Background: an optimization exercise with open tools, aiming at small area. Do not read the settings as production practice. The RTL was checked by simulation tests, not by an equivalence proof against the original design. Some runs may be left out. An edit can pass the tests and still lose a function that they never use. The clock port is modelled as an ideal driver; clocking choices that lean on that would not hold on a real chip. Power figures rest on the tool's default switching activity, not on a simulated workload.

`design/flow/design.v`:
```
module exp7_test5(clk,rst_div,rst,p_1,p_2,p_3,p_4,host,jt,jf,en1,en2,en3,P_LED,ds,a,b,c,d,e,f,g,h,sound,row,col,out_1hz,out_10hz,out_100hz,out_1khz);
input clk,rst_div;
input rst,p_1,p_2,p_3,p_4,host,jt,jf;
output en1,en2,en3;
output [3:0]P_LED;
output [7:0]ds;
output a,b,c,d,e,f,g;
output h;
output sound;
output [15:0] row;
output [3:0] col;
output out_1hz,out_10hz,out_100hz,out_1khz;
localparam [14:0] TERM = 15'h77b9;
reg [14:0] lf;
wire term = (lf == TERM);
always @(posedge clk)
	if (!rst_div || term) lf <= 15'd0;
	else lf <= {lf[13:0], ~(lf[14] ^ lf[13])};
reg khz, h100, h10, h1;
reg [2:0] ca, cb, cc;
function [2:0] inc5;
	input [2:0] x;
	inc5 = {x[1] & x[0], x[1] ^ x[0], ~(x[0] | x[2])};
endfunction
wire ea = term & khz;
wire eh100 = ea & ca[2];
wire eb = eh100 & h100;
wire eh10 = eb & cb[2];
wire ec = eh10 & h10;
wire eh1 = ec & cc[2];
always @(posedge clk)
	if (!rst_div) begin
		khz <= 1'b0; h100 <= 1'b0; h10 <= 1'b0; h1 <= 1'b0;
		ca <= 3'd0; cb <= 3'd0; cc <= 3'd0;
	end else begin
		khz <= khz ^ term;
		if (ea) ca <= inc5(ca);
		h100 <= h100 ^ eh100;
		if (eb) cb <= inc5(cb);
		h10 <= h10 ^ eh10;
		if (ec) cc <= inc5(cc);
		h1 <= h1 ^ eh1;
	end
wire tick = rst_div & term & ~khz;
assign out_1khz = khz;
assign out_100hz = h100;
assign out_10hz = h10;
assign out_1hz = h1;
reg [1:0] st;
reg [2:0] P;
reg [3:0] s1, s2, s3, s4;
assign en1 = st[0];
assign en2 = st[1];
assign en3 = ~(st[0] | st[1]);
wire anyp = ~(p_1 & p_2 & p_3 & p_4);
wire t1 = P[0] & ~P[1];
wire t2 = P[1] & ~P[0];
wire t3 = P[1] & P[0];
wire t4 = P[2];
assign P_LED = {~t1, ~t2, ~t3, ~t4};
assign sound = anyp & khz;
function [3:0] upd;
	input [3:0] s;
	input up;
	reg [3:0] t;
	begin
		t[0] = up | (|s);
		t[1] = up ? s[0] : (~s[0] & (|s[3:1]));
		t[2] = up ? (&s[1:0]) : (~|s[1:0] & (|s[3:2]));
		t[3] = up ? (&s[2:0]) : (~|s[2:0] & s[3]);
		upd = s ^ t;
	end
endfunction
always @(posedge clk or negedge rst)
	if (!rst) begin
		st <= 2'b00; P <= 3'd0;
		s1 <= 4'd0; s2 <= 4'd0; s3 <= 4'd0; s4 <= 4'd0;
	end else if (tick) begin
		if (st[0] & anyp) begin
			case ({p_1,p_2,p_3,p_4})
				4'b0111: P <= 3'd1;
				4'b1011: P <= 3'd2;
				4'b1101: P <= 3'd3;
				4'b1110: P <= 3'd4;
				default: ;
			endcase
			st <= 2'b10;
		end else if (st[1] & ~(jt & jf)) begin
			if (t1) s1 <= upd(s1, ~jt);
			if (t2) s2 <= upd(s2, ~jt);
			if (t3) s3 <= upd(s3, ~jt);
			if (t4) s4 <= upd(s4, ~jt);
			st <= 2'b00;
		end else if (en3 & ~host) begin
			P <= 3'd0;
			st <= 2'b01;
		end
	end
reg [2:0] w, wp;
reg [3:0] colr;
assign col = colr;
always @(posedge clk)
	if (!rst_div) begin
		w <= 3'd0; wp <= 3'd0; colr <= 4'd0;
	end else if (tick) begin
		wp <= w;
		w <= (&s1) ? 3'd1 : (&s2) ? 3'd2 : (&s3) ? 3'd3 : (&s4) ? 3'd4 : 3'd0;
		colr <= {colr[3] ^ (&colr[2:0]), colr[2] ^ (&colr[1:0]), colr[1] ^ colr[0], ~colr[0]};
	end
wire W1 = wp[0] & ~wp[1];
wire W2 = wp[1] & ~wp[0];
wire W3 = wp[1] & wp[0];
wire W4 = wp[2];
wire [15:0] cpd = 16'd1 << (colr - 4'd1);
wire pF  = (W1 & cpd[7]) | ((W2 | W3) & cpd[10]) | (W4 & (cpd[3] | cpd[11]));
wire pP2 = (W2 & cpd[4]) | (W3 & cpd[3]);
wire pP3 = W3 & cpd[6];
wire pP4a = W4 & (cpd[4] | cpd[5] | cpd[6]);
wire pP4b = W4 & cpd[7];
wire pP4c = W4 & (cpd[8] | cpd[9] | cpd[10]);
wire [5:0] rc;  
assign rc[5] = pF | pP4a | pP4b | pP4c;
assign rc[4] = pF | pP4b;
assign rc[3] = pF | pP2 | pP4b;
assign rc[2] = pF | pP2 | pP3 | pP4b;
assign rc[1] = pF | pP2 | pP3 | pP4a | pP4b;
assign rc[0] = pF | pP2 | pP3;
assign row = {rc[5], rc[4], rc[3], rc[3], rc[2], rc[1], rc[0], rc[0],
              rc[0], rc[0], rc[1], rc[2], rc[3], rc[3], rc[4], rc[5]};
assign ds = ~(8'b1000_0000 >> colr[2:0]);
reg [3:0] sc;
always @(*)
	case (colr[2:1])
		2'd0: sc = s4;
		2'd1: sc = s3;
		2'd2: sc = s2;
		default: sc = s1;
	endcase
reg [6:0] seg;
always @(*)
	case ({colr[0], sc})
		5'd0: seg = 7'b1111110;
		5'd1: seg = 7'b0110000;
		5'd2: seg = 7'b1101101;
		5'd3: seg = 7'b1111001;
		5'd4: seg = 7'b0110011;
		5'd5: seg = 7'b1011011;
		5'd6: seg = 7'b1011111;
		5'd7: seg = 7'b1110000;
		5'd8: seg = 7'b1111111;
		5'd9: seg = 7'b1111011;
		5'd10: seg = 7'b1111110;
		5'd11: seg = 7'b0110000;
		5'd12: seg = 7'b1101101;
		5'd13: seg = 7'b1111001;
		5'd14: seg = 7'b0110011;
		5'd15: seg = 7'b1011011;
		5'd16: seg = 7'b1111110;
		5'd17: seg = 7'b1111110;
		5'd18: seg = 7'b1111110;
		5'd19: seg = 7'b1111110;
		5'd20: seg = 7'b1111110;
		5'd21: seg = 7'b1111110;
		5'd22: seg = 7'b1111110;
		5'd23: seg = 7'b1111110;
		5'd24: seg = 7'b1111110;
		5'd25: seg = 7'b1111110;
		5'd26: seg = 7'b0110000;
		5'd27: seg = 7'b0110000;
		5'd28: seg = 7'b0110000;
		5'd29: seg = 7'b0110000;
		5'd30: seg = 7'b0110000;
		5'd31: seg = 7'b0110000;
		default: seg = 7'b0000000;
	endcase
assign {a,b,c,d,e,f,g} = seg;
assign h = 1'b0;
endmodule
```
`design/flow/run.sh`:
```
#!/bin/bash
# synth_recipe.tcl (not shown) runs the flow's synth.tcl, then flattens the netlist and writes it again
# the make line also repeats each setting of config.mk as NAME=value (left out here)
make -C /OpenROAD-flow-scripts/flow DESIGN_CONFIG=/design/flow/config.mk WORK_HOME=/design/flow/orfs CLKGATE_MAP_FILE= SYNTH_SCRIPT=/design/flow/synth_recipe.tcl finish
```
`design/flow/config.mk`:
```
export PLATFORM = sky130hd
export DESIGN_NAME = exp7_test5
export DESIGN_NICKNAME = exp7_test5
export VERILOG_FILES = /design/flow/design.v
export SDC_FILE = /design/flow/constraint.sdc
export NUM_CORES = 4
export LEC_CHECK = 0
export CAP_MARGIN = 20
export CORE_MARGIN = 2
export CORE_UTILIZATION = 40
export SLEW_MARGIN = 20
```
`design/flow/constraint.sdc`:
```
create_clock -name core_clock -period 20.0 [get_ports {clk}]
set_input_delay 4.0000 -clock core_clock [delete_from_list [all_inputs] [get_ports {clk}]]
set_output_delay 4.0000 -clock core_clock [all_outputs]
set_load 0.01 [all_outputs]
```
### Met1 routing, run 1

Scale: 4 px per µm.
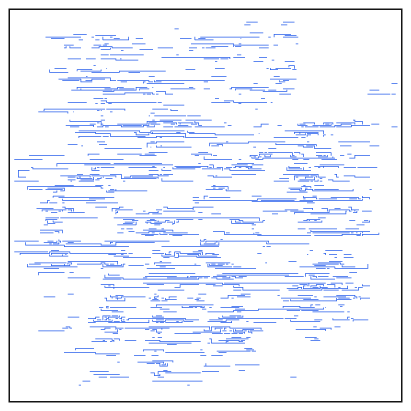
wire length on this layer = 3,570 µm
main direction = horizontal
share of all routed wire = 50%
nets with wire on the layer = 388
longest straight run = 36.3 µm

### Signal wires on met2, run 1

Scale: 6 px per µm.
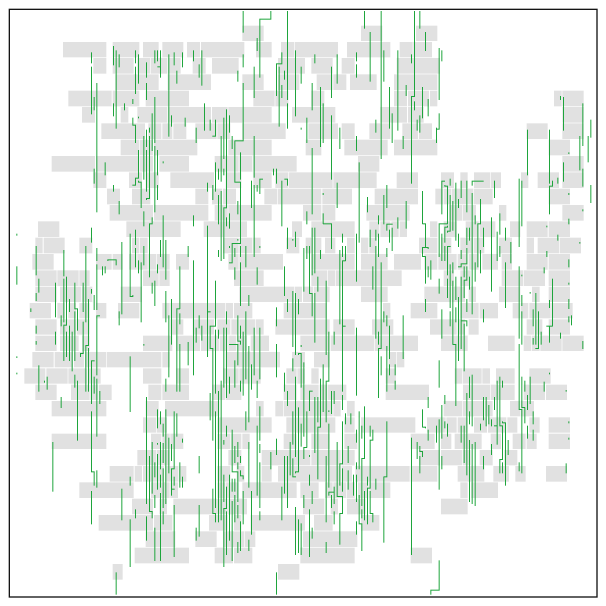
wire length on this layer = 2,990 µm
share of all routed wire = 42%
nets with wire on the layer = 365

==> impl_metrics.py, run 1 <==
metrics = {
    "worst_setup_path": {
        "crit_end": "sound",
        "path_common_cell": "clkdlybuf4s50_1",
        "r2r_end": "h1",
        "cp.arrival_ns": 5.52,
        "crit_buf_inv": 2,
        "endpoint_kind": "output port",
        "crit_slowest_cell": "clkdlybuf4s50_1",
        "cp_max_fo": 6,
    },
    "grt": {
        "grt_pass1_wl_um": 12500,
        "grt-ovfl-total": 0,
    },
    "clocking": {
        "cts_root_buf": "clkbuf_8",
        "cts.sinks": 59,
    },
    "sta": {
        "holdWs_ns": 0.446,
        "hold_viol": 0,
        "tightest_slew_ns": 1.02,
    },
    "routing": {
        "viasPerCell": 5.32,
        "post_drt_wl_per_cell_um": 13.1,
        "postRouteAntennaNets": 0,
    },
    "floorplan": {
        "die_w_um": 97.7,
        "floorplan.core_area_um2": 8640,
    },
    "hold_path": {
        "hold_depth": 2,
        "min_from": "w[2]",
    },
    "logic_synthesis": {
        "syn_area_um2": 3510,
        "avgSynthCellArea_um2": 8.87,
        "synth-edff-count": 0,
    },
    "layout": {
        "fillCellCount": 821,
        "diodes": 0,
    },
    "outcome": {
        "status": "finished clean",
    },
    "placed_design": {
        "io_buffers": 56,
    },
}
### The metal 3 layer, run 1

Scale: 4 px per µm.
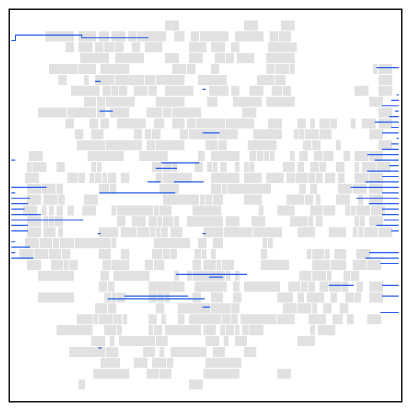
longest straight run = 23.9 µm
main direction = horizontal

### Met4 routing, run 1

Scale: 4 px per µm.
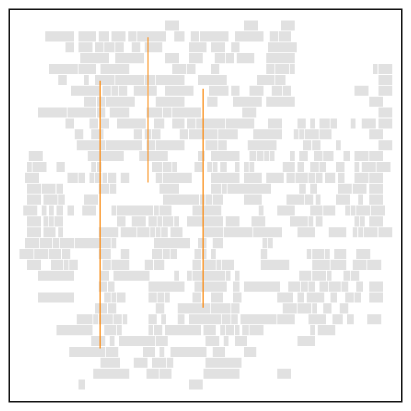
nets with wire on the layer = 2
main direction = vertical
wire length on this layer = 157 µm

[run 1: through the flow]
step / utilization, % / total power, mW / cell area, µm² / worst slack (ns)
2_1_floorplan: - / 0.128 / 3510 / 11.41
3_3_place_gp: 46.8 / 0.133 / 4040 / 10.55
3_5_place_dp: 46.8 / 0.133 / 4040 / 10.51
4_1_cts: 49.1 / 0.243 / 4240 / 10.49
5_1_grt: 49.1 / 0.250 / 4240 / 10.40
6_report: 49.1 / 0.239 / 4240 / 10.48
[run 1: flip-flops by register name, summed over array words and instances, names as in the netlist]
signal  flops
P           3
ca          3
cb          3
cc          3
colr        4
h1          1
h10         1
h100        1
khz         1
lf         15
s1          4
s2          4
s3          4
s4          4
st          2
w           3
wp          3
[run 1: metal layers]
layer | vias to the layer above | wire, µm | global-route usage (%)
met4 | 0 | 157 | 7.69
met1 | 1336 | 3570 | 20.9
met5 | - | 0 | 0
li1 | 1458 | - | -
met2 | 73 | 2990 | 25.4
met3 | 12 | 369 | 2.66
[run 1: worst min-delay path, delay by kind of cell (launching register included)]
kind / cells / cell delay [ns]
flops: 1 / 0.32
simple gates: 2 / 0.09
[run 1: area by class of cell]
class	count	area, µm²	share of cell area, %
clock buffers	9	124	2.92
clock inverters	7	75.1	1.77
inverters	17	63.8	1.50
multi-input cells	284	1990	47.0
flip-flops and latches	59	1290	30.3
well taps	108	135	3.19
repair buffers	57	563	13.3
[run 1: power by group]
group,internal (mW),switching [mW]
sequential,0.119,0.000643
clock,0.0581,0.0510
combinational,0.00458,0.00607
total,0.182,0.0577
[run 1: cells by family (layout without fill, tap and decap cells)]
kind of cell             count (synthesis)  after routing  synth area share [%]
multiplexers                            22             22                  7.80
AND/OR/NAND/NOR                        150            150                  22.7
buffers and inverters                   53             90                  6.84
XOR/XNOR                                19             19                  4.74
flip-flops                              59             59                  36.6
adder cells (fa/ha/maj)                 21             21                  7.41
other                                    1              1                 0.107
AO/OA/AOI/OAI                           71             71                  13.8
[run 1: cells in the final DEF (no fill, tap or decap), types with 5 or more instances in the layout]
cell type	instances
clkdlybuf4s50_1	55
nand2_1	40
dfxtp_1	38
dfrtp_1	21
ha_1	20
inv_1	17
nand3_1	17
o21ai_0	16
nor2_1	16
and3_1	15
mux2i_1	15
nor2b_1	12
a21oi_1	10
xor2_1	10
and2_1	9
xnor2_1	9
o22ai_1	9
clkbuf_8	9
nand2b_1	7
or3_1	7
nand4_1	5
o21a_1	5
### CTS result over the die, run 1

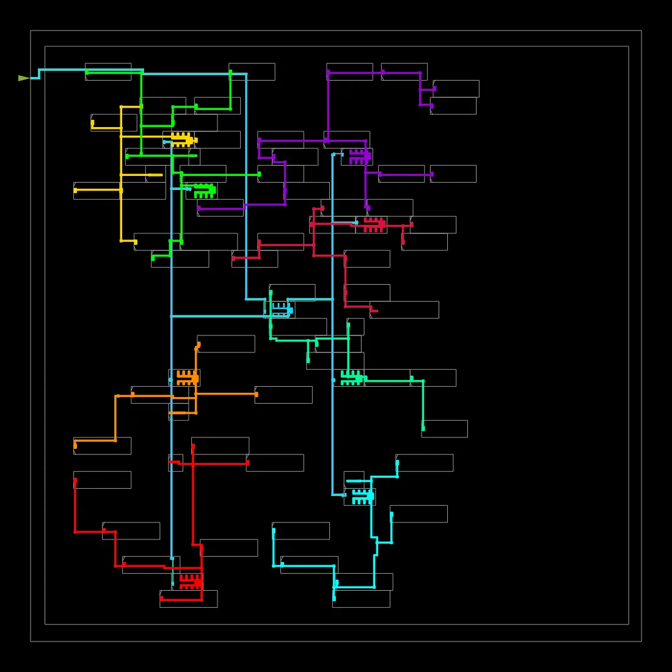

--- run 2 (changed files replaced; the others as in run 1) ---
removed: design/flow/run.sh
==> design/flow/design.v <==
module exp7_test5(clk,rst_div,rst,p_1,p_2,p_3,p_4,host,jt,jf,en1,en2,en3,P_LED,ds,a,b,c,d,e,f,g,h,sound,row,col,out_1hz,out_10hz,out_100hz,out_1khz);
input clk,rst_div;
input rst,p_1,p_2,p_3,p_4,host,jt,jf;
output en1,en2,en3;
output [3:0]P_LED;
output [7:0]ds;
output a,b,c,d,e,f,g;
output h;
output sound;
output [15:0] row;
output [3:0] col;
output out_1hz,out_10hz,out_100hz,out_1khz;
localparam [14:0] LF_START = 15'h537a;
localparam [14:0] LF_TERM = 15'h7dd5;
localparam [14:0] LF_MASK = 15'h557f;
reg [14:0] lf;
wire term = ((lf & LF_MASK) == (LF_TERM & LF_MASK));
always @(posedge clk)
	if (!rst_div || term) lf <= LF_START;
	else lf <= {~lf[13:0], lf[14] ^ lf[13]};
reg khz, h100, h10, h1;
reg [2:0] ca, cb, cc;
function [2:0] tg5;
	input [2:0] x;
	tg5 = {x[2] | (x[1] & x[0]), x[0], ~x[2]};
endfunction
wire ea = term & khz;
wire eh100 = ea & ca[2];
wire eb = eh100 & h100;
wire eh10 = eb & cb[2];
wire ec = eh10 & h10;
wire eh1 = ec & cc[2];
always @(posedge clk)
	if (!rst_div) begin
		khz <= 1'b0; h100 <= 1'b0; h10 <= 1'b0; h1 <= 1'b0;
		ca <= 3'd0; cb <= 3'd0; cc <= 3'd0;
	end else begin
		khz <= khz ^ term;
		ca <= ca ^ (tg5(ca) & {3{ea}});
		h100 <= h100 ^ eh100;
		cb <= cb ^ (tg5(cb) & {3{eb}});
		h10 <= h10 ^ eh10;
		cc <= cc ^ (tg5(cc) & {3{ec}});
		h1 <= h1 ^ eh1;
	end
wire tick = rst_div & term & ~khz;
assign out_1khz = khz;
assign out_100hz = h100;
assign out_10hz = h10;
assign out_1hz = h1;
reg [1:0] st;
reg [2:0] P;
reg [3:0] s1, s2, s3, s4;
assign en1 = st[0];
assign en2 = st[1];
assign en3 = ~(st[0] | st[1]);
wire anyp = ~(p_1 & p_2 & p_3 & p_4);
wire t1 = P[0] & ~P[1];
wire t2 = P[1] & ~P[0];
wire t3 = P[1] & P[0];
wire t4 = P[2];
assign P_LED = {~t1, ~t2, ~t3, ~t4};
assign sound = anyp & khz;
wire up = ~jt;
wire go1 = tick & st[0] & anyp;
wire go2 = tick & st[1] & ~(jt & jf);
wire go3 = tick & en3 & ~host;
wire [3:0] ss = ({4{t1}} & s1) | ({4{t2}} & s2) | ({4{t3}} & s3) | ({4{t4}} & s4);
wire [3:0] tg;
assign tg[0] = up | (|ss);
assign tg[1] = up ? ss[0] : (~ss[0] & (|ss[3:1]));
assign tg[2] = up ? (&ss[1:0]) : (~|ss[1:0] & (|ss[3:2]));
assign tg[3] = up ? (&ss[2:0]) : (~|ss[2:0] & ss[3]);
wire [3:0] tm = go2 ? tg : 4'd0;
wire o1 = ~p_1 & p_2 & p_3 & p_4;
wire o2 = p_1 & ~p_2 & p_3 & p_4;
wire o3 = p_1 & p_2 & ~p_3 & p_4;
wire o4 = p_1 & p_2 & p_3 & ~p_4;
wire [2:0] Pn = {o4, o2 | o3, o1 | o3};
always @(posedge clk or negedge rst)
	if (!rst) begin
		st <= 2'b00; P <= 3'd0;
		s1 <= 4'd0; s2 <= 4'd0; s3 <= 4'd0; s4 <= 4'd0;
	end else begin
		st <= {go1 | (st[1] & ~go2), go3 | (st[0] & ~go1)};
		P <= go1 ? Pn : go3 ? 3'd0 : P;
		s1 <= s1 ^ (tm & {4{t1}});
		s2 <= s2 ^ (tm & {4{t2}});
		s3 <= s3 ^ (tm & {4{t3}});
		s4 <= s4 ^ (tm & {4{t4}});
	end
reg [2:0] w, wp;
reg [3:0] colr;
assign col = colr;
always @(posedge clk)
	if (!rst_div) begin
		w <= 3'd0; wp <= 3'd0; colr <= 4'd0;
	end else begin
		if (tick) begin
			wp <= w;
			w <= (&s1) ? 3'd1 : (&s2) ? 3'd2 : (&s3) ? 3'd3 : (&s4) ? 3'd4 : 3'd0;
		end
		colr <= colr ^ ({&colr[2:0], &colr[1:0], colr[0], 1'b1} & {4{tick}});
	end
wire W1 = wp[0] & ~wp[1];
wire W2 = wp[1] & ~wp[0];
wire W3 = wp[1] & wp[0];
wire W4 = wp[2];
wire [15:0] cpd;  
genvar gk;
generate for (gk = 0; gk < 16; gk = gk + 1) begin : g_cpd
	assign cpd[gk] = (colr == ((gk + 1) % 16));
end endgenerate
wire pF  = (W1 & cpd[7]) | ((W2 | W3) & cpd[10]) | (W4 & (cpd[3] | cpd[11]));
wire pP2 = (W2 & cpd[4]) | (W3 & cpd[3]);
wire pP3 = W3 & cpd[6];
wire pP4a = W4 & (cpd[4] | cpd[5] | cpd[6]);
wire pP4b = W4 & cpd[7];
wire pP4c = W4 & (cpd[8] | cpd[9] | cpd[10]);
wire [5:0] rc;  
assign rc[5] = pF | pP4a | pP4b | pP4c;
assign rc[4] = pF | pP4b;
assign rc[3] = pF | pP2 | pP4b;
assign rc[2] = pF | pP2 | pP3 | pP4b;
assign rc[1] = pF | pP2 | pP3 | pP4a | pP4b;
assign rc[0] = pF | pP2 | pP3;
assign row = {rc[5], rc[4], rc[3], rc[3], rc[2], rc[1], rc[0], rc[0],
              rc[0], rc[0], rc[1], rc[2], rc[3], rc[3], rc[4], rc[5]};
generate for (gk = 0; gk < 8; gk = gk + 1) begin : g_ds
	assign ds[7 - gk] = (colr[2:0] != gk);
end endgenerate
reg [3:0] sc;
always @(*)
	case (colr[2:1])
		2'd0: sc = s4;
		2'd1: sc = s3;
		2'd2: sc = s2;
		default: sc = s1;
	endcase
reg [6:0] seg;
always @(*)
	case ({colr[0], sc})
		5'd0: seg = 7'b1111110;
		5'd1: seg = 7'b0110000;
		5'd2: seg = 7'b1101101;
		5'd3: seg = 7'b1111001;
		5'd4: seg = 7'b0110011;
		5'd5: seg = 7'b1011011;
		5'd6: seg = 7'b1011111;
		5'd7: seg = 7'b1110000;
		5'd8: seg = 7'b1111111;
		5'd9: seg = 7'b1111011;
		5'd10: seg = 7'b1111110;
		5'd11: seg = 7'b0110000;
		5'd12: seg = 7'b1101101;
		5'd13: seg = 7'b1111001;
		5'd14: seg = 7'b0110011;
		5'd15: seg = 7'b1011011;
		5'd16: seg = 7'b1111110;
		5'd17: seg = 7'b1111110;
		5'd18: seg = 7'b1111110;
		5'd19: seg = 7'b1111110;
		5'd20: seg = 7'b1111110;
		5'd21: seg = 7'b1111110;
		5'd22: seg = 7'b1111110;
		5'd23: seg = 7'b1111110;
		5'd24: seg = 7'b1111110;
		5'd25: seg = 7'b1111110;
		5'd26: seg = 7'b0110000;
		5'd27: seg = 7'b0110000;
		5'd28: seg = 7'b0110000;
		5'd29: seg = 7'b0110000;
		5'd30: seg = 7'b0110000;
		5'd31: seg = 7'b0110000;
		default: seg = 7'b0000000;
	endcase
assign {a,b,c,d,e,f,g} = seg;
assign h = 1'b0;
endmodule
==> design/flow/flow/run.sh <==
#!/bin/bash
# Standard layout, but the port buffers use the smallest buffer cell.
set -euo pipefail
export BUFFER_PORTS_ARGS="-buffer_cell sky130_fd_sc_hd__buf_1"
bash standard.sh > standard.log 2>&1
==> design/flow/standard.sh <==
#!/bin/bash
# synth_recipe.tcl (not shown) runs the flow's synth.tcl, then flattens the netlist and writes it again
# the make line also repeats each setting of config.mk as NAME=value (left out here)
make -C /OpenROAD-flow-scripts/flow DESIGN_CONFIG=/design/flow/config.mk WORK_HOME=/design/flow/orfs CLKGATE_MAP_FILE= SYNTH_SCRIPT=/design/flow/synth_recipe.tcl "${@:-finish}"
### CTS result over the die, run 2

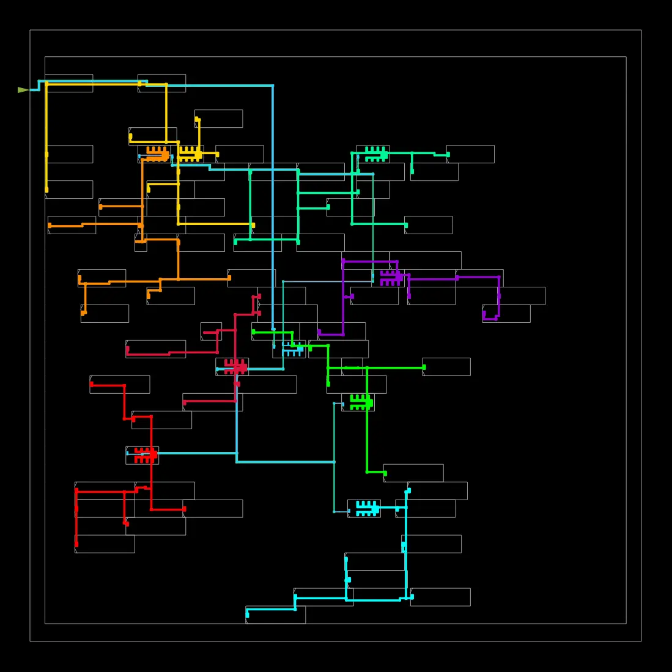
root buffer cell: clkbuf_8
num sequential: 59
H-tree Lvls: 3
CTS sink cnt: 59
Num CTS Buffers: 9

### The metal 3 layer, run 2

Scale: 4 px per µm.
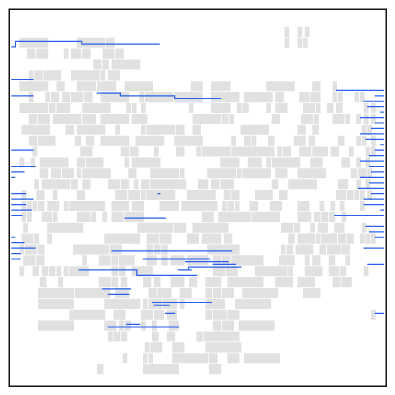
share of all routed wire = 6.5%
nets with wire on the layer = 58
main direction = horizontal
wire length on this layer = 427 µm
longest straight run = 29.9 µm

==> run 2 against run 1 <==
- utilization is 1.8 points lower
- count of clock-buffer cells in the layout grew 3
- flip-flop and latch count unchanged
- global-route usage about the same
- first-iteration DRC count increased by 3.5%
- clock power rose by 14%
- via count shrank 12%
- power is 4.8% higher
- register-to-register slack improved by 0.49 ns
- non-clock buffer count up 1
- critical endpoint unchanged
==> impl_metrics.py, run 2 <==
metrics = {
    "outcome": {
        "status": "finished clean",
    },
    "power_and_ir_drop": {
        "p_int_uw": 198,
        "swShare_pct": 20.9,
        "switchingPower_uw": 52.5,
        "pwr-share-seq_pct": 48.1,
        "p_comb_share_pct": 2.4,
        "clkPwrFrac_pct": 49.4,
        "total_power_uw": 251,
    },
    "layout": {
        "multi_input_area_um2": 1760,
        "layout_commonest_cell": "buf_1",
        "diodes": 0,
        "layout.area.seq_um2": 1290,
        "largest_reg_flops": 15,
        "regMostFlops": "lf",
        "final_area_um2": 3680,
        "final_cell_mix": "buf_1, nand2_1, dfxtp_1, o21ai_0, xnor2_1",
        "postLayoutCoreUtil_pct": 47.3,
    },
    "worst_setup_path": {
        "cp_max_fo": 4,
        "cp.arrival_ns": 4.70,
        "crit_end": "sound",
        "r2r_end": "cc[0]",
        "endpoint_kind": "output port",
    },
    "routing": {
        "met3_length_um": 427,
        "wl_met1_um": 3280,
        "route.met2.wl_um": 2800,
        "top_layer_used": "met4",
        "postRouteAntennaNets": 0,
        "viasPerCell": 5.12,
        "post_drt_wl_per_cell_um": 13.2,
    },
    "sta": {
        "tightest_slew_ns": 0.770,
        "holdWs_ns": 0.368,
        "maxSlewViolCount": 0,
        "hold_viol": 0,
        "fin_ws_ns": 11.30,
    },
    "placed_design": {
        "place_area_um2": 3430,
        "place_congestion": 0.852,
        "post-place-ws_ns": 11.29,
        "io_buffers": 56,
    },
    "logic_synthesis": {
        "yosysTopAreaCellShare_pct": 23.5,
        "syn_area_um2": 3230,
        "synth-edff-count": 0,
        "avgSynthCellArea_um2": 9.34,
        "ys.flop_type": "dfxtp_1",
    },
    "grt": {
        "grt-ovfl-total": 0,
        "grt_pass1_wl_um": 11000,
    },
    "floorplan": {
        "die_w_um": 93.9,
    },
}
### Top view of the die, run 2

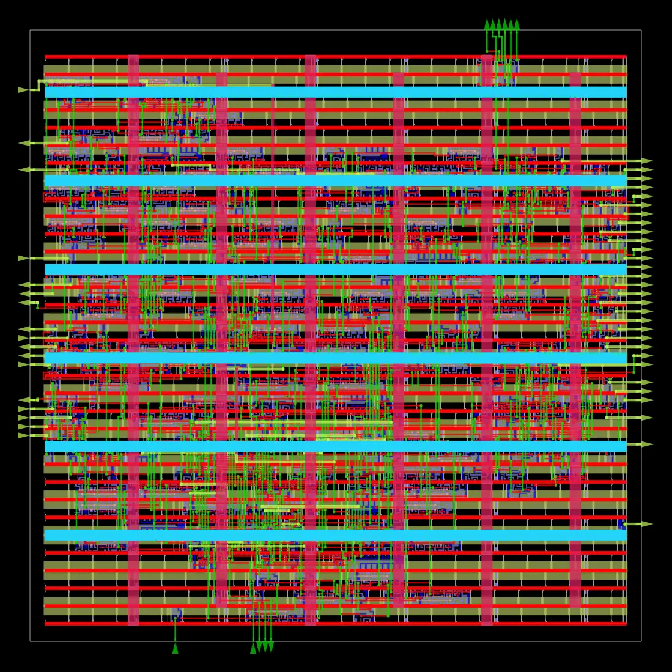
Die Y: 93.9 µm
Rows: 32
I/O pins: 58

### Signal wires by layer, run 2

Scale: 4 px per µm.
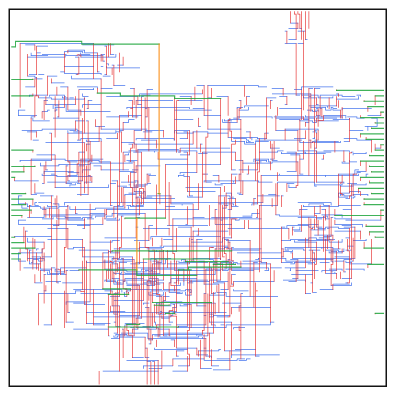
green -> met3  # wire length 427 µm
orange -> met4  # wire length 50.3 µm
red -> met2  # wire length 2,800 µm
blue -> met1  # wire length 3,280 µm

==> run 2: cell types whose count changed in the layout (fill, tap and decap cells not counted), sizes merged, moves of 10 or more <==
cell,before,now
and3,16,1
clkdlybuf4s50,55,0
o21ai,16,26
buf,2,57
and2,9,20
ha,20,10
xnor2,9,26
==> run 2: worst min path at each step <==
stage               slack [ns]  endpoint  cells past startpoint  startpoint
global route              0.38     lf[8]                      1       lf[7]
floorplan                 0.34    lf[12]                      1      lf[11]
finish                    0.37     lf[8]                      1       lf[7]
global placement          0.35    lf[12]                      1      lf[11]
detailed placement        0.36    lf[12]                      1      lf[11]
CTS                       0.37     lf[8]                      1       lf[7]
==> run 2: cell families after synthesis <==
group | synth area share (%)
AO/OA/AOI/OAI | 11.2
flip-flops | 39.8
buffers and inverters | 5.77
XOR/XNOR | 8.68
AND/OR/NAND/NOR | 23.7
adder cells (fa/ha/maj) | 3.87
other | 0.116
multiplexers | 6.86
==> run 2: worst max-delay path: stages <==
cell and delay (ns):
buf_1 0.17, nand4_1 0.19, and2_1 0.21, buf_1 0.12
==> run 2: final cells by class <==
type	instances	area share [%]
multi-input combinational	252	47.8
inverter	10	1.02
clock buffer	12	5.11
timing repair buffer	58	6.16
sequential	59	35.0
clock inverter	4	1.43
tap	102	3.47
==> run 2: per-layer routing <==
layer | GRT usage [%] | vias up
li1 | - | 1281
met1 | 22.3 | 1180
met2 | 23.5 | 81
met3 | 4.01 | 4
met4 | 5.80 | 0
met5 | 0 | -
==> run 2: power by group through the flow <==
stage	registers [mW]	logic, mW	clock network (mW)
finish	0.121	0.00613	0.124
global route	0.121	0.00711	0.134
CTS	0.121	0.00622	0.128
detailed placement	0.123	0.00626	0
global placement	0.123	0.00605	0
floorplan	0.123	0.00353	0
==> inputs of run 3 (changes only) <==
==> design/flow/run.sh (new file) <==
#!/bin/bash
# synth_recipe.tcl (not shown) runs the flow's synth.tcl, then flattens the netlist and writes it again
# the make line also repeats each setting of config.mk as NAME=value (left out here)
make -C /OpenROAD-flow-scripts/flow DESIGN_CONFIG=/design/flow/config.mk WORK_HOME=/design/flow/orfs CLKGATE_MAP_FILE= SYNTH_SCRIPT=/design/flow/synth_recipe.tcl finish
removed: design/flow/flow/run.sh
removed: design/flow/standard.sh
==> run 3 against run 2 <==
- global-route usage is 0.22 points higher
- critical path type unchanged
- still clean
- highest routed layer unchanged
- cell area is 8.4% higher
- register-to-register slack worse by 0.03 ns
- hold slack worse by 0.0029 ns
- cell count is 0.20% lower
- largest cell class unchanged
==> impl_metrics.py, run 3 <==
metrics = {
    "clocking": {
        "htreeDepth": 3,
        "cts_root_buf": "clkbuf_8",
        "numCtsBuffers": 9,
    },
    "layout": {
        "postLayoutCoreUtil_pct": 51.3,
        "largest_reg_flops": 15,
        "regMostFlops": "lf",
        "diodes": 0,
        "final_cell_mix": "clkdlybuf4s50_1, nand2_1, dfxtp_1, o21ai_0, xnor2_1",
        "layout_commonest_cell": "clkdlybuf4s50_1",
    },
    "worst_setup_path": {
        "cp_max_fo": 4,
        "path_common_cell": "clkdlybuf4s50_1",
        "critical_path.max_stage_delay_ns": 0.54,
        "cp.arrival_ns": 5.40,
        "path_cells": "clkdlybuf4s50_1 > nand4_1 > and2_1 > clkdlybuf4s50_1",
    },
    "hold_path": {
        "min_from": "lf[7]",
    },
    "logic_synthesis": {
        "ys.flop_type": "dfxtp_1",
        "avgSynthCellArea_um2": 9.34,
        "synthMuxAreaShare_pct": 6.86,
        "yosysTopAreaCellShare_pct": 23.5,
        "synth_simple_gate_area_share_pct": 23.7,
        "synth_top_family_by_area": "simple AND/OR/NAND/NOR gates",
        "synth-xor-area-share_pct": 8.68,
        "syn_area_um2": 3230,
        "synth_fa_ha_area_share_pct": 3.87,
        "synth_compound_area_share_pct": 11.2,
    },
    "floorplan": {
        "fp-row-count": 32,
    },
    "sta": {
        "hold_viol": 0,
        "tightest_slew_ns": 0.921,
        "maxSlewViolCount": 0,
    },
    "routing": {
        "postRouteAntennaNets": 0,
        "viasPerCell": 5.13,
    },
    "outcome": {
        "status": "finished clean",
    },
    "placed_design": {
        "place_congestion": 0.918,
        "io_buffers": 56,
    },
    "grt": {
        "grt-ovfl-total": 0,
        "grt_pass1_wl_um": 11300,
    },
}
-- run 3: kinds of logic after synthesis --
logic type / Yosys count
multiplexers: 16
flip-flops: 59
AND/OR/NAND/NOR: 137
adder cells (fa/ha/maj): 10
XOR/XNOR: 32
other: 1
AO/OA/AOI/OAI: 56
buffers and inverters: 35
-- run 3: worst paths after layout --
kind	to	cells past startpoint
min in group asynchronous	s1[1]	1
worst min-delay path	lf[8]	1
worst min register to register	lf[8]	1
worst max register to register	cc[0]	10
worst max-delay path	sound	4
max in group asynchronous	s2[2]	1
-- run 3: metrics by stage --
| stage | std cells | cell area (µm²) | hold WS, ns | worst slack [ns] | power (mW) |
|---|---|---|---|---|---|
| 4_1_cts | 496 | 3980 | 0.368 | 10.58 | 0.239 |
| 5_1_grt | 496 | 3980 | 0.384 | 10.51 | 0.246 |
| 3_5_place_dp | 480 | 3780 | 0.354 | 10.59 | 0.130 |
| 3_3_place_gp | 480 | 3780 | 0.347 | 10.60 | 0.130 |
| 6_report | 496 | 3980 | 0.365 | 10.60 | 0.236 |
| 2_1_floorplan | 346 | 3230 | 0.343 | 11.66 | 0.126 |
-- run 3: area by class of cell --
| type | instances | area (µm²) |
|---|---|---|
| Multi-Input combinational cell | 252 | 1760 |
| Tap cell | 102 | 128 |
| Clock buffer | 14 | 194 |
| Timing Repair Buffer | 57 | 568 |
| Fill cell | 781 | 3780 |
| Sequential cell | 59 | 1290 |
| Clock inverter | 2 | 12.5 |
| Inverter | 10 | 37.5 |
-- run 3: worst max-delay path, delay by kind of cell --
kind,cells,cell delay (ns)
buffers and inverters,2,1.01
AND/OR/NAND/NOR,2,0.39
-- run 3: metal layers --
metal	track usage, %	vias up	routed length [µm]
li1	-	1283	-
met1	22.0	1174	3240
met2	25.0	80	2950
met3	3.29	6	385
met4	6.16	0	64
met5	0	-	0
-- run 3: power breakdown --
group	internal, mW	switching (mW)	leakage (nW)
Combinational	0.00324	0.00385	0.862
Sequential	0.120	0.000936	0.603
Clock	0.0629	0.0453	0.109
### The metal 3 layer, run 3

Scale: 4 px per µm.
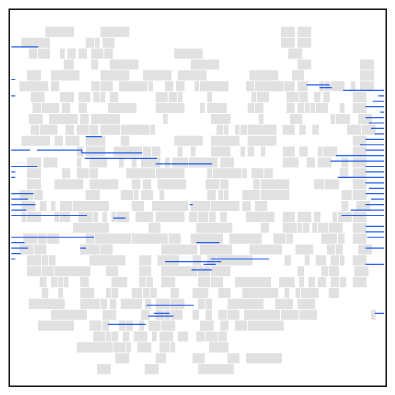
nets with wire on the layer = 59
main direction = horizontal
wire length on this layer = 385 µm
longest straight run = 20.5 µm

### Top view of the die, run 3

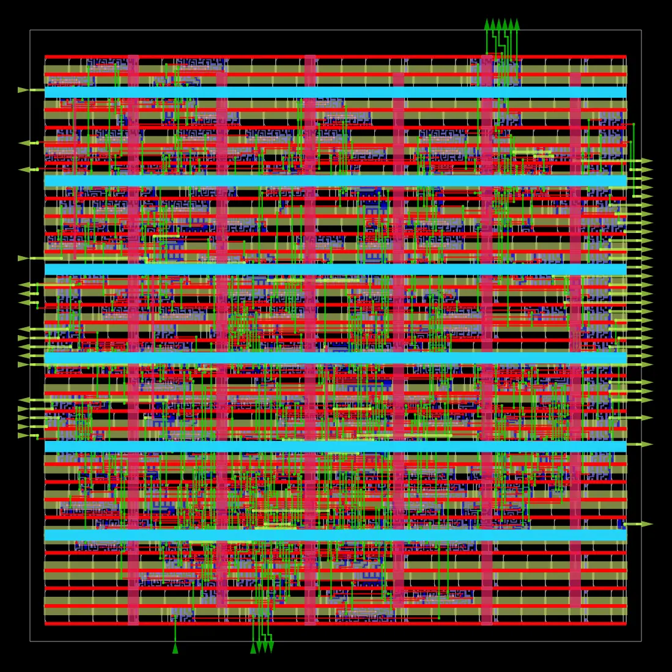
full die area: 8810 µm²
die width: 93.9 µm

### CTS result over the die, run 3

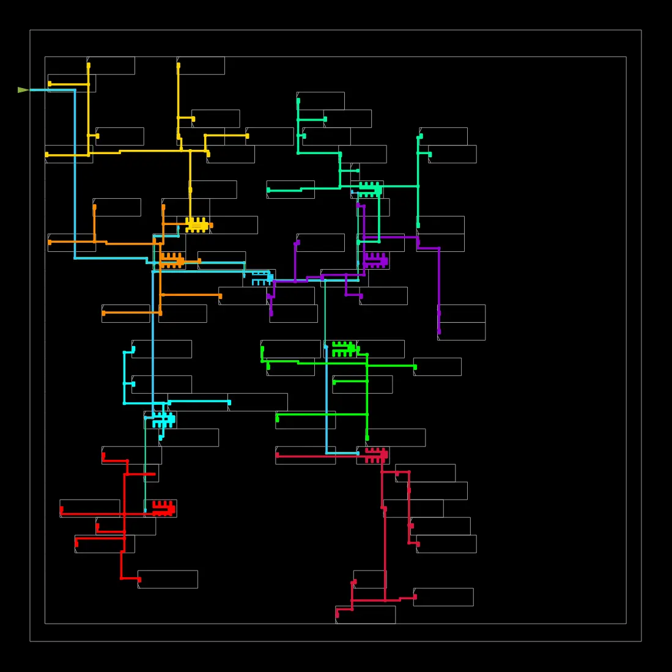

### Met1 routing, run 3

Scale: 4 px per µm.
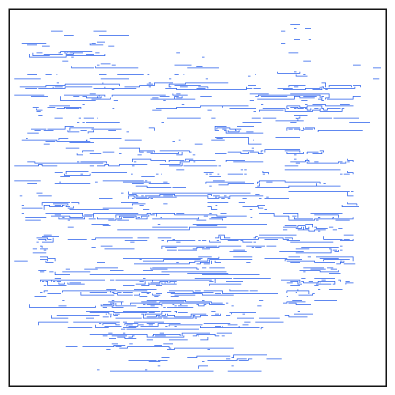
nets with wire on the layer = 353
longest straight run = 29.4 µm
main direction = horizontal
share of all routed wire = 49%

==> inputs of run 4 (changes only) <==
==> design/flow/flow/run.sh (new file) <==
#!/bin/bash
# Standard ORFS layout with three changes:
#  - synthesis: same script, but no half/full-adder extraction and an area-oriented
#    ABC script (flow/abc_area_deep.script); registers are mapped exactly as standard;
#  - port buffers use the smallest buffer, sky130_fd_sc_hd__buf_1;
#  - clock tree built from smaller clock buffers, without dummy loads.
set -euo pipefail
W=$(pwd)
S=$W/scripts_synth
mkdir -p "$S"
for f in "$FLOW_HOME"/scripts/*; do ln -sf "$f" "$S/$(basename "$f")"; done
rm -f "$S/synth.tcl" "$S/abc_speed.script"
sed 's/^  \[env_var_exists_and_non_empty ADDER_MAP_FILE\] &&$/  0 \&\&/' "$FLOW_HOME/scripts/synth.tcl" > "$S/synth.tcl"
grep -q '^  0 &&$' "$S/synth.tcl"
cp "$W/flow/abc_area_deep.script" "$S/abc_speed.script"

SCRIPTS_DIR=$S bash standard.sh synth > synth.log 2>&1

export BUFFER_PORTS_ARGS="-buffer_cell sky130_fd_sc_hd__buf_1"
export CTS_ARGS="-sink_clustering_enable -repair_clock_nets -dont_use_dummy_load -buf_list sky130_fd_sc_hd__clkbuf_4 -root_buf sky130_fd_sc_hd__clkbuf_8 -sink_clustering_size 12 -sink_clustering_max_diameter 50"
bash standard.sh > layout.log 2>&1
==> design/flow/flow/abc_area_deep.script (new file) <==
strash
&get -n
&deepsyn -T 20
&put
dch -f
map -a
strash
dch -f
map -a
topo
==> design/flow/standard.sh (new file) <==
#!/bin/bash
# synth_recipe.tcl (not shown) runs the flow's synth.tcl, then flattens the netlist and writes it again
# the make line also repeats each setting of config.mk as NAME=value (left out here)
make -C /OpenROAD-flow-scripts/flow DESIGN_CONFIG=/design/flow/config.mk WORK_HOME=/design/flow/orfs CLKGATE_MAP_FILE= SYNTH_SCRIPT=/design/flow/synth_recipe.tcl "${@:-finish}"
removed: design/flow/run.sh
### Signal wires on met2, run 4

Scale: 6 px per µm.
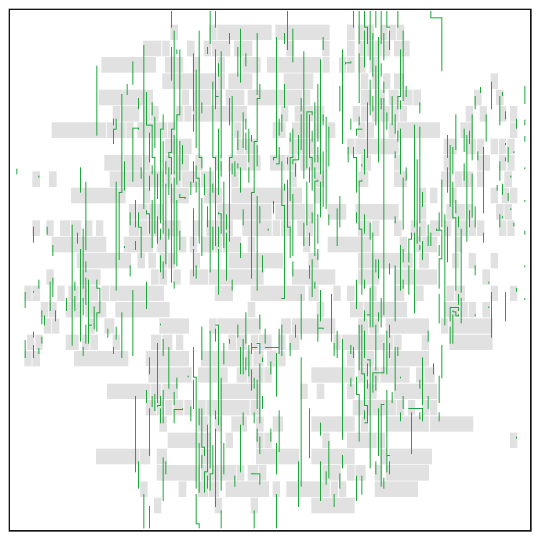
nets with wire on the layer = 350
main direction = vertical

### The metal 3 layer, run 4

Scale: 6 px per µm.
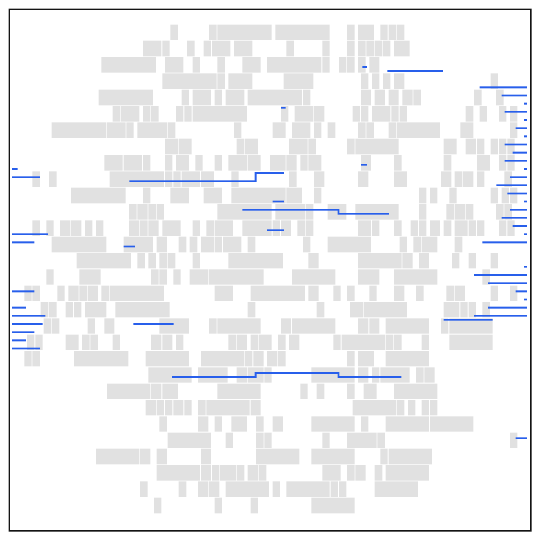
longest straight run = 20.9 µm
share of all routed wire = 4.0%
wire length on this layer = 247 µm

### Top view of the die, run 4

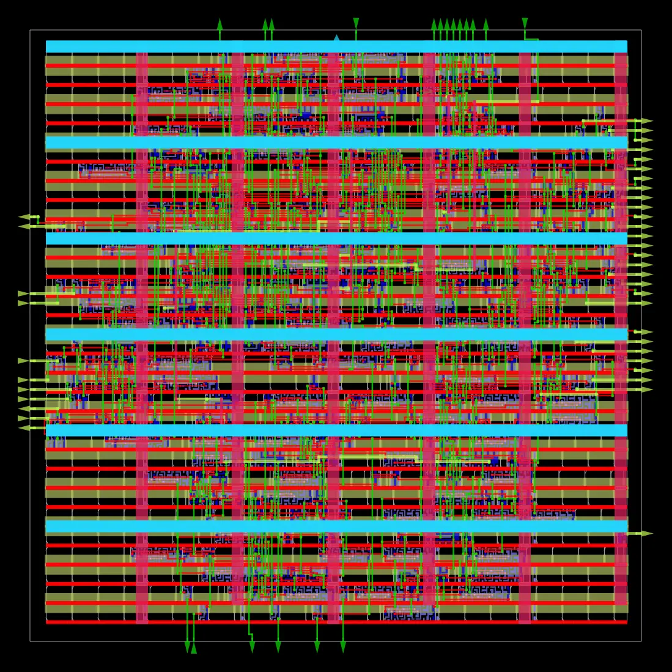
full die area: 7510 µm²
Die Y: 86.7 µm
Final Util: 46.1%
die width: 86.7 µm
final std cell area, no fill: 3100 µm²

### Met1 routing, run 4

Scale: 6 px per µm.
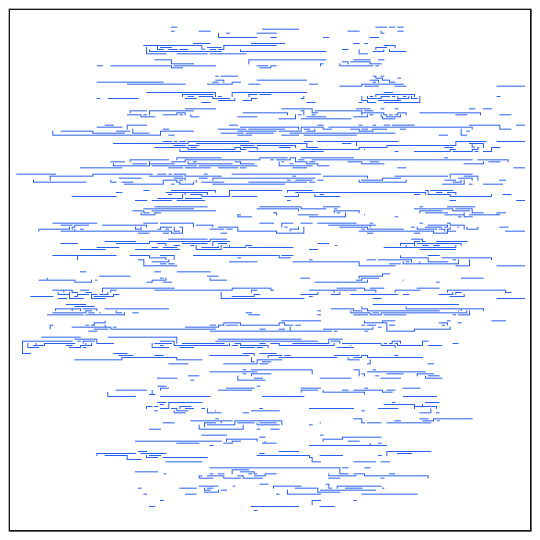
wire length on this layer = 3,130 µm
main direction = horizontal
nets with wire on the layer = 370
longest straight run = 26.7 µm

==> run 4 against run 3 <==
- still clean
- utilization is 5.2 points lower
- sequential share of layout area is 9.2 points higher
- clock power is 26% lower
- sequential power hardly changed
- register-to-register slack worse by 0.91 ns
- wire length is 8.1% lower
- area after synthesis is 15% lower
- maximum frequency is 9.1% higher
- count of clock-buffer cells in the layout is 5 lower
- synthesized cell count is 1.4% higher
- power is 11% lower
- critical path type unchanged
- largest power group unchanged
==> impl_metrics.py, run 4 <==
metrics = {
    "outcome": {
        "status": "finished clean",
    },
    "worst_setup_path": {
        "critPathKind": "in -> out",
        "cp.arrival_ns": 4.62,
        "r2r_end": "s2[3]",
        "r2r_cells": 11,
        "crit_end": "sound",
        "cp_max_fo": 3,
    },
    "sta": {
        "tightest_slew_ns": 0.806,
        "tns_ns": 0,
        "maxSlewViolCount": 0,
        "hold_viol": 0,
        "max_slew_margin_pct": 45.6,
        "rsz0062_at_grt": "no",
        "post-route-min-period_ns": 8.62,
    },
    "logic_synthesis": {
        "yosysMostFrequentCell": "clkinv_1",
        "yosysWarnings": 1,
        "ys.flop_type": "dfxtp_1",
        "syn-num-nets": 361,
        "yosysTopAreaCellShare_pct": 27.8,
        "syn_area_um2": 2730,
        "ys_seq_area_share_pct": 47.0,
        "avgSynthCellArea_um2": 7.79,
        "async_flop_share_pct": 35.6,
    },
    "clocking": {
        "numCtsBuffers": 9,
        "htreeDepth": 3,
        "cts_root_buf": "clkbuf_8",
        "cts_hold_buf": 0,
    },
    "grt": {
        "grt-ovfl-total": 0,
        "grt_max_degree": 14,
        "grt_pass1_wl_um": 10100,
        "grt_use_total_pct": 17.0,
        "grt_pass1_vias": 2154,
    },
    "layout": {
        "final_cell_mix": "clkinv_1, buf_1, nand2_1, nor2_1, dfxtp_1",
        "diodes": 0,
        "fillCellCount": 712,
        "final_net_count": 418,
        "layout_commonest_cell": "clkinv_1",
        "regMostFlops": "lf",
        "largest_reg_flops": 15,
    },
    "placed_design": {
        "place_congestion": 0.886,
        "io_buffers": 56,
        "hpwl_um": 4650,
    },
    "routing": {
        "viasPerCell": 4.99,
        "wl_um": 6100,
        "postRouteAntennaNets": 0,
        "drc": 0,
    },
    "floorplan": {
        "fp-row-count": 30,
    },
    "power_and_ir_drop": {
        "total_power_uw": 210,
        "power.leakage_nw": 1.15,
    },
}
run 4: changes by cell type after synthesis, moves of 13 or more:
cell	previous run	this run
clkinv_1	0	58
nor2_1	9	52
xnor2_1	26	1
and2_1	20	0
a21oi_1	5	18
nand2_1	40	53
run 4: stage by stage:
step	hold WS, ns	cell area (µm²)	setup WS (ns)	instances
final	0.368	3100	11.38	486
after global routing	0.388	3100	11.31	486
after CTS	0.373	3100	11.39	486
after detailed placement	0.359	2970	11.39	477
after global placement	0.357	2960	11.42	476
after floorplan	0.352	2730	11.72	351
run 4: kinds of logic after synthesis:
| logic type | after synthesis | share of synthesized area, % |
|---|---|---|
| AND/OR/NAND/NOR | 137 | 20.9 |
| other | 1 | 0.137 |
| flip-flops | 59 | 47.0 |
| XOR/XNOR | 17 | 5.45 |
| buffers and inverters | 69 | 11.0 |
| AO/OA/AOI/OAI | 68 | 15.5 |
run 4: area by class of cell:
type | instances | area (µm²) | area share [%]
sequential | 59 | 1290 | 41.5
timing repair buffer | 57 | 221 | 7.15
clock buffer | 9 | 124 | 4.00
tap | 80 | 100 | 3.23
multi-input combinational | 223 | 1150 | 37.1
inverter | 58 | 218 | 7.03
run 4: critical path: stages:
cell and delay [ns]:
buf_1 0.13, nand3_1 0.11, nor2_1 0.17, nor2_1 0.08
buf_1 0.13
run 4: worst min-delay path by stage:
stage,from,cells past startpoint,endpoint,slack (ns)
final,lf[5],1,lf[6],0.37
after global routing,lf[5],1,lf[6],0.39
after CTS,lf[5],1,lf[6],0.37
after detailed placement,lf[7],1,lf[8],0.36
after global placement,lf[7],1,lf[8],0.36
after floorplan,lf[11],1,lf[12],0.35
run 4: report_power, final:
| group | total (mW) | leakage, nW | internal (mW) | switching (mW) |
|---|---|---|---|---|
| combinational | 0.00855 | 0.547 | 0.00261 | 0.00594 |
| sequential | 0.122 | 0.535 | 0.120 | 0.00129 |
| clock | 0.0804 | 0.0647 | 0.0399 | 0.0405 |
run 4: metal layers:
metal / track usage [%] / part of all wire (%) / up-vias
met5: 0 / 0 / -
met4: 6.39 / 1.5 / 0
met3: 4.00 / 4.0 / 13
met2: 25.8 / 43 / 54
met1: 23.6 / 51 / 1092
li1: - / - / 1264
### CTS result over the die, run 4

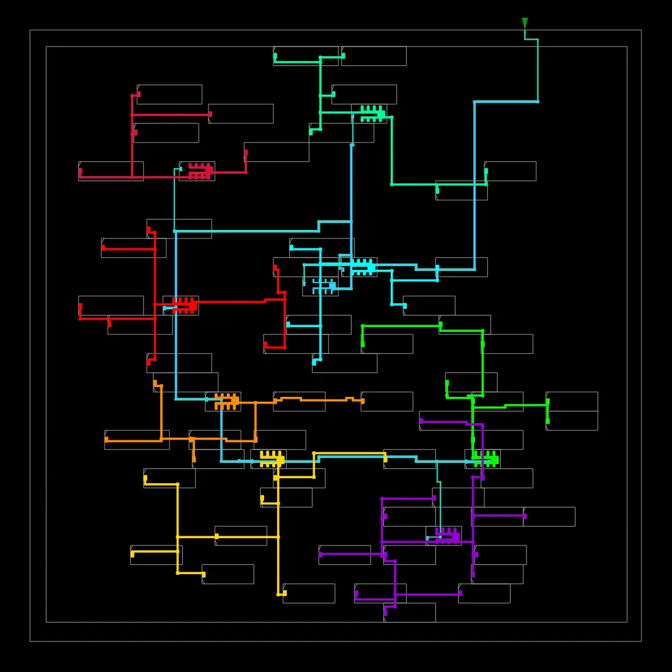

==> inputs of run 5 (changes only) <==
--- a/design/flow/flow/run.sh
+++ b/design/flow/flow/run.sh
@@ -17,5 +17,5 @@
 SCRIPTS_DIR=$S bash standard.sh synth > synth.log 2>&1
 
 export BUFFER_PORTS_ARGS="-buffer_cell sky130_fd_sc_hd__buf_1"
-export CTS_ARGS="-sink_clustering_enable -repair_clock_nets -dont_use_dummy_load -buf_list sky130_fd_sc_hd__clkbuf_4 -root_buf sky130_fd_sc_hd__clkbuf_8 -sink_clustering_size 12 -sink_clustering_max_diameter 50"
+export CTS_ARGS="-sink_clustering_enable -repair_clock_nets -dont_use_dummy_load -buf_list sky130_fd_sc_hd__clkbuf_4 -root_buf sky130_fd_sc_hd__clkbuf_4 -sink_clustering_size 10 -sink_clustering_max_diameter 40"
 bash standard.sh > layout.log 2>&1
### CTS result over the die, run 5

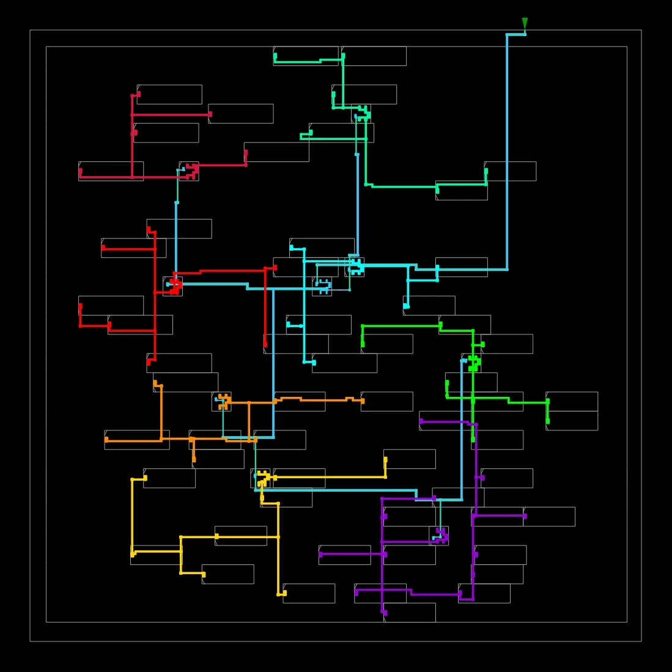
root buffer cell: clkbuf_4

### Signal wires by layer, run 5

Scale: 6 px per µm.
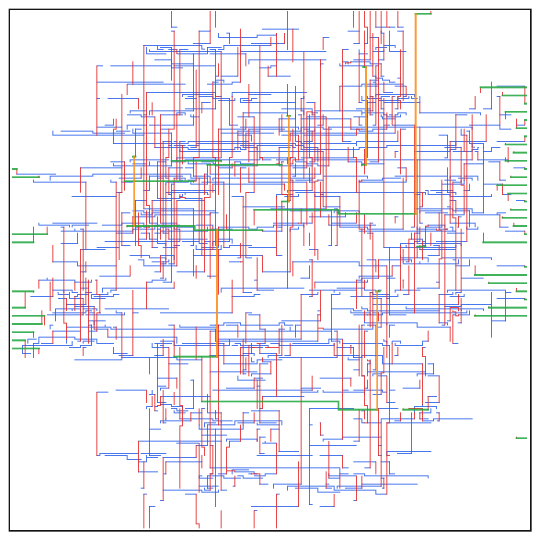
blue -> met1  # wire length 3,080 µm
green -> met3  # wire length 257 µm
red -> met2  # wire length 2,600 µm
orange -> met4  # wire length 116 µm

### Met1 routing, run 5

Scale: 6 px per µm.
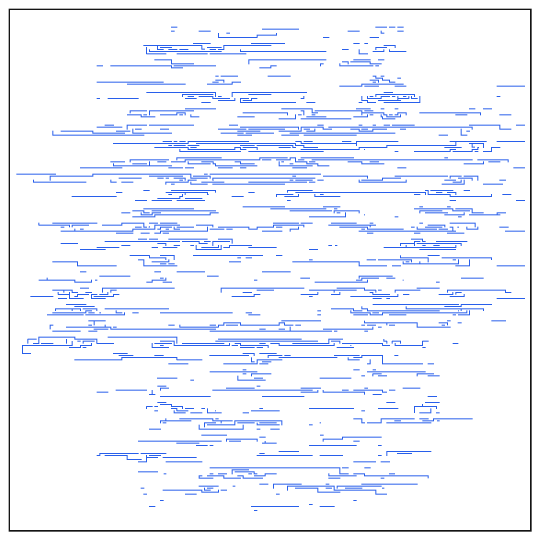
share of all routed wire = 51%
longest straight run = 26.7 µm

### Signal wires on met2, run 5

Scale: 6 px per µm.
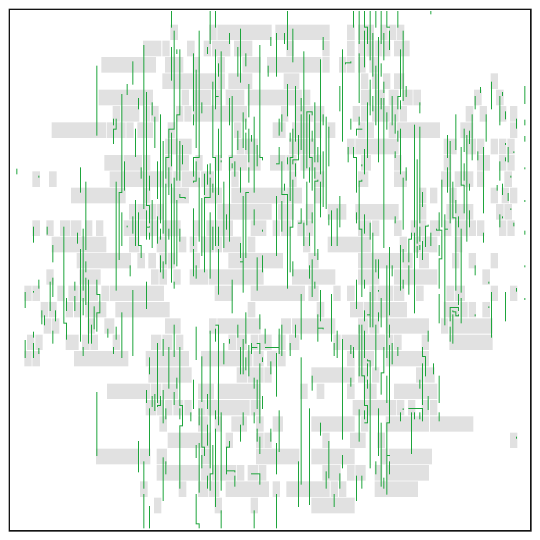
share of all routed wire = 43%
main direction = vertical
longest straight run = 27.2 µm

==> run 5 against run 4 <==
- still clean on timing, DRC and antenna
- count of clock-buffer cells in the layout stayed put
- wire length shrank 0.79%
- sequential share of layout area grew 0.77 points
- first-iteration DRC count unchanged
- hold slack lost 0.011 ns
- largest cell class unchanged
==> impl_metrics.py, run 5 <==
metrics = {
    "outcome": {
        "status": "finished clean",
    },
    "logic_synthesis": {
        "yosysTopAreaCellShare_pct": 27.8,
        "ys.flop_type": "dfxtp_1",
        "synth_compound_area_share_pct": 15.5,
        "avgSynthCellArea_um2": 7.79,
        "synth-xor-area-share_pct": 5.45,
        "synth_fa_ha_area_share_pct": 0,
        "yosysWarnings": 1,
        "syn-num-nets": 361,
        "async_flop_share_pct": 35.6,
        "yosysMostFrequentCell": "clkinv_1",
    },
    "sta": {
        "rsz0062_at_grt": "no",
        "maxSlewViolCount": 0,
        "hold_viol": 0,
        "tns_ns": 0,
    },
    "worst_setup_path": {
        "r2r_cells": 11,
        "cp_max_fo": 3,
        "critPathKind": "in -> out",
    },
    "layout": {
        "postLayoutCoreUtil_pct": 45.3,
        "largest_reg_flops": 15,
        "final_net_count": 418,
        "fillCellCount": 725,
        "layout_commonest_cell": "clkinv_1",
        "layout.area.seq_um2": 1290,
        "diodes": 0,
        "multi_input_area_um2": 1150,
    },
    "grt": {
        "grt_pass1_wl_um": 10200,
        "grt_max_degree": 14,
        "grt-ovfl-total": 0,
        "grt_pass1_vias": 2170,
        "grt_use_total_pct": 17.3,
    },
    "placed_design": {
        "io_buffers": 56,
        "hpwl_um": 4650,
        "place_congestion": 0.886,
    },
    "floorplan": {
        "die_w_um": 86.7,
        "fp-row-count": 30,
        "die_h_um": 86.7,
    },
    "hold_path": {
        "hold_depth": 1,
    },
    "routing": {
        "wl_um": 6050,
    },
}
==> run 5: cell families after synthesis <==
| family | after synthesis |
|---|---|
| AOI/OAI and AO/OA | 68 |
| xor gates and xnor gates | 17 |
| buffers and inverters | 69 |
| DFF | 59 |
| other | 1 |
| and+or+nand+nor | 137 |
==> run 5: cell type report <==
| type | instances | share of cell area (%) |
|---|---|---|
| repair buffers | 57 | 7.28 |
| inverters | 58 | 7.16 |
| flip-flops and latches | 59 | 42.3 |
| multi-input cells | 223 | 37.7 |
| clock buffers | 9 | 2.22 |
| well taps | 80 | 3.29 |
==> run 5: worst paths after layout <==
kind	from	end	slack, ns
max	p_1	sound	11.39
min	lf[5]	lf[6]	0.36
max reg2reg	lf[8]	s2[3]	16.42
min reg2reg	lf[5]	lf[6]	0.36
max in group asynchronous	rst	s3[0]	15.87
min in group asynchronous	rst	s2[2]	3.60
==> run 5: critical path, cell delays in order <==
cell	delay (ns)
buf_1	0.13
nand3_1	0.10
nor2_1	0.17
nor2_1	0.07
buf_1	0.13
==> run 5: through the flow <==
stage | area, µm² | cells | hold slack [ns] | total power [mW] | worst slack (ns)
after global placement | 2960 | 476 | 0.357 | 0.132 | 11.42
after detailed placement | 2970 | 477 | 0.359 | 0.133 | 11.39
after CTS | 3040 | 486 | 0.362 | 0.191 | 11.39
after floorplan | 2730 | 351 | 0.352 | 0.129 | 11.72
final | 3040 | 486 | 0.357 | 0.188 | 11.39
after global routing | 3040 | 486 | 0.376 | 0.197 | 11.31
==> run 5: routing by layer <==
metal  track usage, %  part of all wire, %
met3             4.86                  4.2
met5                0                    0
met1             23.7                   51
met4             6.39                  1.9
met2             25.9                   43
==> run 5: report_power, final <==
part | internal (mW) | total (mW) | switching (mW)
sequential | 0.120 | 0.121 | 0.00129
combinational | 0.00261 | 0.00854 | 0.00593
clock | 0.0209 | 0.0585 | 0.0376
==> inputs of run 6 (changes only) <==
--- a/design/flow/flow/run.sh
+++ b/design/flow/flow/run.sh
@@ -17,5 +17,5 @@
 SCRIPTS_DIR=$S bash standard.sh synth > synth.log 2>&1
 
 export BUFFER_PORTS_ARGS="-buffer_cell sky130_fd_sc_hd__buf_1"
-export CTS_ARGS="-sink_clustering_enable -repair_clock_nets -dont_use_dummy_load -buf_list sky130_fd_sc_hd__clkbuf_4 -root_buf sky130_fd_sc_hd__clkbuf_4 -sink_clustering_size 10 -sink_clustering_max_diameter 40"
+export CTS_ARGS="-sink_clustering_enable -repair_clock_nets -dont_use_dummy_load -buf_list sky130_fd_sc_hd__clkbuf_4 -root_buf sky130_fd_sc_hd__clkbuf_4 -sink_clustering_size 20 -sink_clustering_max_diameter 60"
 bash standard.sh > layout.log 2>&1
### The metal 3 layer, run 6

Scale: 6 px per µm.
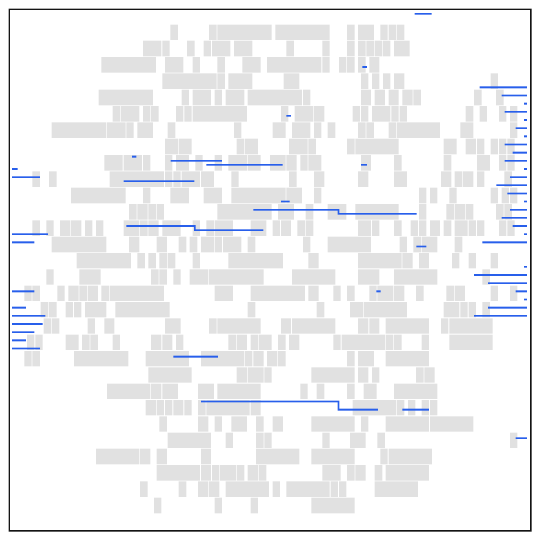
longest straight run = 22.8 µm
nets with wire on the layer = 47
main direction = horizontal

==> run 6 against run 5 <==
- sequential power barely moved
- combinational power barely moved
- via count did not move
- flip-flop and latch count did not move
- worst setup slack did not move
- hold slack did not move
- power did not move
- die area did not move
- global-route usage did not move
- largest power group unchanged
==> impl_metrics.py, run 6 <==
metrics = {
    "outcome": {
        "status": "finished clean",
    },
    "floorplan": {
        "die_w_um": 86.7,
    },
    "logic_synthesis": {
        "ys.flop_type": "dfxtp_1",
        "yosysMostFrequentCell": "clkinv_1",
        "yosysWarnings": 1,
        "avgSynthCellArea_um2": 7.79,
        "yosysTopAreaCellShare_pct": 27.8,
        "synth-xor-area-share_pct": 5.45,
        "async_flop_share_pct": 35.6,
        "synth_compound_area_share_pct": 15.5,
        "syn-num-nets": 361,
    },
    "worst_setup_path": {
        "crit_slowest_cell": "nor2_1",
        "crit_end": "sound",
        "crit_cells": 5,
        "r2r_slack_ns": 16.42,
        "path_cells": "buf_1 > nand3_1 > nor2_1 > nor2_1 > buf_1",
        "cp_max_fo": 3,
        "worstSetupStartpoint": "p_1",
        "cp_top_family": "simple AND/OR/NAND/NOR gates",
        "r2r_end": "s2[3]",
    },
    "grt": {
        "grt-ovfl-total": 0,
        "grt_max_degree": 14,
        "use_met1_pct": 23.7,
        "grt_pass1_wl_um": 10200,
        "grt_use_total_pct": 17.3,
        "grt_use_met3_pct": 4.86,
    },
    "layout": {
        "largest_reg_flops": 15,
        "diodes": 0,
        "layout_commonest_cell": "clkinv_1",
        "final_net_count": 418,
    },
    "sta": {
        "rsz0062_at_grt": "no",
        "hold_viol": 0,
    },
    "power_and_ir_drop": {
        "clkPwrFrac_pct": 31.0,
        "pwr-share-seq_pct": 64.4,
        "switchingPower_uw": 44.8,
        "p_int_uw": 144,
    },
    "placed_design": {
        "hpwl_um": 4650,
    },
}
### Top view of the die, run 6

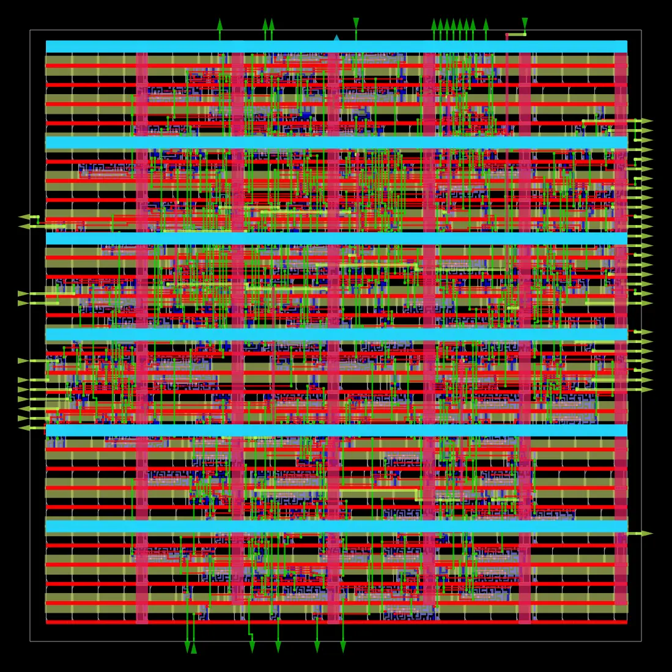
Final Util: 45.3%
final std cell area, no fill: 3040 µm²
Rows: 30
drt total wl: 6050 µm

==> run 6: cells by family after synthesis <==
kind of cell / Yosys count
DFF: 59
and+or+nand+nor: 137
buffers and inverters: 69
xor gates and xnor gates: 17
other: 1
AOI/OAI and AO/OA: 68
==> run 6: metal layers <==
metal / wire (µm) / vias up
met3: 257 / 12
met5: 0 / -
met1: 3080 / 1083
met2: 2600 / 63
li1: - / 1266
met4: 116 / 0
==> run 6: layout make-up <==
class	count	area [µm²]	share of cell area, %
Clock buffer	9	67.6	2.22
Inverter	58	218	7.16
Multi-Input combinational cell	223	1150	37.7
Sequential cell	59	1290	42.3
Tap cell	80	100	3.29
Timing Repair Buffer	57	221	7.28
==> run 6: power groups by stage <==
stage,clock (mW),sequential [mW],combinational (mW)
floorplan,0,0.124,0.00487
global placement,0,0.124,0.00824
detailed placement,0,0.124,0.00867
CTS,0.0606,0.121,0.00869
global route,0.0661,0.122,0.00972
finish,0.0585,0.121,0.00854
==> run 6: worst min path at each step <==
stage	startpoint	endpoint	slack, ns
after floorplan	lf[11]	lf[12]	0.35
after global placement	lf[7]	lf[8]	0.36
after detailed placement	lf[7]	lf[8]	0.36
after CTS	lf[5]	lf[6]	0.36
after global routing	lf[5]	lf[6]	0.38
final	lf[5]	lf[6]	0.36
==> run 6: stage by stage <==
step | setup slack [ns] | cell area [µm²] | cells | power, mW | hold WS (ns)
6_report | 11.39 | 3040 | 486 | 0.188 | 0.357
5_1_grt | 11.31 | 3040 | 486 | 0.197 | 0.376
4_1_cts | 11.39 | 3040 | 486 | 0.191 | 0.362
3_5_place_dp | 11.39 | 2970 | 477 | 0.133 | 0.359
3_3_place_gp | 11.42 | 2960 | 476 | 0.132 | 0.357
2_1_floorplan | 11.72 | 2730 | 351 | 0.129 | 0.352
==> inputs of run 7 (changes only) <==
--- a/design/flow/flow/run.sh
+++ b/design/flow/flow/run.sh
@@ -3,7 +3,8 @@
 #  - synthesis: same script, but no half/full-adder extraction and an area-oriented
 #    ABC script (flow/abc_area_deep.script); registers are mapped exactly as standard;
 #  - port buffers use the smallest buffer, sky130_fd_sc_hd__buf_1;
-#  - clock tree built from smaller clock buffers, without dummy loads.
+#  - clock tree built from clkbuf_4 cells without dummy loads; after CTS, a clock buffer
+#    whose sinks see a slow edge is upsized (flow/post_cts.tcl).
 set -euo pipefail
 W=$(pwd)
 S=$W/scripts_synth
@@ -18,4 +19,5 @@
 
 export BUFFER_PORTS_ARGS="-buffer_cell sky130_fd_sc_hd__buf_1"
 export CTS_ARGS="-sink_clustering_enable -repair_clock_nets -dont_use_dummy_load -buf_list sky130_fd_sc_hd__clkbuf_4 -root_buf sky130_fd_sc_hd__clkbuf_4 -sink_clustering_size 20 -sink_clustering_max_diameter 60"
+export POST_CTS_TCL=$W/flow/post_cts.tcl
 bash standard.sh > layout.log 2>&1
==> design/flow/flow/abc_area_deep.script (replaced) <==
strash
&get -n
&deepsyn -T 20
&put
dch -f
amap -F 5 -A 5
topo
==> design/flow/flow/post_cts.tcl (new file) <==
estimate_parasitics -placement
set swapped 0
foreach inst [get_cells -quiet clkbuf_*] {
  set ref [get_property $inst ref_name]
  set mx 0
  foreach pin [get_pins -quiet -of_objects [get_nets -of_objects [get_pins -of_objects $inst -filter "direction == output"]] -filter "direction == input"] {
    set s [get_property $pin slew_max]
    if {$s > $mx} { set mx $s }
  }
  if {$mx > 0.090} {
    set big ""
    if {$ref == "sky130_fd_sc_hd__clkbuf_4"} { set big sky130_fd_sc_hd__clkbuf_8 }
    if {$ref == "sky130_fd_sc_hd__clkbuf_8"} { set big sky130_fd_sc_hd__clkbuf_16 }
    if {$big != ""} {
      replace_cell $inst $big
      incr swapped
      puts "post_cts: [get_name $inst] $ref -> $big (sink slew [format %.3f $mx] ns)"
    }
  }
}
if {$swapped > 0} {
  detailed_placement
  check_placement -verbose
  estimate_parasitics -placement
}
### The metal 3 layer, run 7

Scale: 6 px per µm.
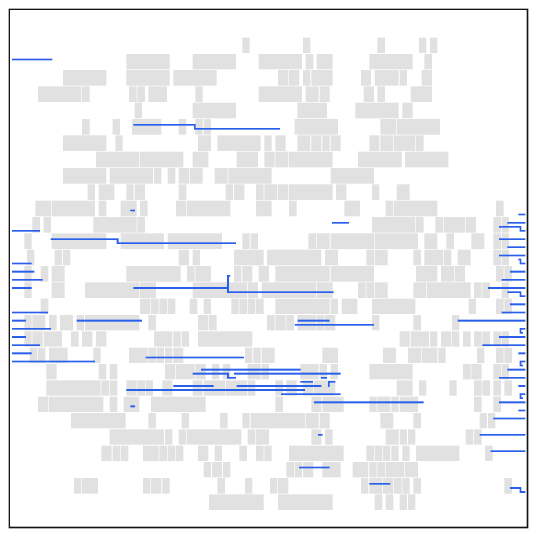
main direction = horizontal
longest straight run = 29.4 µm
share of all routed wire = 7.2%

### Signal wires on met2, run 7

Scale: 6 px per µm.
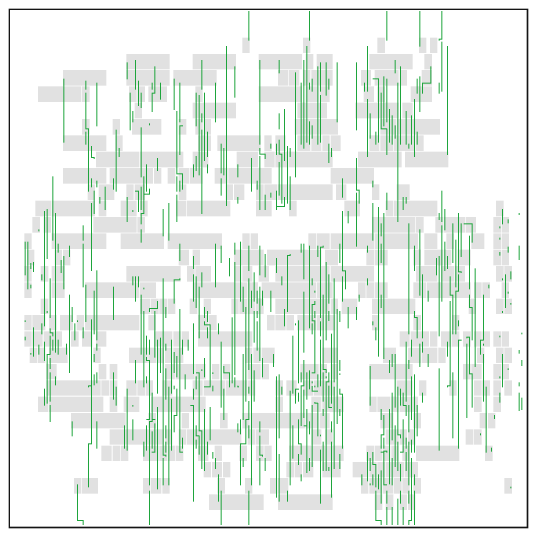
nets with wire on the layer = 340
wire length on this layer = 2,730 µm
share of all routed wire = 45%
main direction = vertical
longest straight run = 29.4 µm

### Signal wires by layer, run 7

Scale: 6 px per µm.
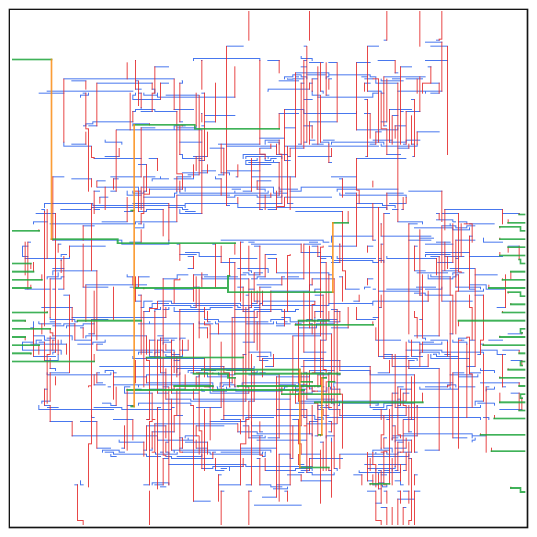
green -> met3  # wire length 435 µm
blue -> met1  # wire length 2,780 µm
orange -> met4  # wire length 114 µm
red -> met2  # wire length 2,730 µm

### Met1 routing, run 7

Scale: 6 px per µm.
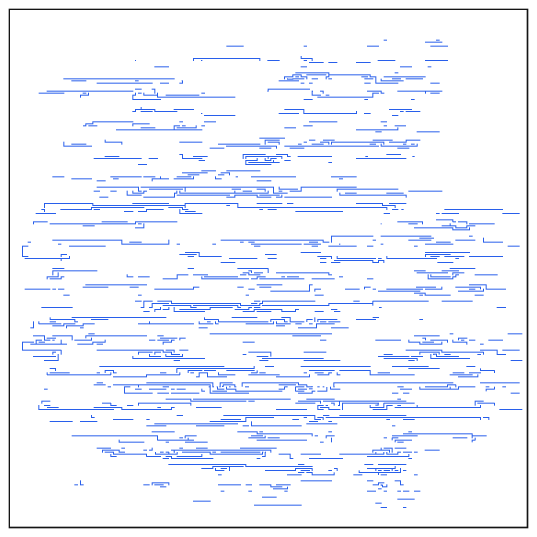
wire length on this layer = 2,780 µm
share of all routed wire = 46%
main direction = horizontal
longest straight run = 25.8 µm

==> run 7 against run 6 <==
- sequential power about the same
- sequential share of layout area up 0.35 points
- largest cell class unchanged
- still clean on timing, DRC and antenna
- flip-flop and latch count did not move
- via count up 2.7%
- die area decreased by 1.3%
- highest routed layer unchanged
==> impl_metrics.py, run 7 <==
metrics = {
    "outcome": {
        "status": "finished clean",
    },
    "logic_synthesis": {
        "ys.flop_type": "dfxtp_1",
        "async_flop_share_pct": 35.6,
        "yosysMostFrequentCell": "nor2_1",
        "syn-num-nets": 346,
        "avgSynthCellArea_um2": 8.03,
        "yosysWarnings": 1,
        "yosysTopAreaCellShare_pct": 28.2,
    },
    "layout": {
        "final_net_count": 403,
        "final_area_um2": 3020,
        "largest_reg_flops": 15,
        "diodes": 0,
    },
    "placed_design": {
        "hpwl_um": 4560,
        "place_area_um2": 2930,
    },
    "floorplan": {
        "die_w_um": 86.1,
        "fp-row-count": 29,
    },
    "power_and_ir_drop": {
        "switchingPower_uw": 40.7,
        "clkPwrFrac_pct": 33.6,
        "p_int_uw": 148,
    },
    "sta": {
        "rsz0062_at_grt": "no",
        "hold_viol": 0,
    },
    "worst_setup_path": {
        "cp_max_fo": 3,
    },
    "grt": {
        "grt_pass1_wl_um": 9920,
        "grt-ovfl-total": 0,
        "grt_use_total_pct": 17.3,
    },
    "routing": {
        "wl_um": 6060,
    },
}
-- run 7: changes by cell type in the layout (fill, tap and decap cells not counted), moves of 4 or more --
cell / previous run / this run
o22ai_1: 9 / 13
or3_1: 0 / 5
xor2_1: 16 / 0
nand3_1: 10 / 6
nand2_1: 53 / 37
a21oi_1: 18 / 11
o21ai_0: 19 / 27
o311a_1: 0 / 4
clkinv_1: 58 / 52
-- run 7: per-stage QoR --
stage               utilization [%]  hold WS (ns)  instances  setup slack, ns  power (mW)
floorplan                         -         0.343        336            11.70       0.125
global placement               45.6         0.346        459            11.44       0.128
detailed placement             45.6         0.350        459            11.41       0.128
global route                   47.0         0.373        468            11.34       0.199
finish                         47.0         0.365        468            11.42       0.189
-- run 7: power by group through the flow --
stage                     clock network [mW]  logic, mW  registers, mW
final                                 0.0636    0.00522          0.120
after global placement                     0    0.00524          0.123
after global routing                  0.0724    0.00612          0.121
after detailed placement                   0    0.00534          0.123
after floorplan                            0    0.00246          0.123
-- run 7: logic make-up after synthesis --
group                  synth area share (%)
AOI/OAI and AO/OA                      21.2
DFF                                    47.7
other                                 0.139
buffers and inverters                  10.3
and+or+nand+nor                        20.7
-- run 7: cell type report --
cell class | count | area, µm²
clock buffers | 9 | 86.3
well taps | 77 | 96.3
flip-flops and latches | 59 | 1290
repair buffers | 57 | 218
multi-input cells | 214 | 1130
fillers | 647 | 3410
inverters | 52 | 195
-- run 7: worst paths after layout --
check	startpoint	endpoint	cells after the start
min in group asynchronous	rst	s3[3]	2
hold reg to reg	lf[7]	lf[8]	1
hold / removal	lf[7]	lf[8]	1
setup / recovery	p_1	sound	5
max in group asynchronous	rst	s4[0]	2
setup reg to reg	lf[0]	s1[3]	11
-- run 7: critical path, stage by stage --
cell,delay (ns)
buf_1,0.12
nand3_1,0.11
nor2b_1,0.18
nor2_1,0.05
buf_1,0.12
-- run 7: routing by layer --
| layer | global-route usage [%] | wire length, µm | vias up |
|---|---|---|---|
| met5 | 0 | 0 | - |
| met4 | 6.93 | 114 | 0 |
| met3 | 5.49 | 435 | 12 |
| met2 | 26.6 | 2730 | 87 |
| met1 | 22.7 | 2780 | 1114 |
| li1 | - | - | 1277 |
==> inputs of run 8 (changes only) <==
==> design/flow/flow/run.sh (replaced) <==
#!/bin/bash
# Standard ORFS layout with three changes:
#  - synthesis: same script, but no half/full-adder extraction and an area-oriented
#    ABC script (flow/abc_area_deep.script); registers are mapped exactly as standard;
#  - port buffers use the smallest buffer, sky130_fd_sc_hd__buf_1;
#  - a small two-level clock tree built by flow/clock_tree.tcl in place of TritonCTS's.
set -euo pipefail
W=$(pwd)
S=$W/scripts_synth
mkdir -p "$S"
for f in "$FLOW_HOME"/scripts/*; do ln -sf "$f" "$S/$(basename "$f")"; done
rm -f "$S/synth.tcl" "$S/abc_speed.script"
sed 's/^  \[env_var_exists_and_non_empty ADDER_MAP_FILE\] &&$/  0 \&\&/' "$FLOW_HOME/scripts/synth.tcl" > "$S/synth.tcl"
grep -q '^  0 &&$' "$S/synth.tcl"
cp "$W/flow/abc_area_deep.script" "$S/abc_speed.script"

SCRIPTS_DIR=$S bash standard.sh synth > synth.log 2>&1

export BUFFER_PORTS_ARGS="-buffer_cell sky130_fd_sc_hd__buf_1"
# clock tree: flow/clock_tree.tcl builds it before CTS (root clkbuf_2, 4 clkbuf_8 leaves),
# so TritonCTS finds the clock port driving a single buffer and leaves it alone
export PRE_CTS_TCL=$W/flow/clock_tree.tcl
export CLK_LEAVES=4
export CLK_LEAF_CELL=sky130_fd_sc_hd__clkbuf_8
export CLK_ROOT_CELL=sky130_fd_sc_hd__clkbuf_2
export CTS_ARGS="-clk_nets clk -dont_use_dummy_load"
bash standard.sh > layout.log 2>&1
==> design/flow/flow/abc_area_deep.script (replaced) <==
strash
&get -n
&deepsyn -T 20
&put
dch -f
map -a
strash
dch -f
amap -F 5 -A 5
strash
dch -f
amap -F 5 -A 5
topo
==> design/flow/flow/clock_tree.tcl (new file) <==
# Hand-built two-level clock tree, run before CTS: clk -> one root buffer -> CLK_LEAVES
# leaf buffers, each driving one cluster of flip-flops (k-means on their placed locations).
set block [ord::get_db_block]
set db [ord::get_db]
set clknet [$block findNet clk]
set nleaf $::env(CLK_LEAVES)
set leafm [$db findMaster $::env(CLK_LEAF_CELL)]
set rootm [$db findMaster $::env(CLK_ROOT_CELL)]
set sinks {}
foreach it [$clknet getITerms] {
  set bb [[$it getInst] getBBox]
  lappend sinks [list $it [expr {([$bb xMin] + [$bb xMax]) / 2.0}] [expr {([$bb yMin] + [$bb yMax]) / 2.0}]]
}
set n [llength $sinks]
# k-means, seeded with sinks spread along the sorted x order
set sorted [lsort -real -index 1 $sinks]
set cx {}; set cy {}
for {set k 0} {$k < $nleaf} {incr k} {
  set s [lindex $sorted [expr {int(($k + 0.5) * $n / $nleaf)}]]
  lappend cx [lindex $s 1]; lappend cy [lindex $s 2]
}
for {set iter 0} {$iter < 50} {incr iter} {
  set asg {}
  foreach s $sinks {
    set best 0; set bd 1e30
    for {set k 0} {$k < $nleaf} {incr k} {
      set d [expr {abs([lindex $s 1] - [lindex $cx $k]) + abs([lindex $s 2] - [lindex $cy $k])}]
      if {$d < $bd} { set bd $d; set best $k }
    }
    lappend asg $best
  }
  set nx {}; set ny {}
  for {set k 0} {$k < $nleaf} {incr k} {
    set sx 0; set sy 0; set c 0
    foreach s $sinks a $asg { if {$a == $k} { set sx [expr {$sx + [lindex $s 1]}]; set sy [expr {$sy + [lindex $s 2]}]; incr c } }
    if {$c > 0} { lappend nx [expr {$sx / $c}]; lappend ny [expr {$sy / $c}] } else { lappend nx [lindex $cx $k]; lappend ny [lindex $cy $k] }
  }
  set cx $nx; set cy $ny
}
set root [odb::dbInst_create $block $rootm clkroot]
set rootnet [odb::dbNet_create $block clknet_root]
$rootnet setSigType CLOCK
set rx 0; set ry 0
for {set k 0} {$k < $nleaf} {incr k} { set rx [expr {$rx + [lindex $cx $k]}]; set ry [expr {$ry + [lindex $cy $k]}] }
$root setLocation [expr {int($rx / $nleaf)}] [expr {int($ry / $nleaf)}]
$root setPlacementStatus PLACED
foreach s $sinks { [lindex $s 0] disconnect }
[$root findITerm A] connect $clknet
[$root findITerm X] connect $rootnet
for {set k 0} {$k < $nleaf} {incr k} {
  set leaf [odb::dbInst_create $block $leafm clkleaf_$k]
  set net [odb::dbNet_create $block clknet_leaf_$k]
  $net setSigType CLOCK
  [$leaf findITerm A] connect $rootnet
  [$leaf findITerm X] connect $net
  $leaf setLocation [expr {int([lindex $cx $k])}] [expr {int([lindex $cy $k])}]
  $leaf setPlacementStatus PLACED
  set c 0
  foreach s $sinks a $asg { if {$a == $k} { [lindex $s 0] connect $net; incr c } }
  puts "clock_tree: leaf $k drives $c sinks"
}
set_propagated_clock [all_clocks]
removed: design/flow/flow/post_cts.tcl
==> run 8 against run 7 <==
- still clean on timing, DRC and antenna
- wire length is 2.7% lower
- critical path depth unchanged
- cell area is 2.2% lower
- sequential share of layout area rose by 0.98 points
- synthesized cell count unchanged
- first-iteration DRC count down 12%
- power is 5.5% lower
- via count is 1.2% lower
- utilization decreased by 0.79 points
- global-route usage down 1.4 points
- critical path type unchanged
- critical endpoint unchanged
- highest routed layer unchanged
==> impl_metrics.py, run 8 <==
metrics = {
    "outcome": {
        "status": "finished clean",
    },
    "grt": {
        "groute.layer.met2.usage_pct": 26.2,
        "grt_use_total_pct": 15.9,
        "use_met1_pct": 22.5,
        "grt-ovfl-total": 0,
        "grt_pass1_wl_um": 9940,
    },
    "hold_path": {
        "hold_path_end": "lf[10]",
        "hold_depth": 1,
        "min_from": "lf[9]",
    },
    "layout": {
        "final_net_count": 399,
        "diodes": 0,
        "finalNonFillerCells": 464,
        "largest_reg_flops": 15,
        "multi_input_area_um2": 1110,
        "layout.area.seq_um2": 1290,
        "fillCellCount": 659,
    },
    "power_and_ir_drop": {
        "total_power_uw": 179,
    },
    "logic_synthesis": {
        "avgSynthCellArea_um2": 7.91,
        "yosysTopAreaCellShare_pct": 28.6,
        "async_flop_share_pct": 35.6,
        "yosysWarnings": 1,
        "syn-num-nets": 346,
    },
    "placed_design": {
        "post-place-ws_ns": 11.35,
        "hpwl_um": 4380,
    },
    "sta": {
        "hold_viol": 0,
        "rsz0062_at_grt": "no",
    },
    "worst_setup_path": {
        "critical_path.max_stage_delay_ns": 0.19,
        "path_cells": "buf_1 > nand3_1 > nor2_1 > nor2_1 > buf_1",
        "r2r_end": "s4[3]",
        "crit_slowest_cell": "nor2_1",
        "r2r_start": "lf[5]",
        "cp_max_fo": 3,
    },
    "routing": {
        "wl_um": 5890,
    },
    "floorplan": {
        "fp-row-count": 29,
    },
}
run 8: cells by family (layout without fill, tap and decap cells):
| family | count (synthesis) | after routing | share of synthesized area (%) |
|---|---|---|---|
| DFF | 59 | 59 | 48.4 |
| AOI/OAI and AO/OA | 87 | 87 | 21.2 |
| buffers and inverters | 57 | 108 | 9.61 |
| other | 1 | 1 | 0.141 |
| and+or+nand+nor | 132 | 132 | 20.7 |
run 8: how the worst max path moves through the flow:
stage	end	start	cells past startpoint
4_1_cts	sound	p_2	5
6_report	sound	p_2	5
2_1_floorplan	sound	p_2	3
3_5_place_dp	sound	p_2	5
3_3_place_gp	sound	p_2	5
5_1_grt	sound	p_2	5
run 8: metrics by stage:
| step | area (µm²) | hold WS, ns |
|---|---|---|
| floorplan | 2660 | 0.343 |
| CTS | 2950 | 0.354 |
| global route | 2950 | 0.366 |
| global placement | 2890 | 0.345 |
| finish | 2950 | 0.353 |
| detailed placement | 2890 | 0.348 |
run 8: critical path, delay by kind of cell:
family,cells,cell delay (ns)
and+or+nand+nor,3,0.37
buffers and inverters,2,0.26
run 8: routing by layer:
| metal | share of wire, % | vias up |
|---|---|---|
| met5 | 0 | - |
| met4 | 2.5 | 0 |
| met3 | 6.1 | 16 |
| met2 | 44 | 85 |
| met1 | 48 | 1110 |
| li1 | - | 1248 |
run 8: layout make-up:
| cell class | instances | area share, % |
|---|---|---|
| flip-flops and latches | 59 | 43.6 |
| multi-input cells | 220 | 37.8 |
| repair buffers | 57 | 7.39 |
| inverters | 46 | 5.86 |
| well taps | 77 | 3.27 |
| plain buffers | 5 | 2.04 |
run 8: report_power, final:
part	switching (mW)	total [mW]	internal [mW]
Clock	0.0341	0.0534	0.0192
Combinational	0.00378	0.00516	0.00139
Sequential	0.000711	0.120	0.120
### Top view of the die, run 8

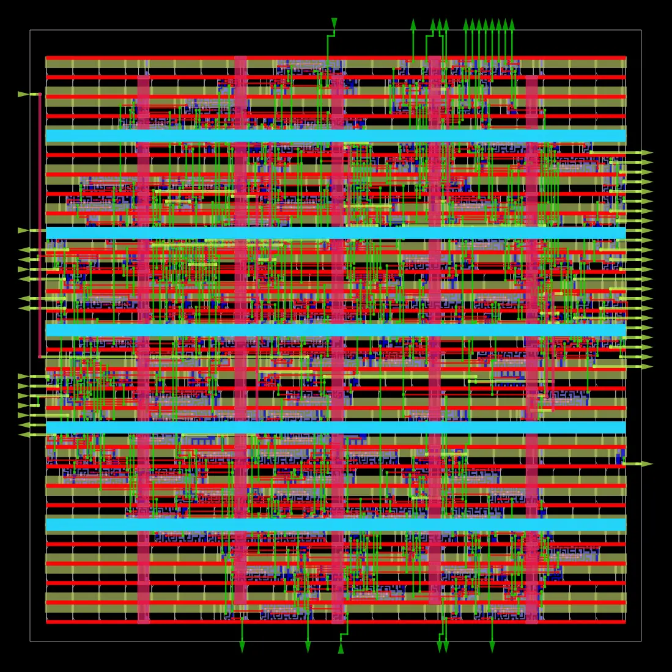
final std cell area, no fill: 2950 µm²
Final Util: 46.2%
full die area: 7310 µm²

### Met4 routing, run 8

Scale: 4 px per µm.
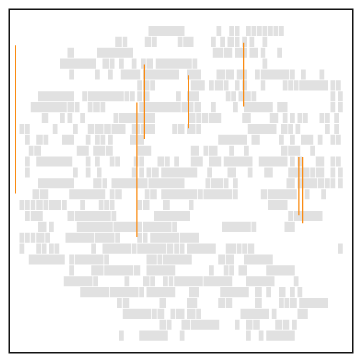
wire length on this layer = 148 µm
share of all routed wire = 2.5%
longest straight run = 36.7 µm
main direction = vertical
nets with wire on the layer = 7

### The metal 3 layer, run 8

Scale: 6 px per µm.
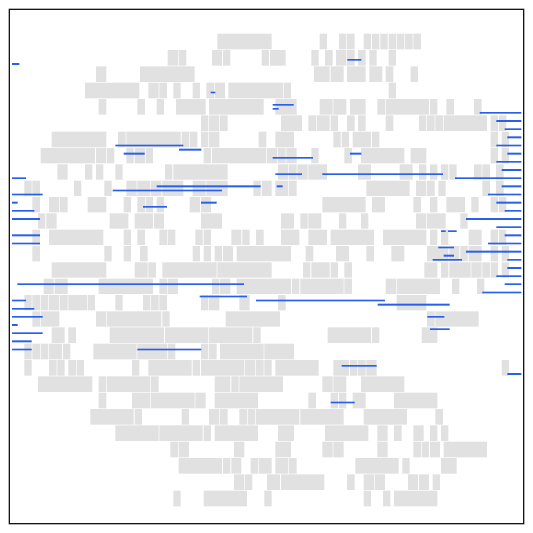
longest straight run = 37.5 µm
wire length on this layer = 359 µm
nets with wire on the layer = 58

### Met1 routing, run 8

Scale: 6 px per µm.
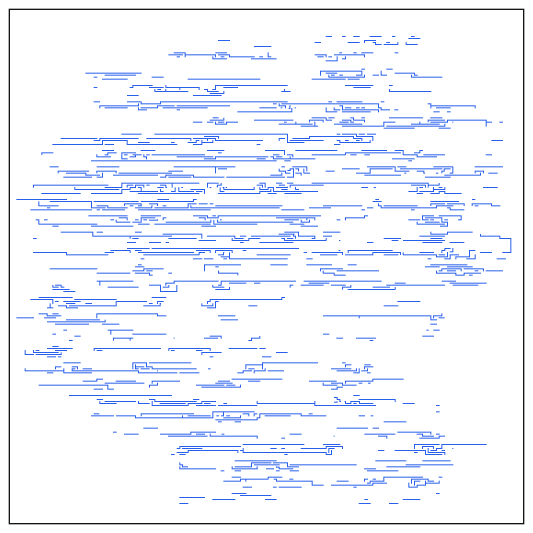
wire length on this layer = 2,810 µm
share of all routed wire = 48%

==> inputs of run 9 (changes only) <==
--- a/design/flow/flow/clock_tree.tcl
+++ b/design/flow/flow/clock_tree.tcl
@@ -1,5 +1,6 @@
 # Hand-built two-level clock tree, run before CTS: clk -> one root buffer -> CLK_LEAVES
-# leaf buffers, each driving one cluster of flip-flops (k-means on their placed locations).
+# leaf buffers, each driving one cluster of flip-flops (k-means on their placed locations,
+# with the clusters kept about the same size).
 set block [ord::get_db_block]
 set db [ord::get_db]
 set clknet [$block findNet clk]
@@ -20,14 +21,33 @@
   lappend cx [lindex $s 1]; lappend cy [lindex $s 2]
 }
 for {set iter 0} {$iter < 50} {incr iter} {
+  # balanced assignment: at most cap sinks per leaf, sinks with the most to lose choose first
+  set cap [expr {($n + $nleaf - 1) / $nleaf + 1}]
+  set order {}
+  set i 0
+  foreach s $sinks {
+    set ds {}
+    for {set k 0} {$k < $nleaf} {incr k} {
+      lappend ds [list $k [expr {abs([lindex $s 1] - [lindex $cx $k]) + abs([lindex $s 2] - [lindex $cy $k])}]]
+    }
+    set ds [lsort -real -index 1 $ds]
+    set regret [expr {[lindex $ds 1 1] - [lindex $ds 0 1]}]
+    lappend order [list $i $regret $ds]
+    incr i
+  }
+  set used {}
+  for {set k 0} {$k < $nleaf} {incr k} { lappend used 0 }
   set asg {}
-  foreach s $sinks {
-    set best 0; set bd 1e30
-    for {set k 0} {$k < $nleaf} {incr k} {
-      set d [expr {abs([lindex $s 1] - [lindex $cx $k]) + abs([lindex $s 2] - [lindex $cy $k])}]
-      if {$d < $bd} { set bd $d; set best $k }
+  foreach s $sinks { lappend asg 0 }
+  foreach o [lsort -real -decreasing -index 1 $order] {
+    foreach d [lindex $o 2] {
+      set k [lindex $d 0]
+      if {[lindex $used $k] < $cap} {
+        lset used $k [expr {[lindex $used $k] + 1}]
+        lset asg [lindex $o 0] $k
+        break
+      }
     }
-    lappend asg $best
   }
   set nx {}; set ny {}
   for {set k 0} {$k < $nleaf} {incr k} {
### Top view of the die, run 9

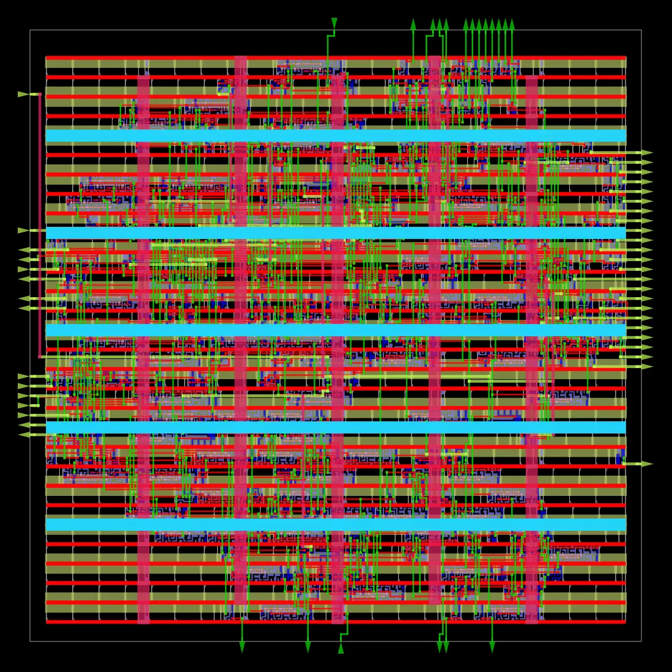
Layout Cells excl Fill: 464
drt total wl: 6010 µm
Die Y: 85.5 µm

### Met4 routing, run 9

Scale: 4 px per µm.
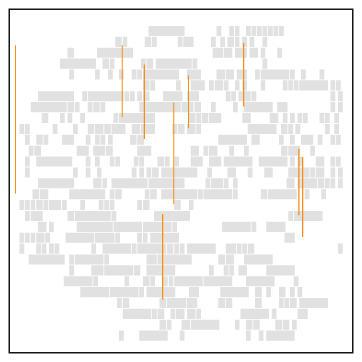
wire length on this layer = 184 µm
longest straight run = 36.7 µm
nets with wire on the layer = 8
main direction = vertical
share of all routed wire = 3.1%

==> run 9 against run 8 <==
- critical path depth unchanged
- cell area stayed put
- hold slack better by 0.014 ns
- utilization did not move
- worst setup slack better by 0.0030 ns
- global-route usage rose by 0.16 points
- wire length up 1.9%
- first-iteration DRC count rose by 15%
- clock skew fell by 0.0099 ns
- sequential share of layout area is the same
- sequential power about the same
==> impl_metrics.py, run 9 <==
metrics = {
    "routing": {
        "drt-initial-drc-count": 157,
        "drc": 0,
        "postRouteAntennaNets": 0,
    },
    "layout": {
        "fillCellCount": 661,
        "synthToLayoutAreaGrowth_pct": 11.0,
        "layout_commonest_cell": "nor2_1",
        "multi_input_area_um2": 1110,
        "layout.area.seq_um2": 1290,
        "postLayoutCoreUtil_pct": 46.2,
        "largest_reg_flops": 15,
        "regMostFlops": "lf",
        "final_net_count": 399,
        "diodes": 0,
    },
    "placed_design": {
        "place_inst": 459,
        "hpwl_um": 4380,
        "post-place-ws_ns": 11.35,
    },
    "logic_synthesis": {
        "syn-num-nets": 346,
        "avgSynthCellArea_um2": 7.91,
        "syn_area_um2": 2660,
        "synth_seq_cells": 59,
        "synth.area.top_cells": "dfxtp_1, dfrtp_1, nor2_1",
        "yosysWarnings": 1,
        "async_flop_share_pct": 35.6,
        "yosysTopAreaCellShare_pct": 28.6,
    },
    "grt": {
        "grt_pass1_vias": 2253,
        "grt_use_total_pct": 16.0,
        "grt-ovfl-total": 0,
        "grt_max_degree": 22,
        "grt_pass1_wl_um": 10000,
    },
    "sta": {
        "hold_viol": 0,
        "tns_ns": 0,
        "rsz0062_at_grt": "no",
        "fmax_mhz": 116,
    },
    "power_and_ir_drop": {
        "power.leakage_nw": 1.07,
        "total_power_uw": 181,
    },
    "clocking": {
        "worstSkewPairLatency_ns": 0.41,
    },
    "worst_setup_path": {
        "cp_max_fo": 3,
        "endpoint_kind": "output port",
        "cp.arrival_ns": 4.64,
    },
    "outcome": {
        "status": "finished clean",
    },
    "floorplan": {
        "fp-row-count": 29,
        "dieArea_um2": 7310,
    },
}
### Met1 routing, run 9

Scale: 6 px per µm.
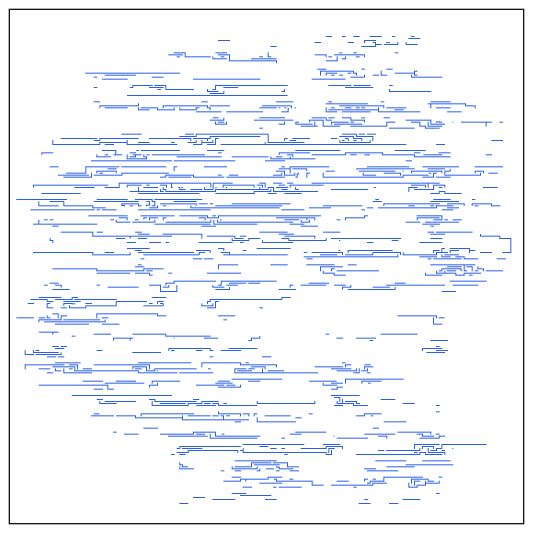
share of all routed wire = 48%
main direction = horizontal
wire length on this layer = 2,870 µm

### Signal wires on met2, run 9

Scale: 6 px per µm.
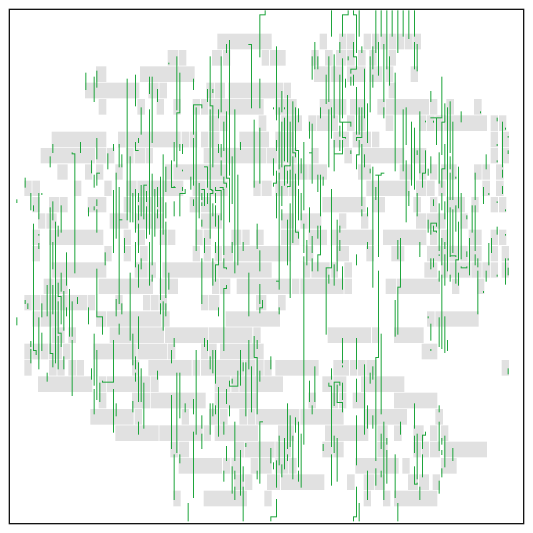
share of all routed wire = 43%
nets with wire on the layer = 331
longest straight run = 31.3 µm

==> run 9: cell counts in the layout (fill, tap and decap cells not counted) <==
Identical to the previous run, type by type.
==> run 9: power by group <==
group	internal [mW]	total [mW]	switching [mW]
clock network	0.0193	0.0552	0.0360
registers	0.120	0.120	0.000741
logic	0.00139	0.00516	0.00378
total	0.140	0.181	0.0405
==> run 9: critical path: stages <==
cell	delay (ns)
buf_1	0.14
nand3_1	0.12
nor2_1	0.19
nor2_1	0.06
buf_1	0.12
==> run 9: final cells by class <==
cell class | instances | share of cell area, %
Buffer | 5 | 2.04
Timing Repair Buffer | 57 | 7.39
Tap cell | 77 | 3.27
Multi-Input combinational cell | 220 | 37.8
Inverter | 46 | 5.86
Sequential cell | 59 | 43.6
==> run 9: cells by family (layout without fill, tap and decap cells) <==
group	count (synthesis)	count (layout)	synth area share (%)
simple gates	132	132	20.7
compound gates	87	87	21.2
flops	59	59	48.4
buf+inv	57	108	9.61
other cells	1	1	0.141
==> run 9: final timing paths <==
path	from	endpoint	cells after the start
max	p_2	sound	5
min	lf[7]	lf[8]	1
max reg2reg	lf[5]	s3[1]	12
min reg2reg	lf[7]	lf[8]	1
max in group asynchronous	rst	st[0]	2
min in group asynchronous	rst	s2[1]	2
==> run 9: metal layers <==
| metal | routed length (µm) | GRT usage (%) |
|---|---|---|
| met1 | 2860 | 22.2 |
| met2 | 2590 | 26.6 |
| met3 | 367 | 1.35 |
| met4 | 183 | 5.48 |
| met5 | 0 | 0 |
==> run 9: through the flow <==
stage	hold slack, ns	instance area [µm²]
after global placement	0.345	2890
after detailed placement	0.348	2890
after global routing	0.373	2950
after CTS	0.369	2950
after floorplan	0.343	2660
final	0.366	2950

==> screenshots <==
Signal wires on met2.
Scale: 6 px per µm.
shot_01.png
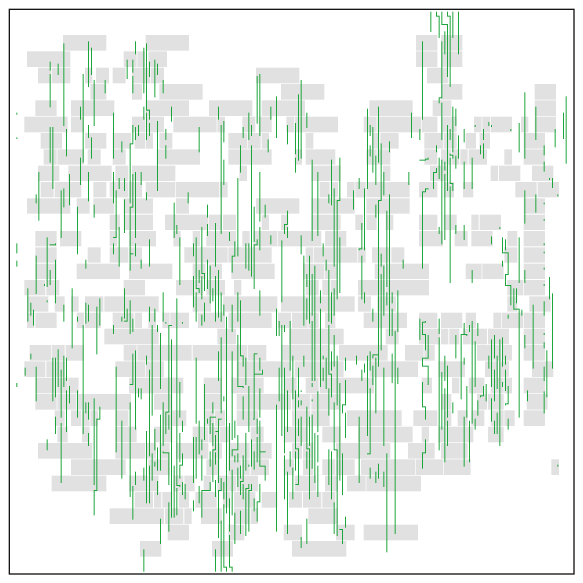
shot_02.png
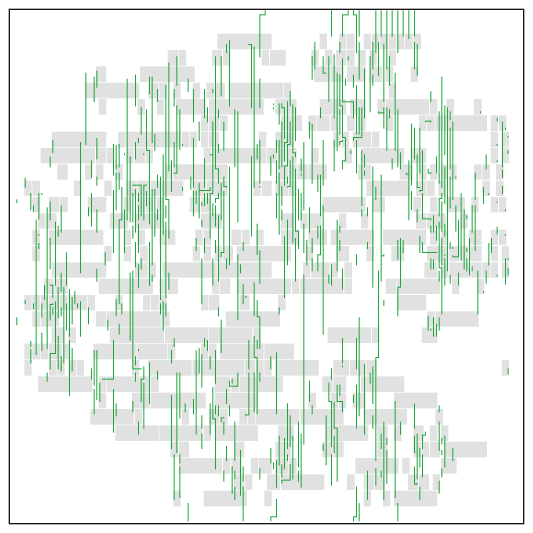
For run 3, see shot_01.png.
For run 8, see shot_02.png.

Key to shot_01.png:
longest straight run = 33.7 µm
wire length on this layer = 2,950 µm

## static timing again, ports no longer ideal
The flow's constraints put no driver on any port. The routed layouts listed below were extracted and timed again, unchanged, in two steps.
Step 1, drivers: a clkbuf_16 drives clk and a buf_2 each remaining input, both assumed.
Step 2 adds t to the input delays and takes it off the output delays; t is the mean of the earliest and latest rising clock arrival at the registers after step 1. Input paths then give back, and output paths get back, about the clock's delay inside the block.
Three values: no drivers, after step 1, after step 2; two values: the first two.
run | t, ns | setup slack, ns | clock arrival spread, ns
run 1 | 0.370 | 10.481 / 10.458 / 10.458 | 0.009 / 0.009
run 2 | 0.359 | 11.302 / 11.278 / 11.278 | 0.008 / 0.008
run 3 | 0.345 | 10.599 / 10.576 / 10.576 | 0.009 / 0.009
run 4 | 0.361 | 11.381 / 11.356 / 11.356 | 0.029 / 0.029
run 5 | 0.424 | 11.391 / 11.367 / 11.367 | 0.046 / 0.046
run 6 | 0.424 | 11.391 / 11.367 / 11.367 | 0.046 / 0.046
run 7 | 0.344 | 11.420 / 11.398 / 11.398 | 0.020 / 0.019
run 8 | 0.416 | 11.357 / 11.335 / 11.335 | 0.033 / 0.034
run 9 | 0.426 | 11.360 / 11.338 / 11.338 | 0.024 / 0.024
After both steps setup and hold are still met in every run listed. The setup slack of run 4, which loses most, moves by -0.025 ns with the drivers and by -0.025 ns with both steps.
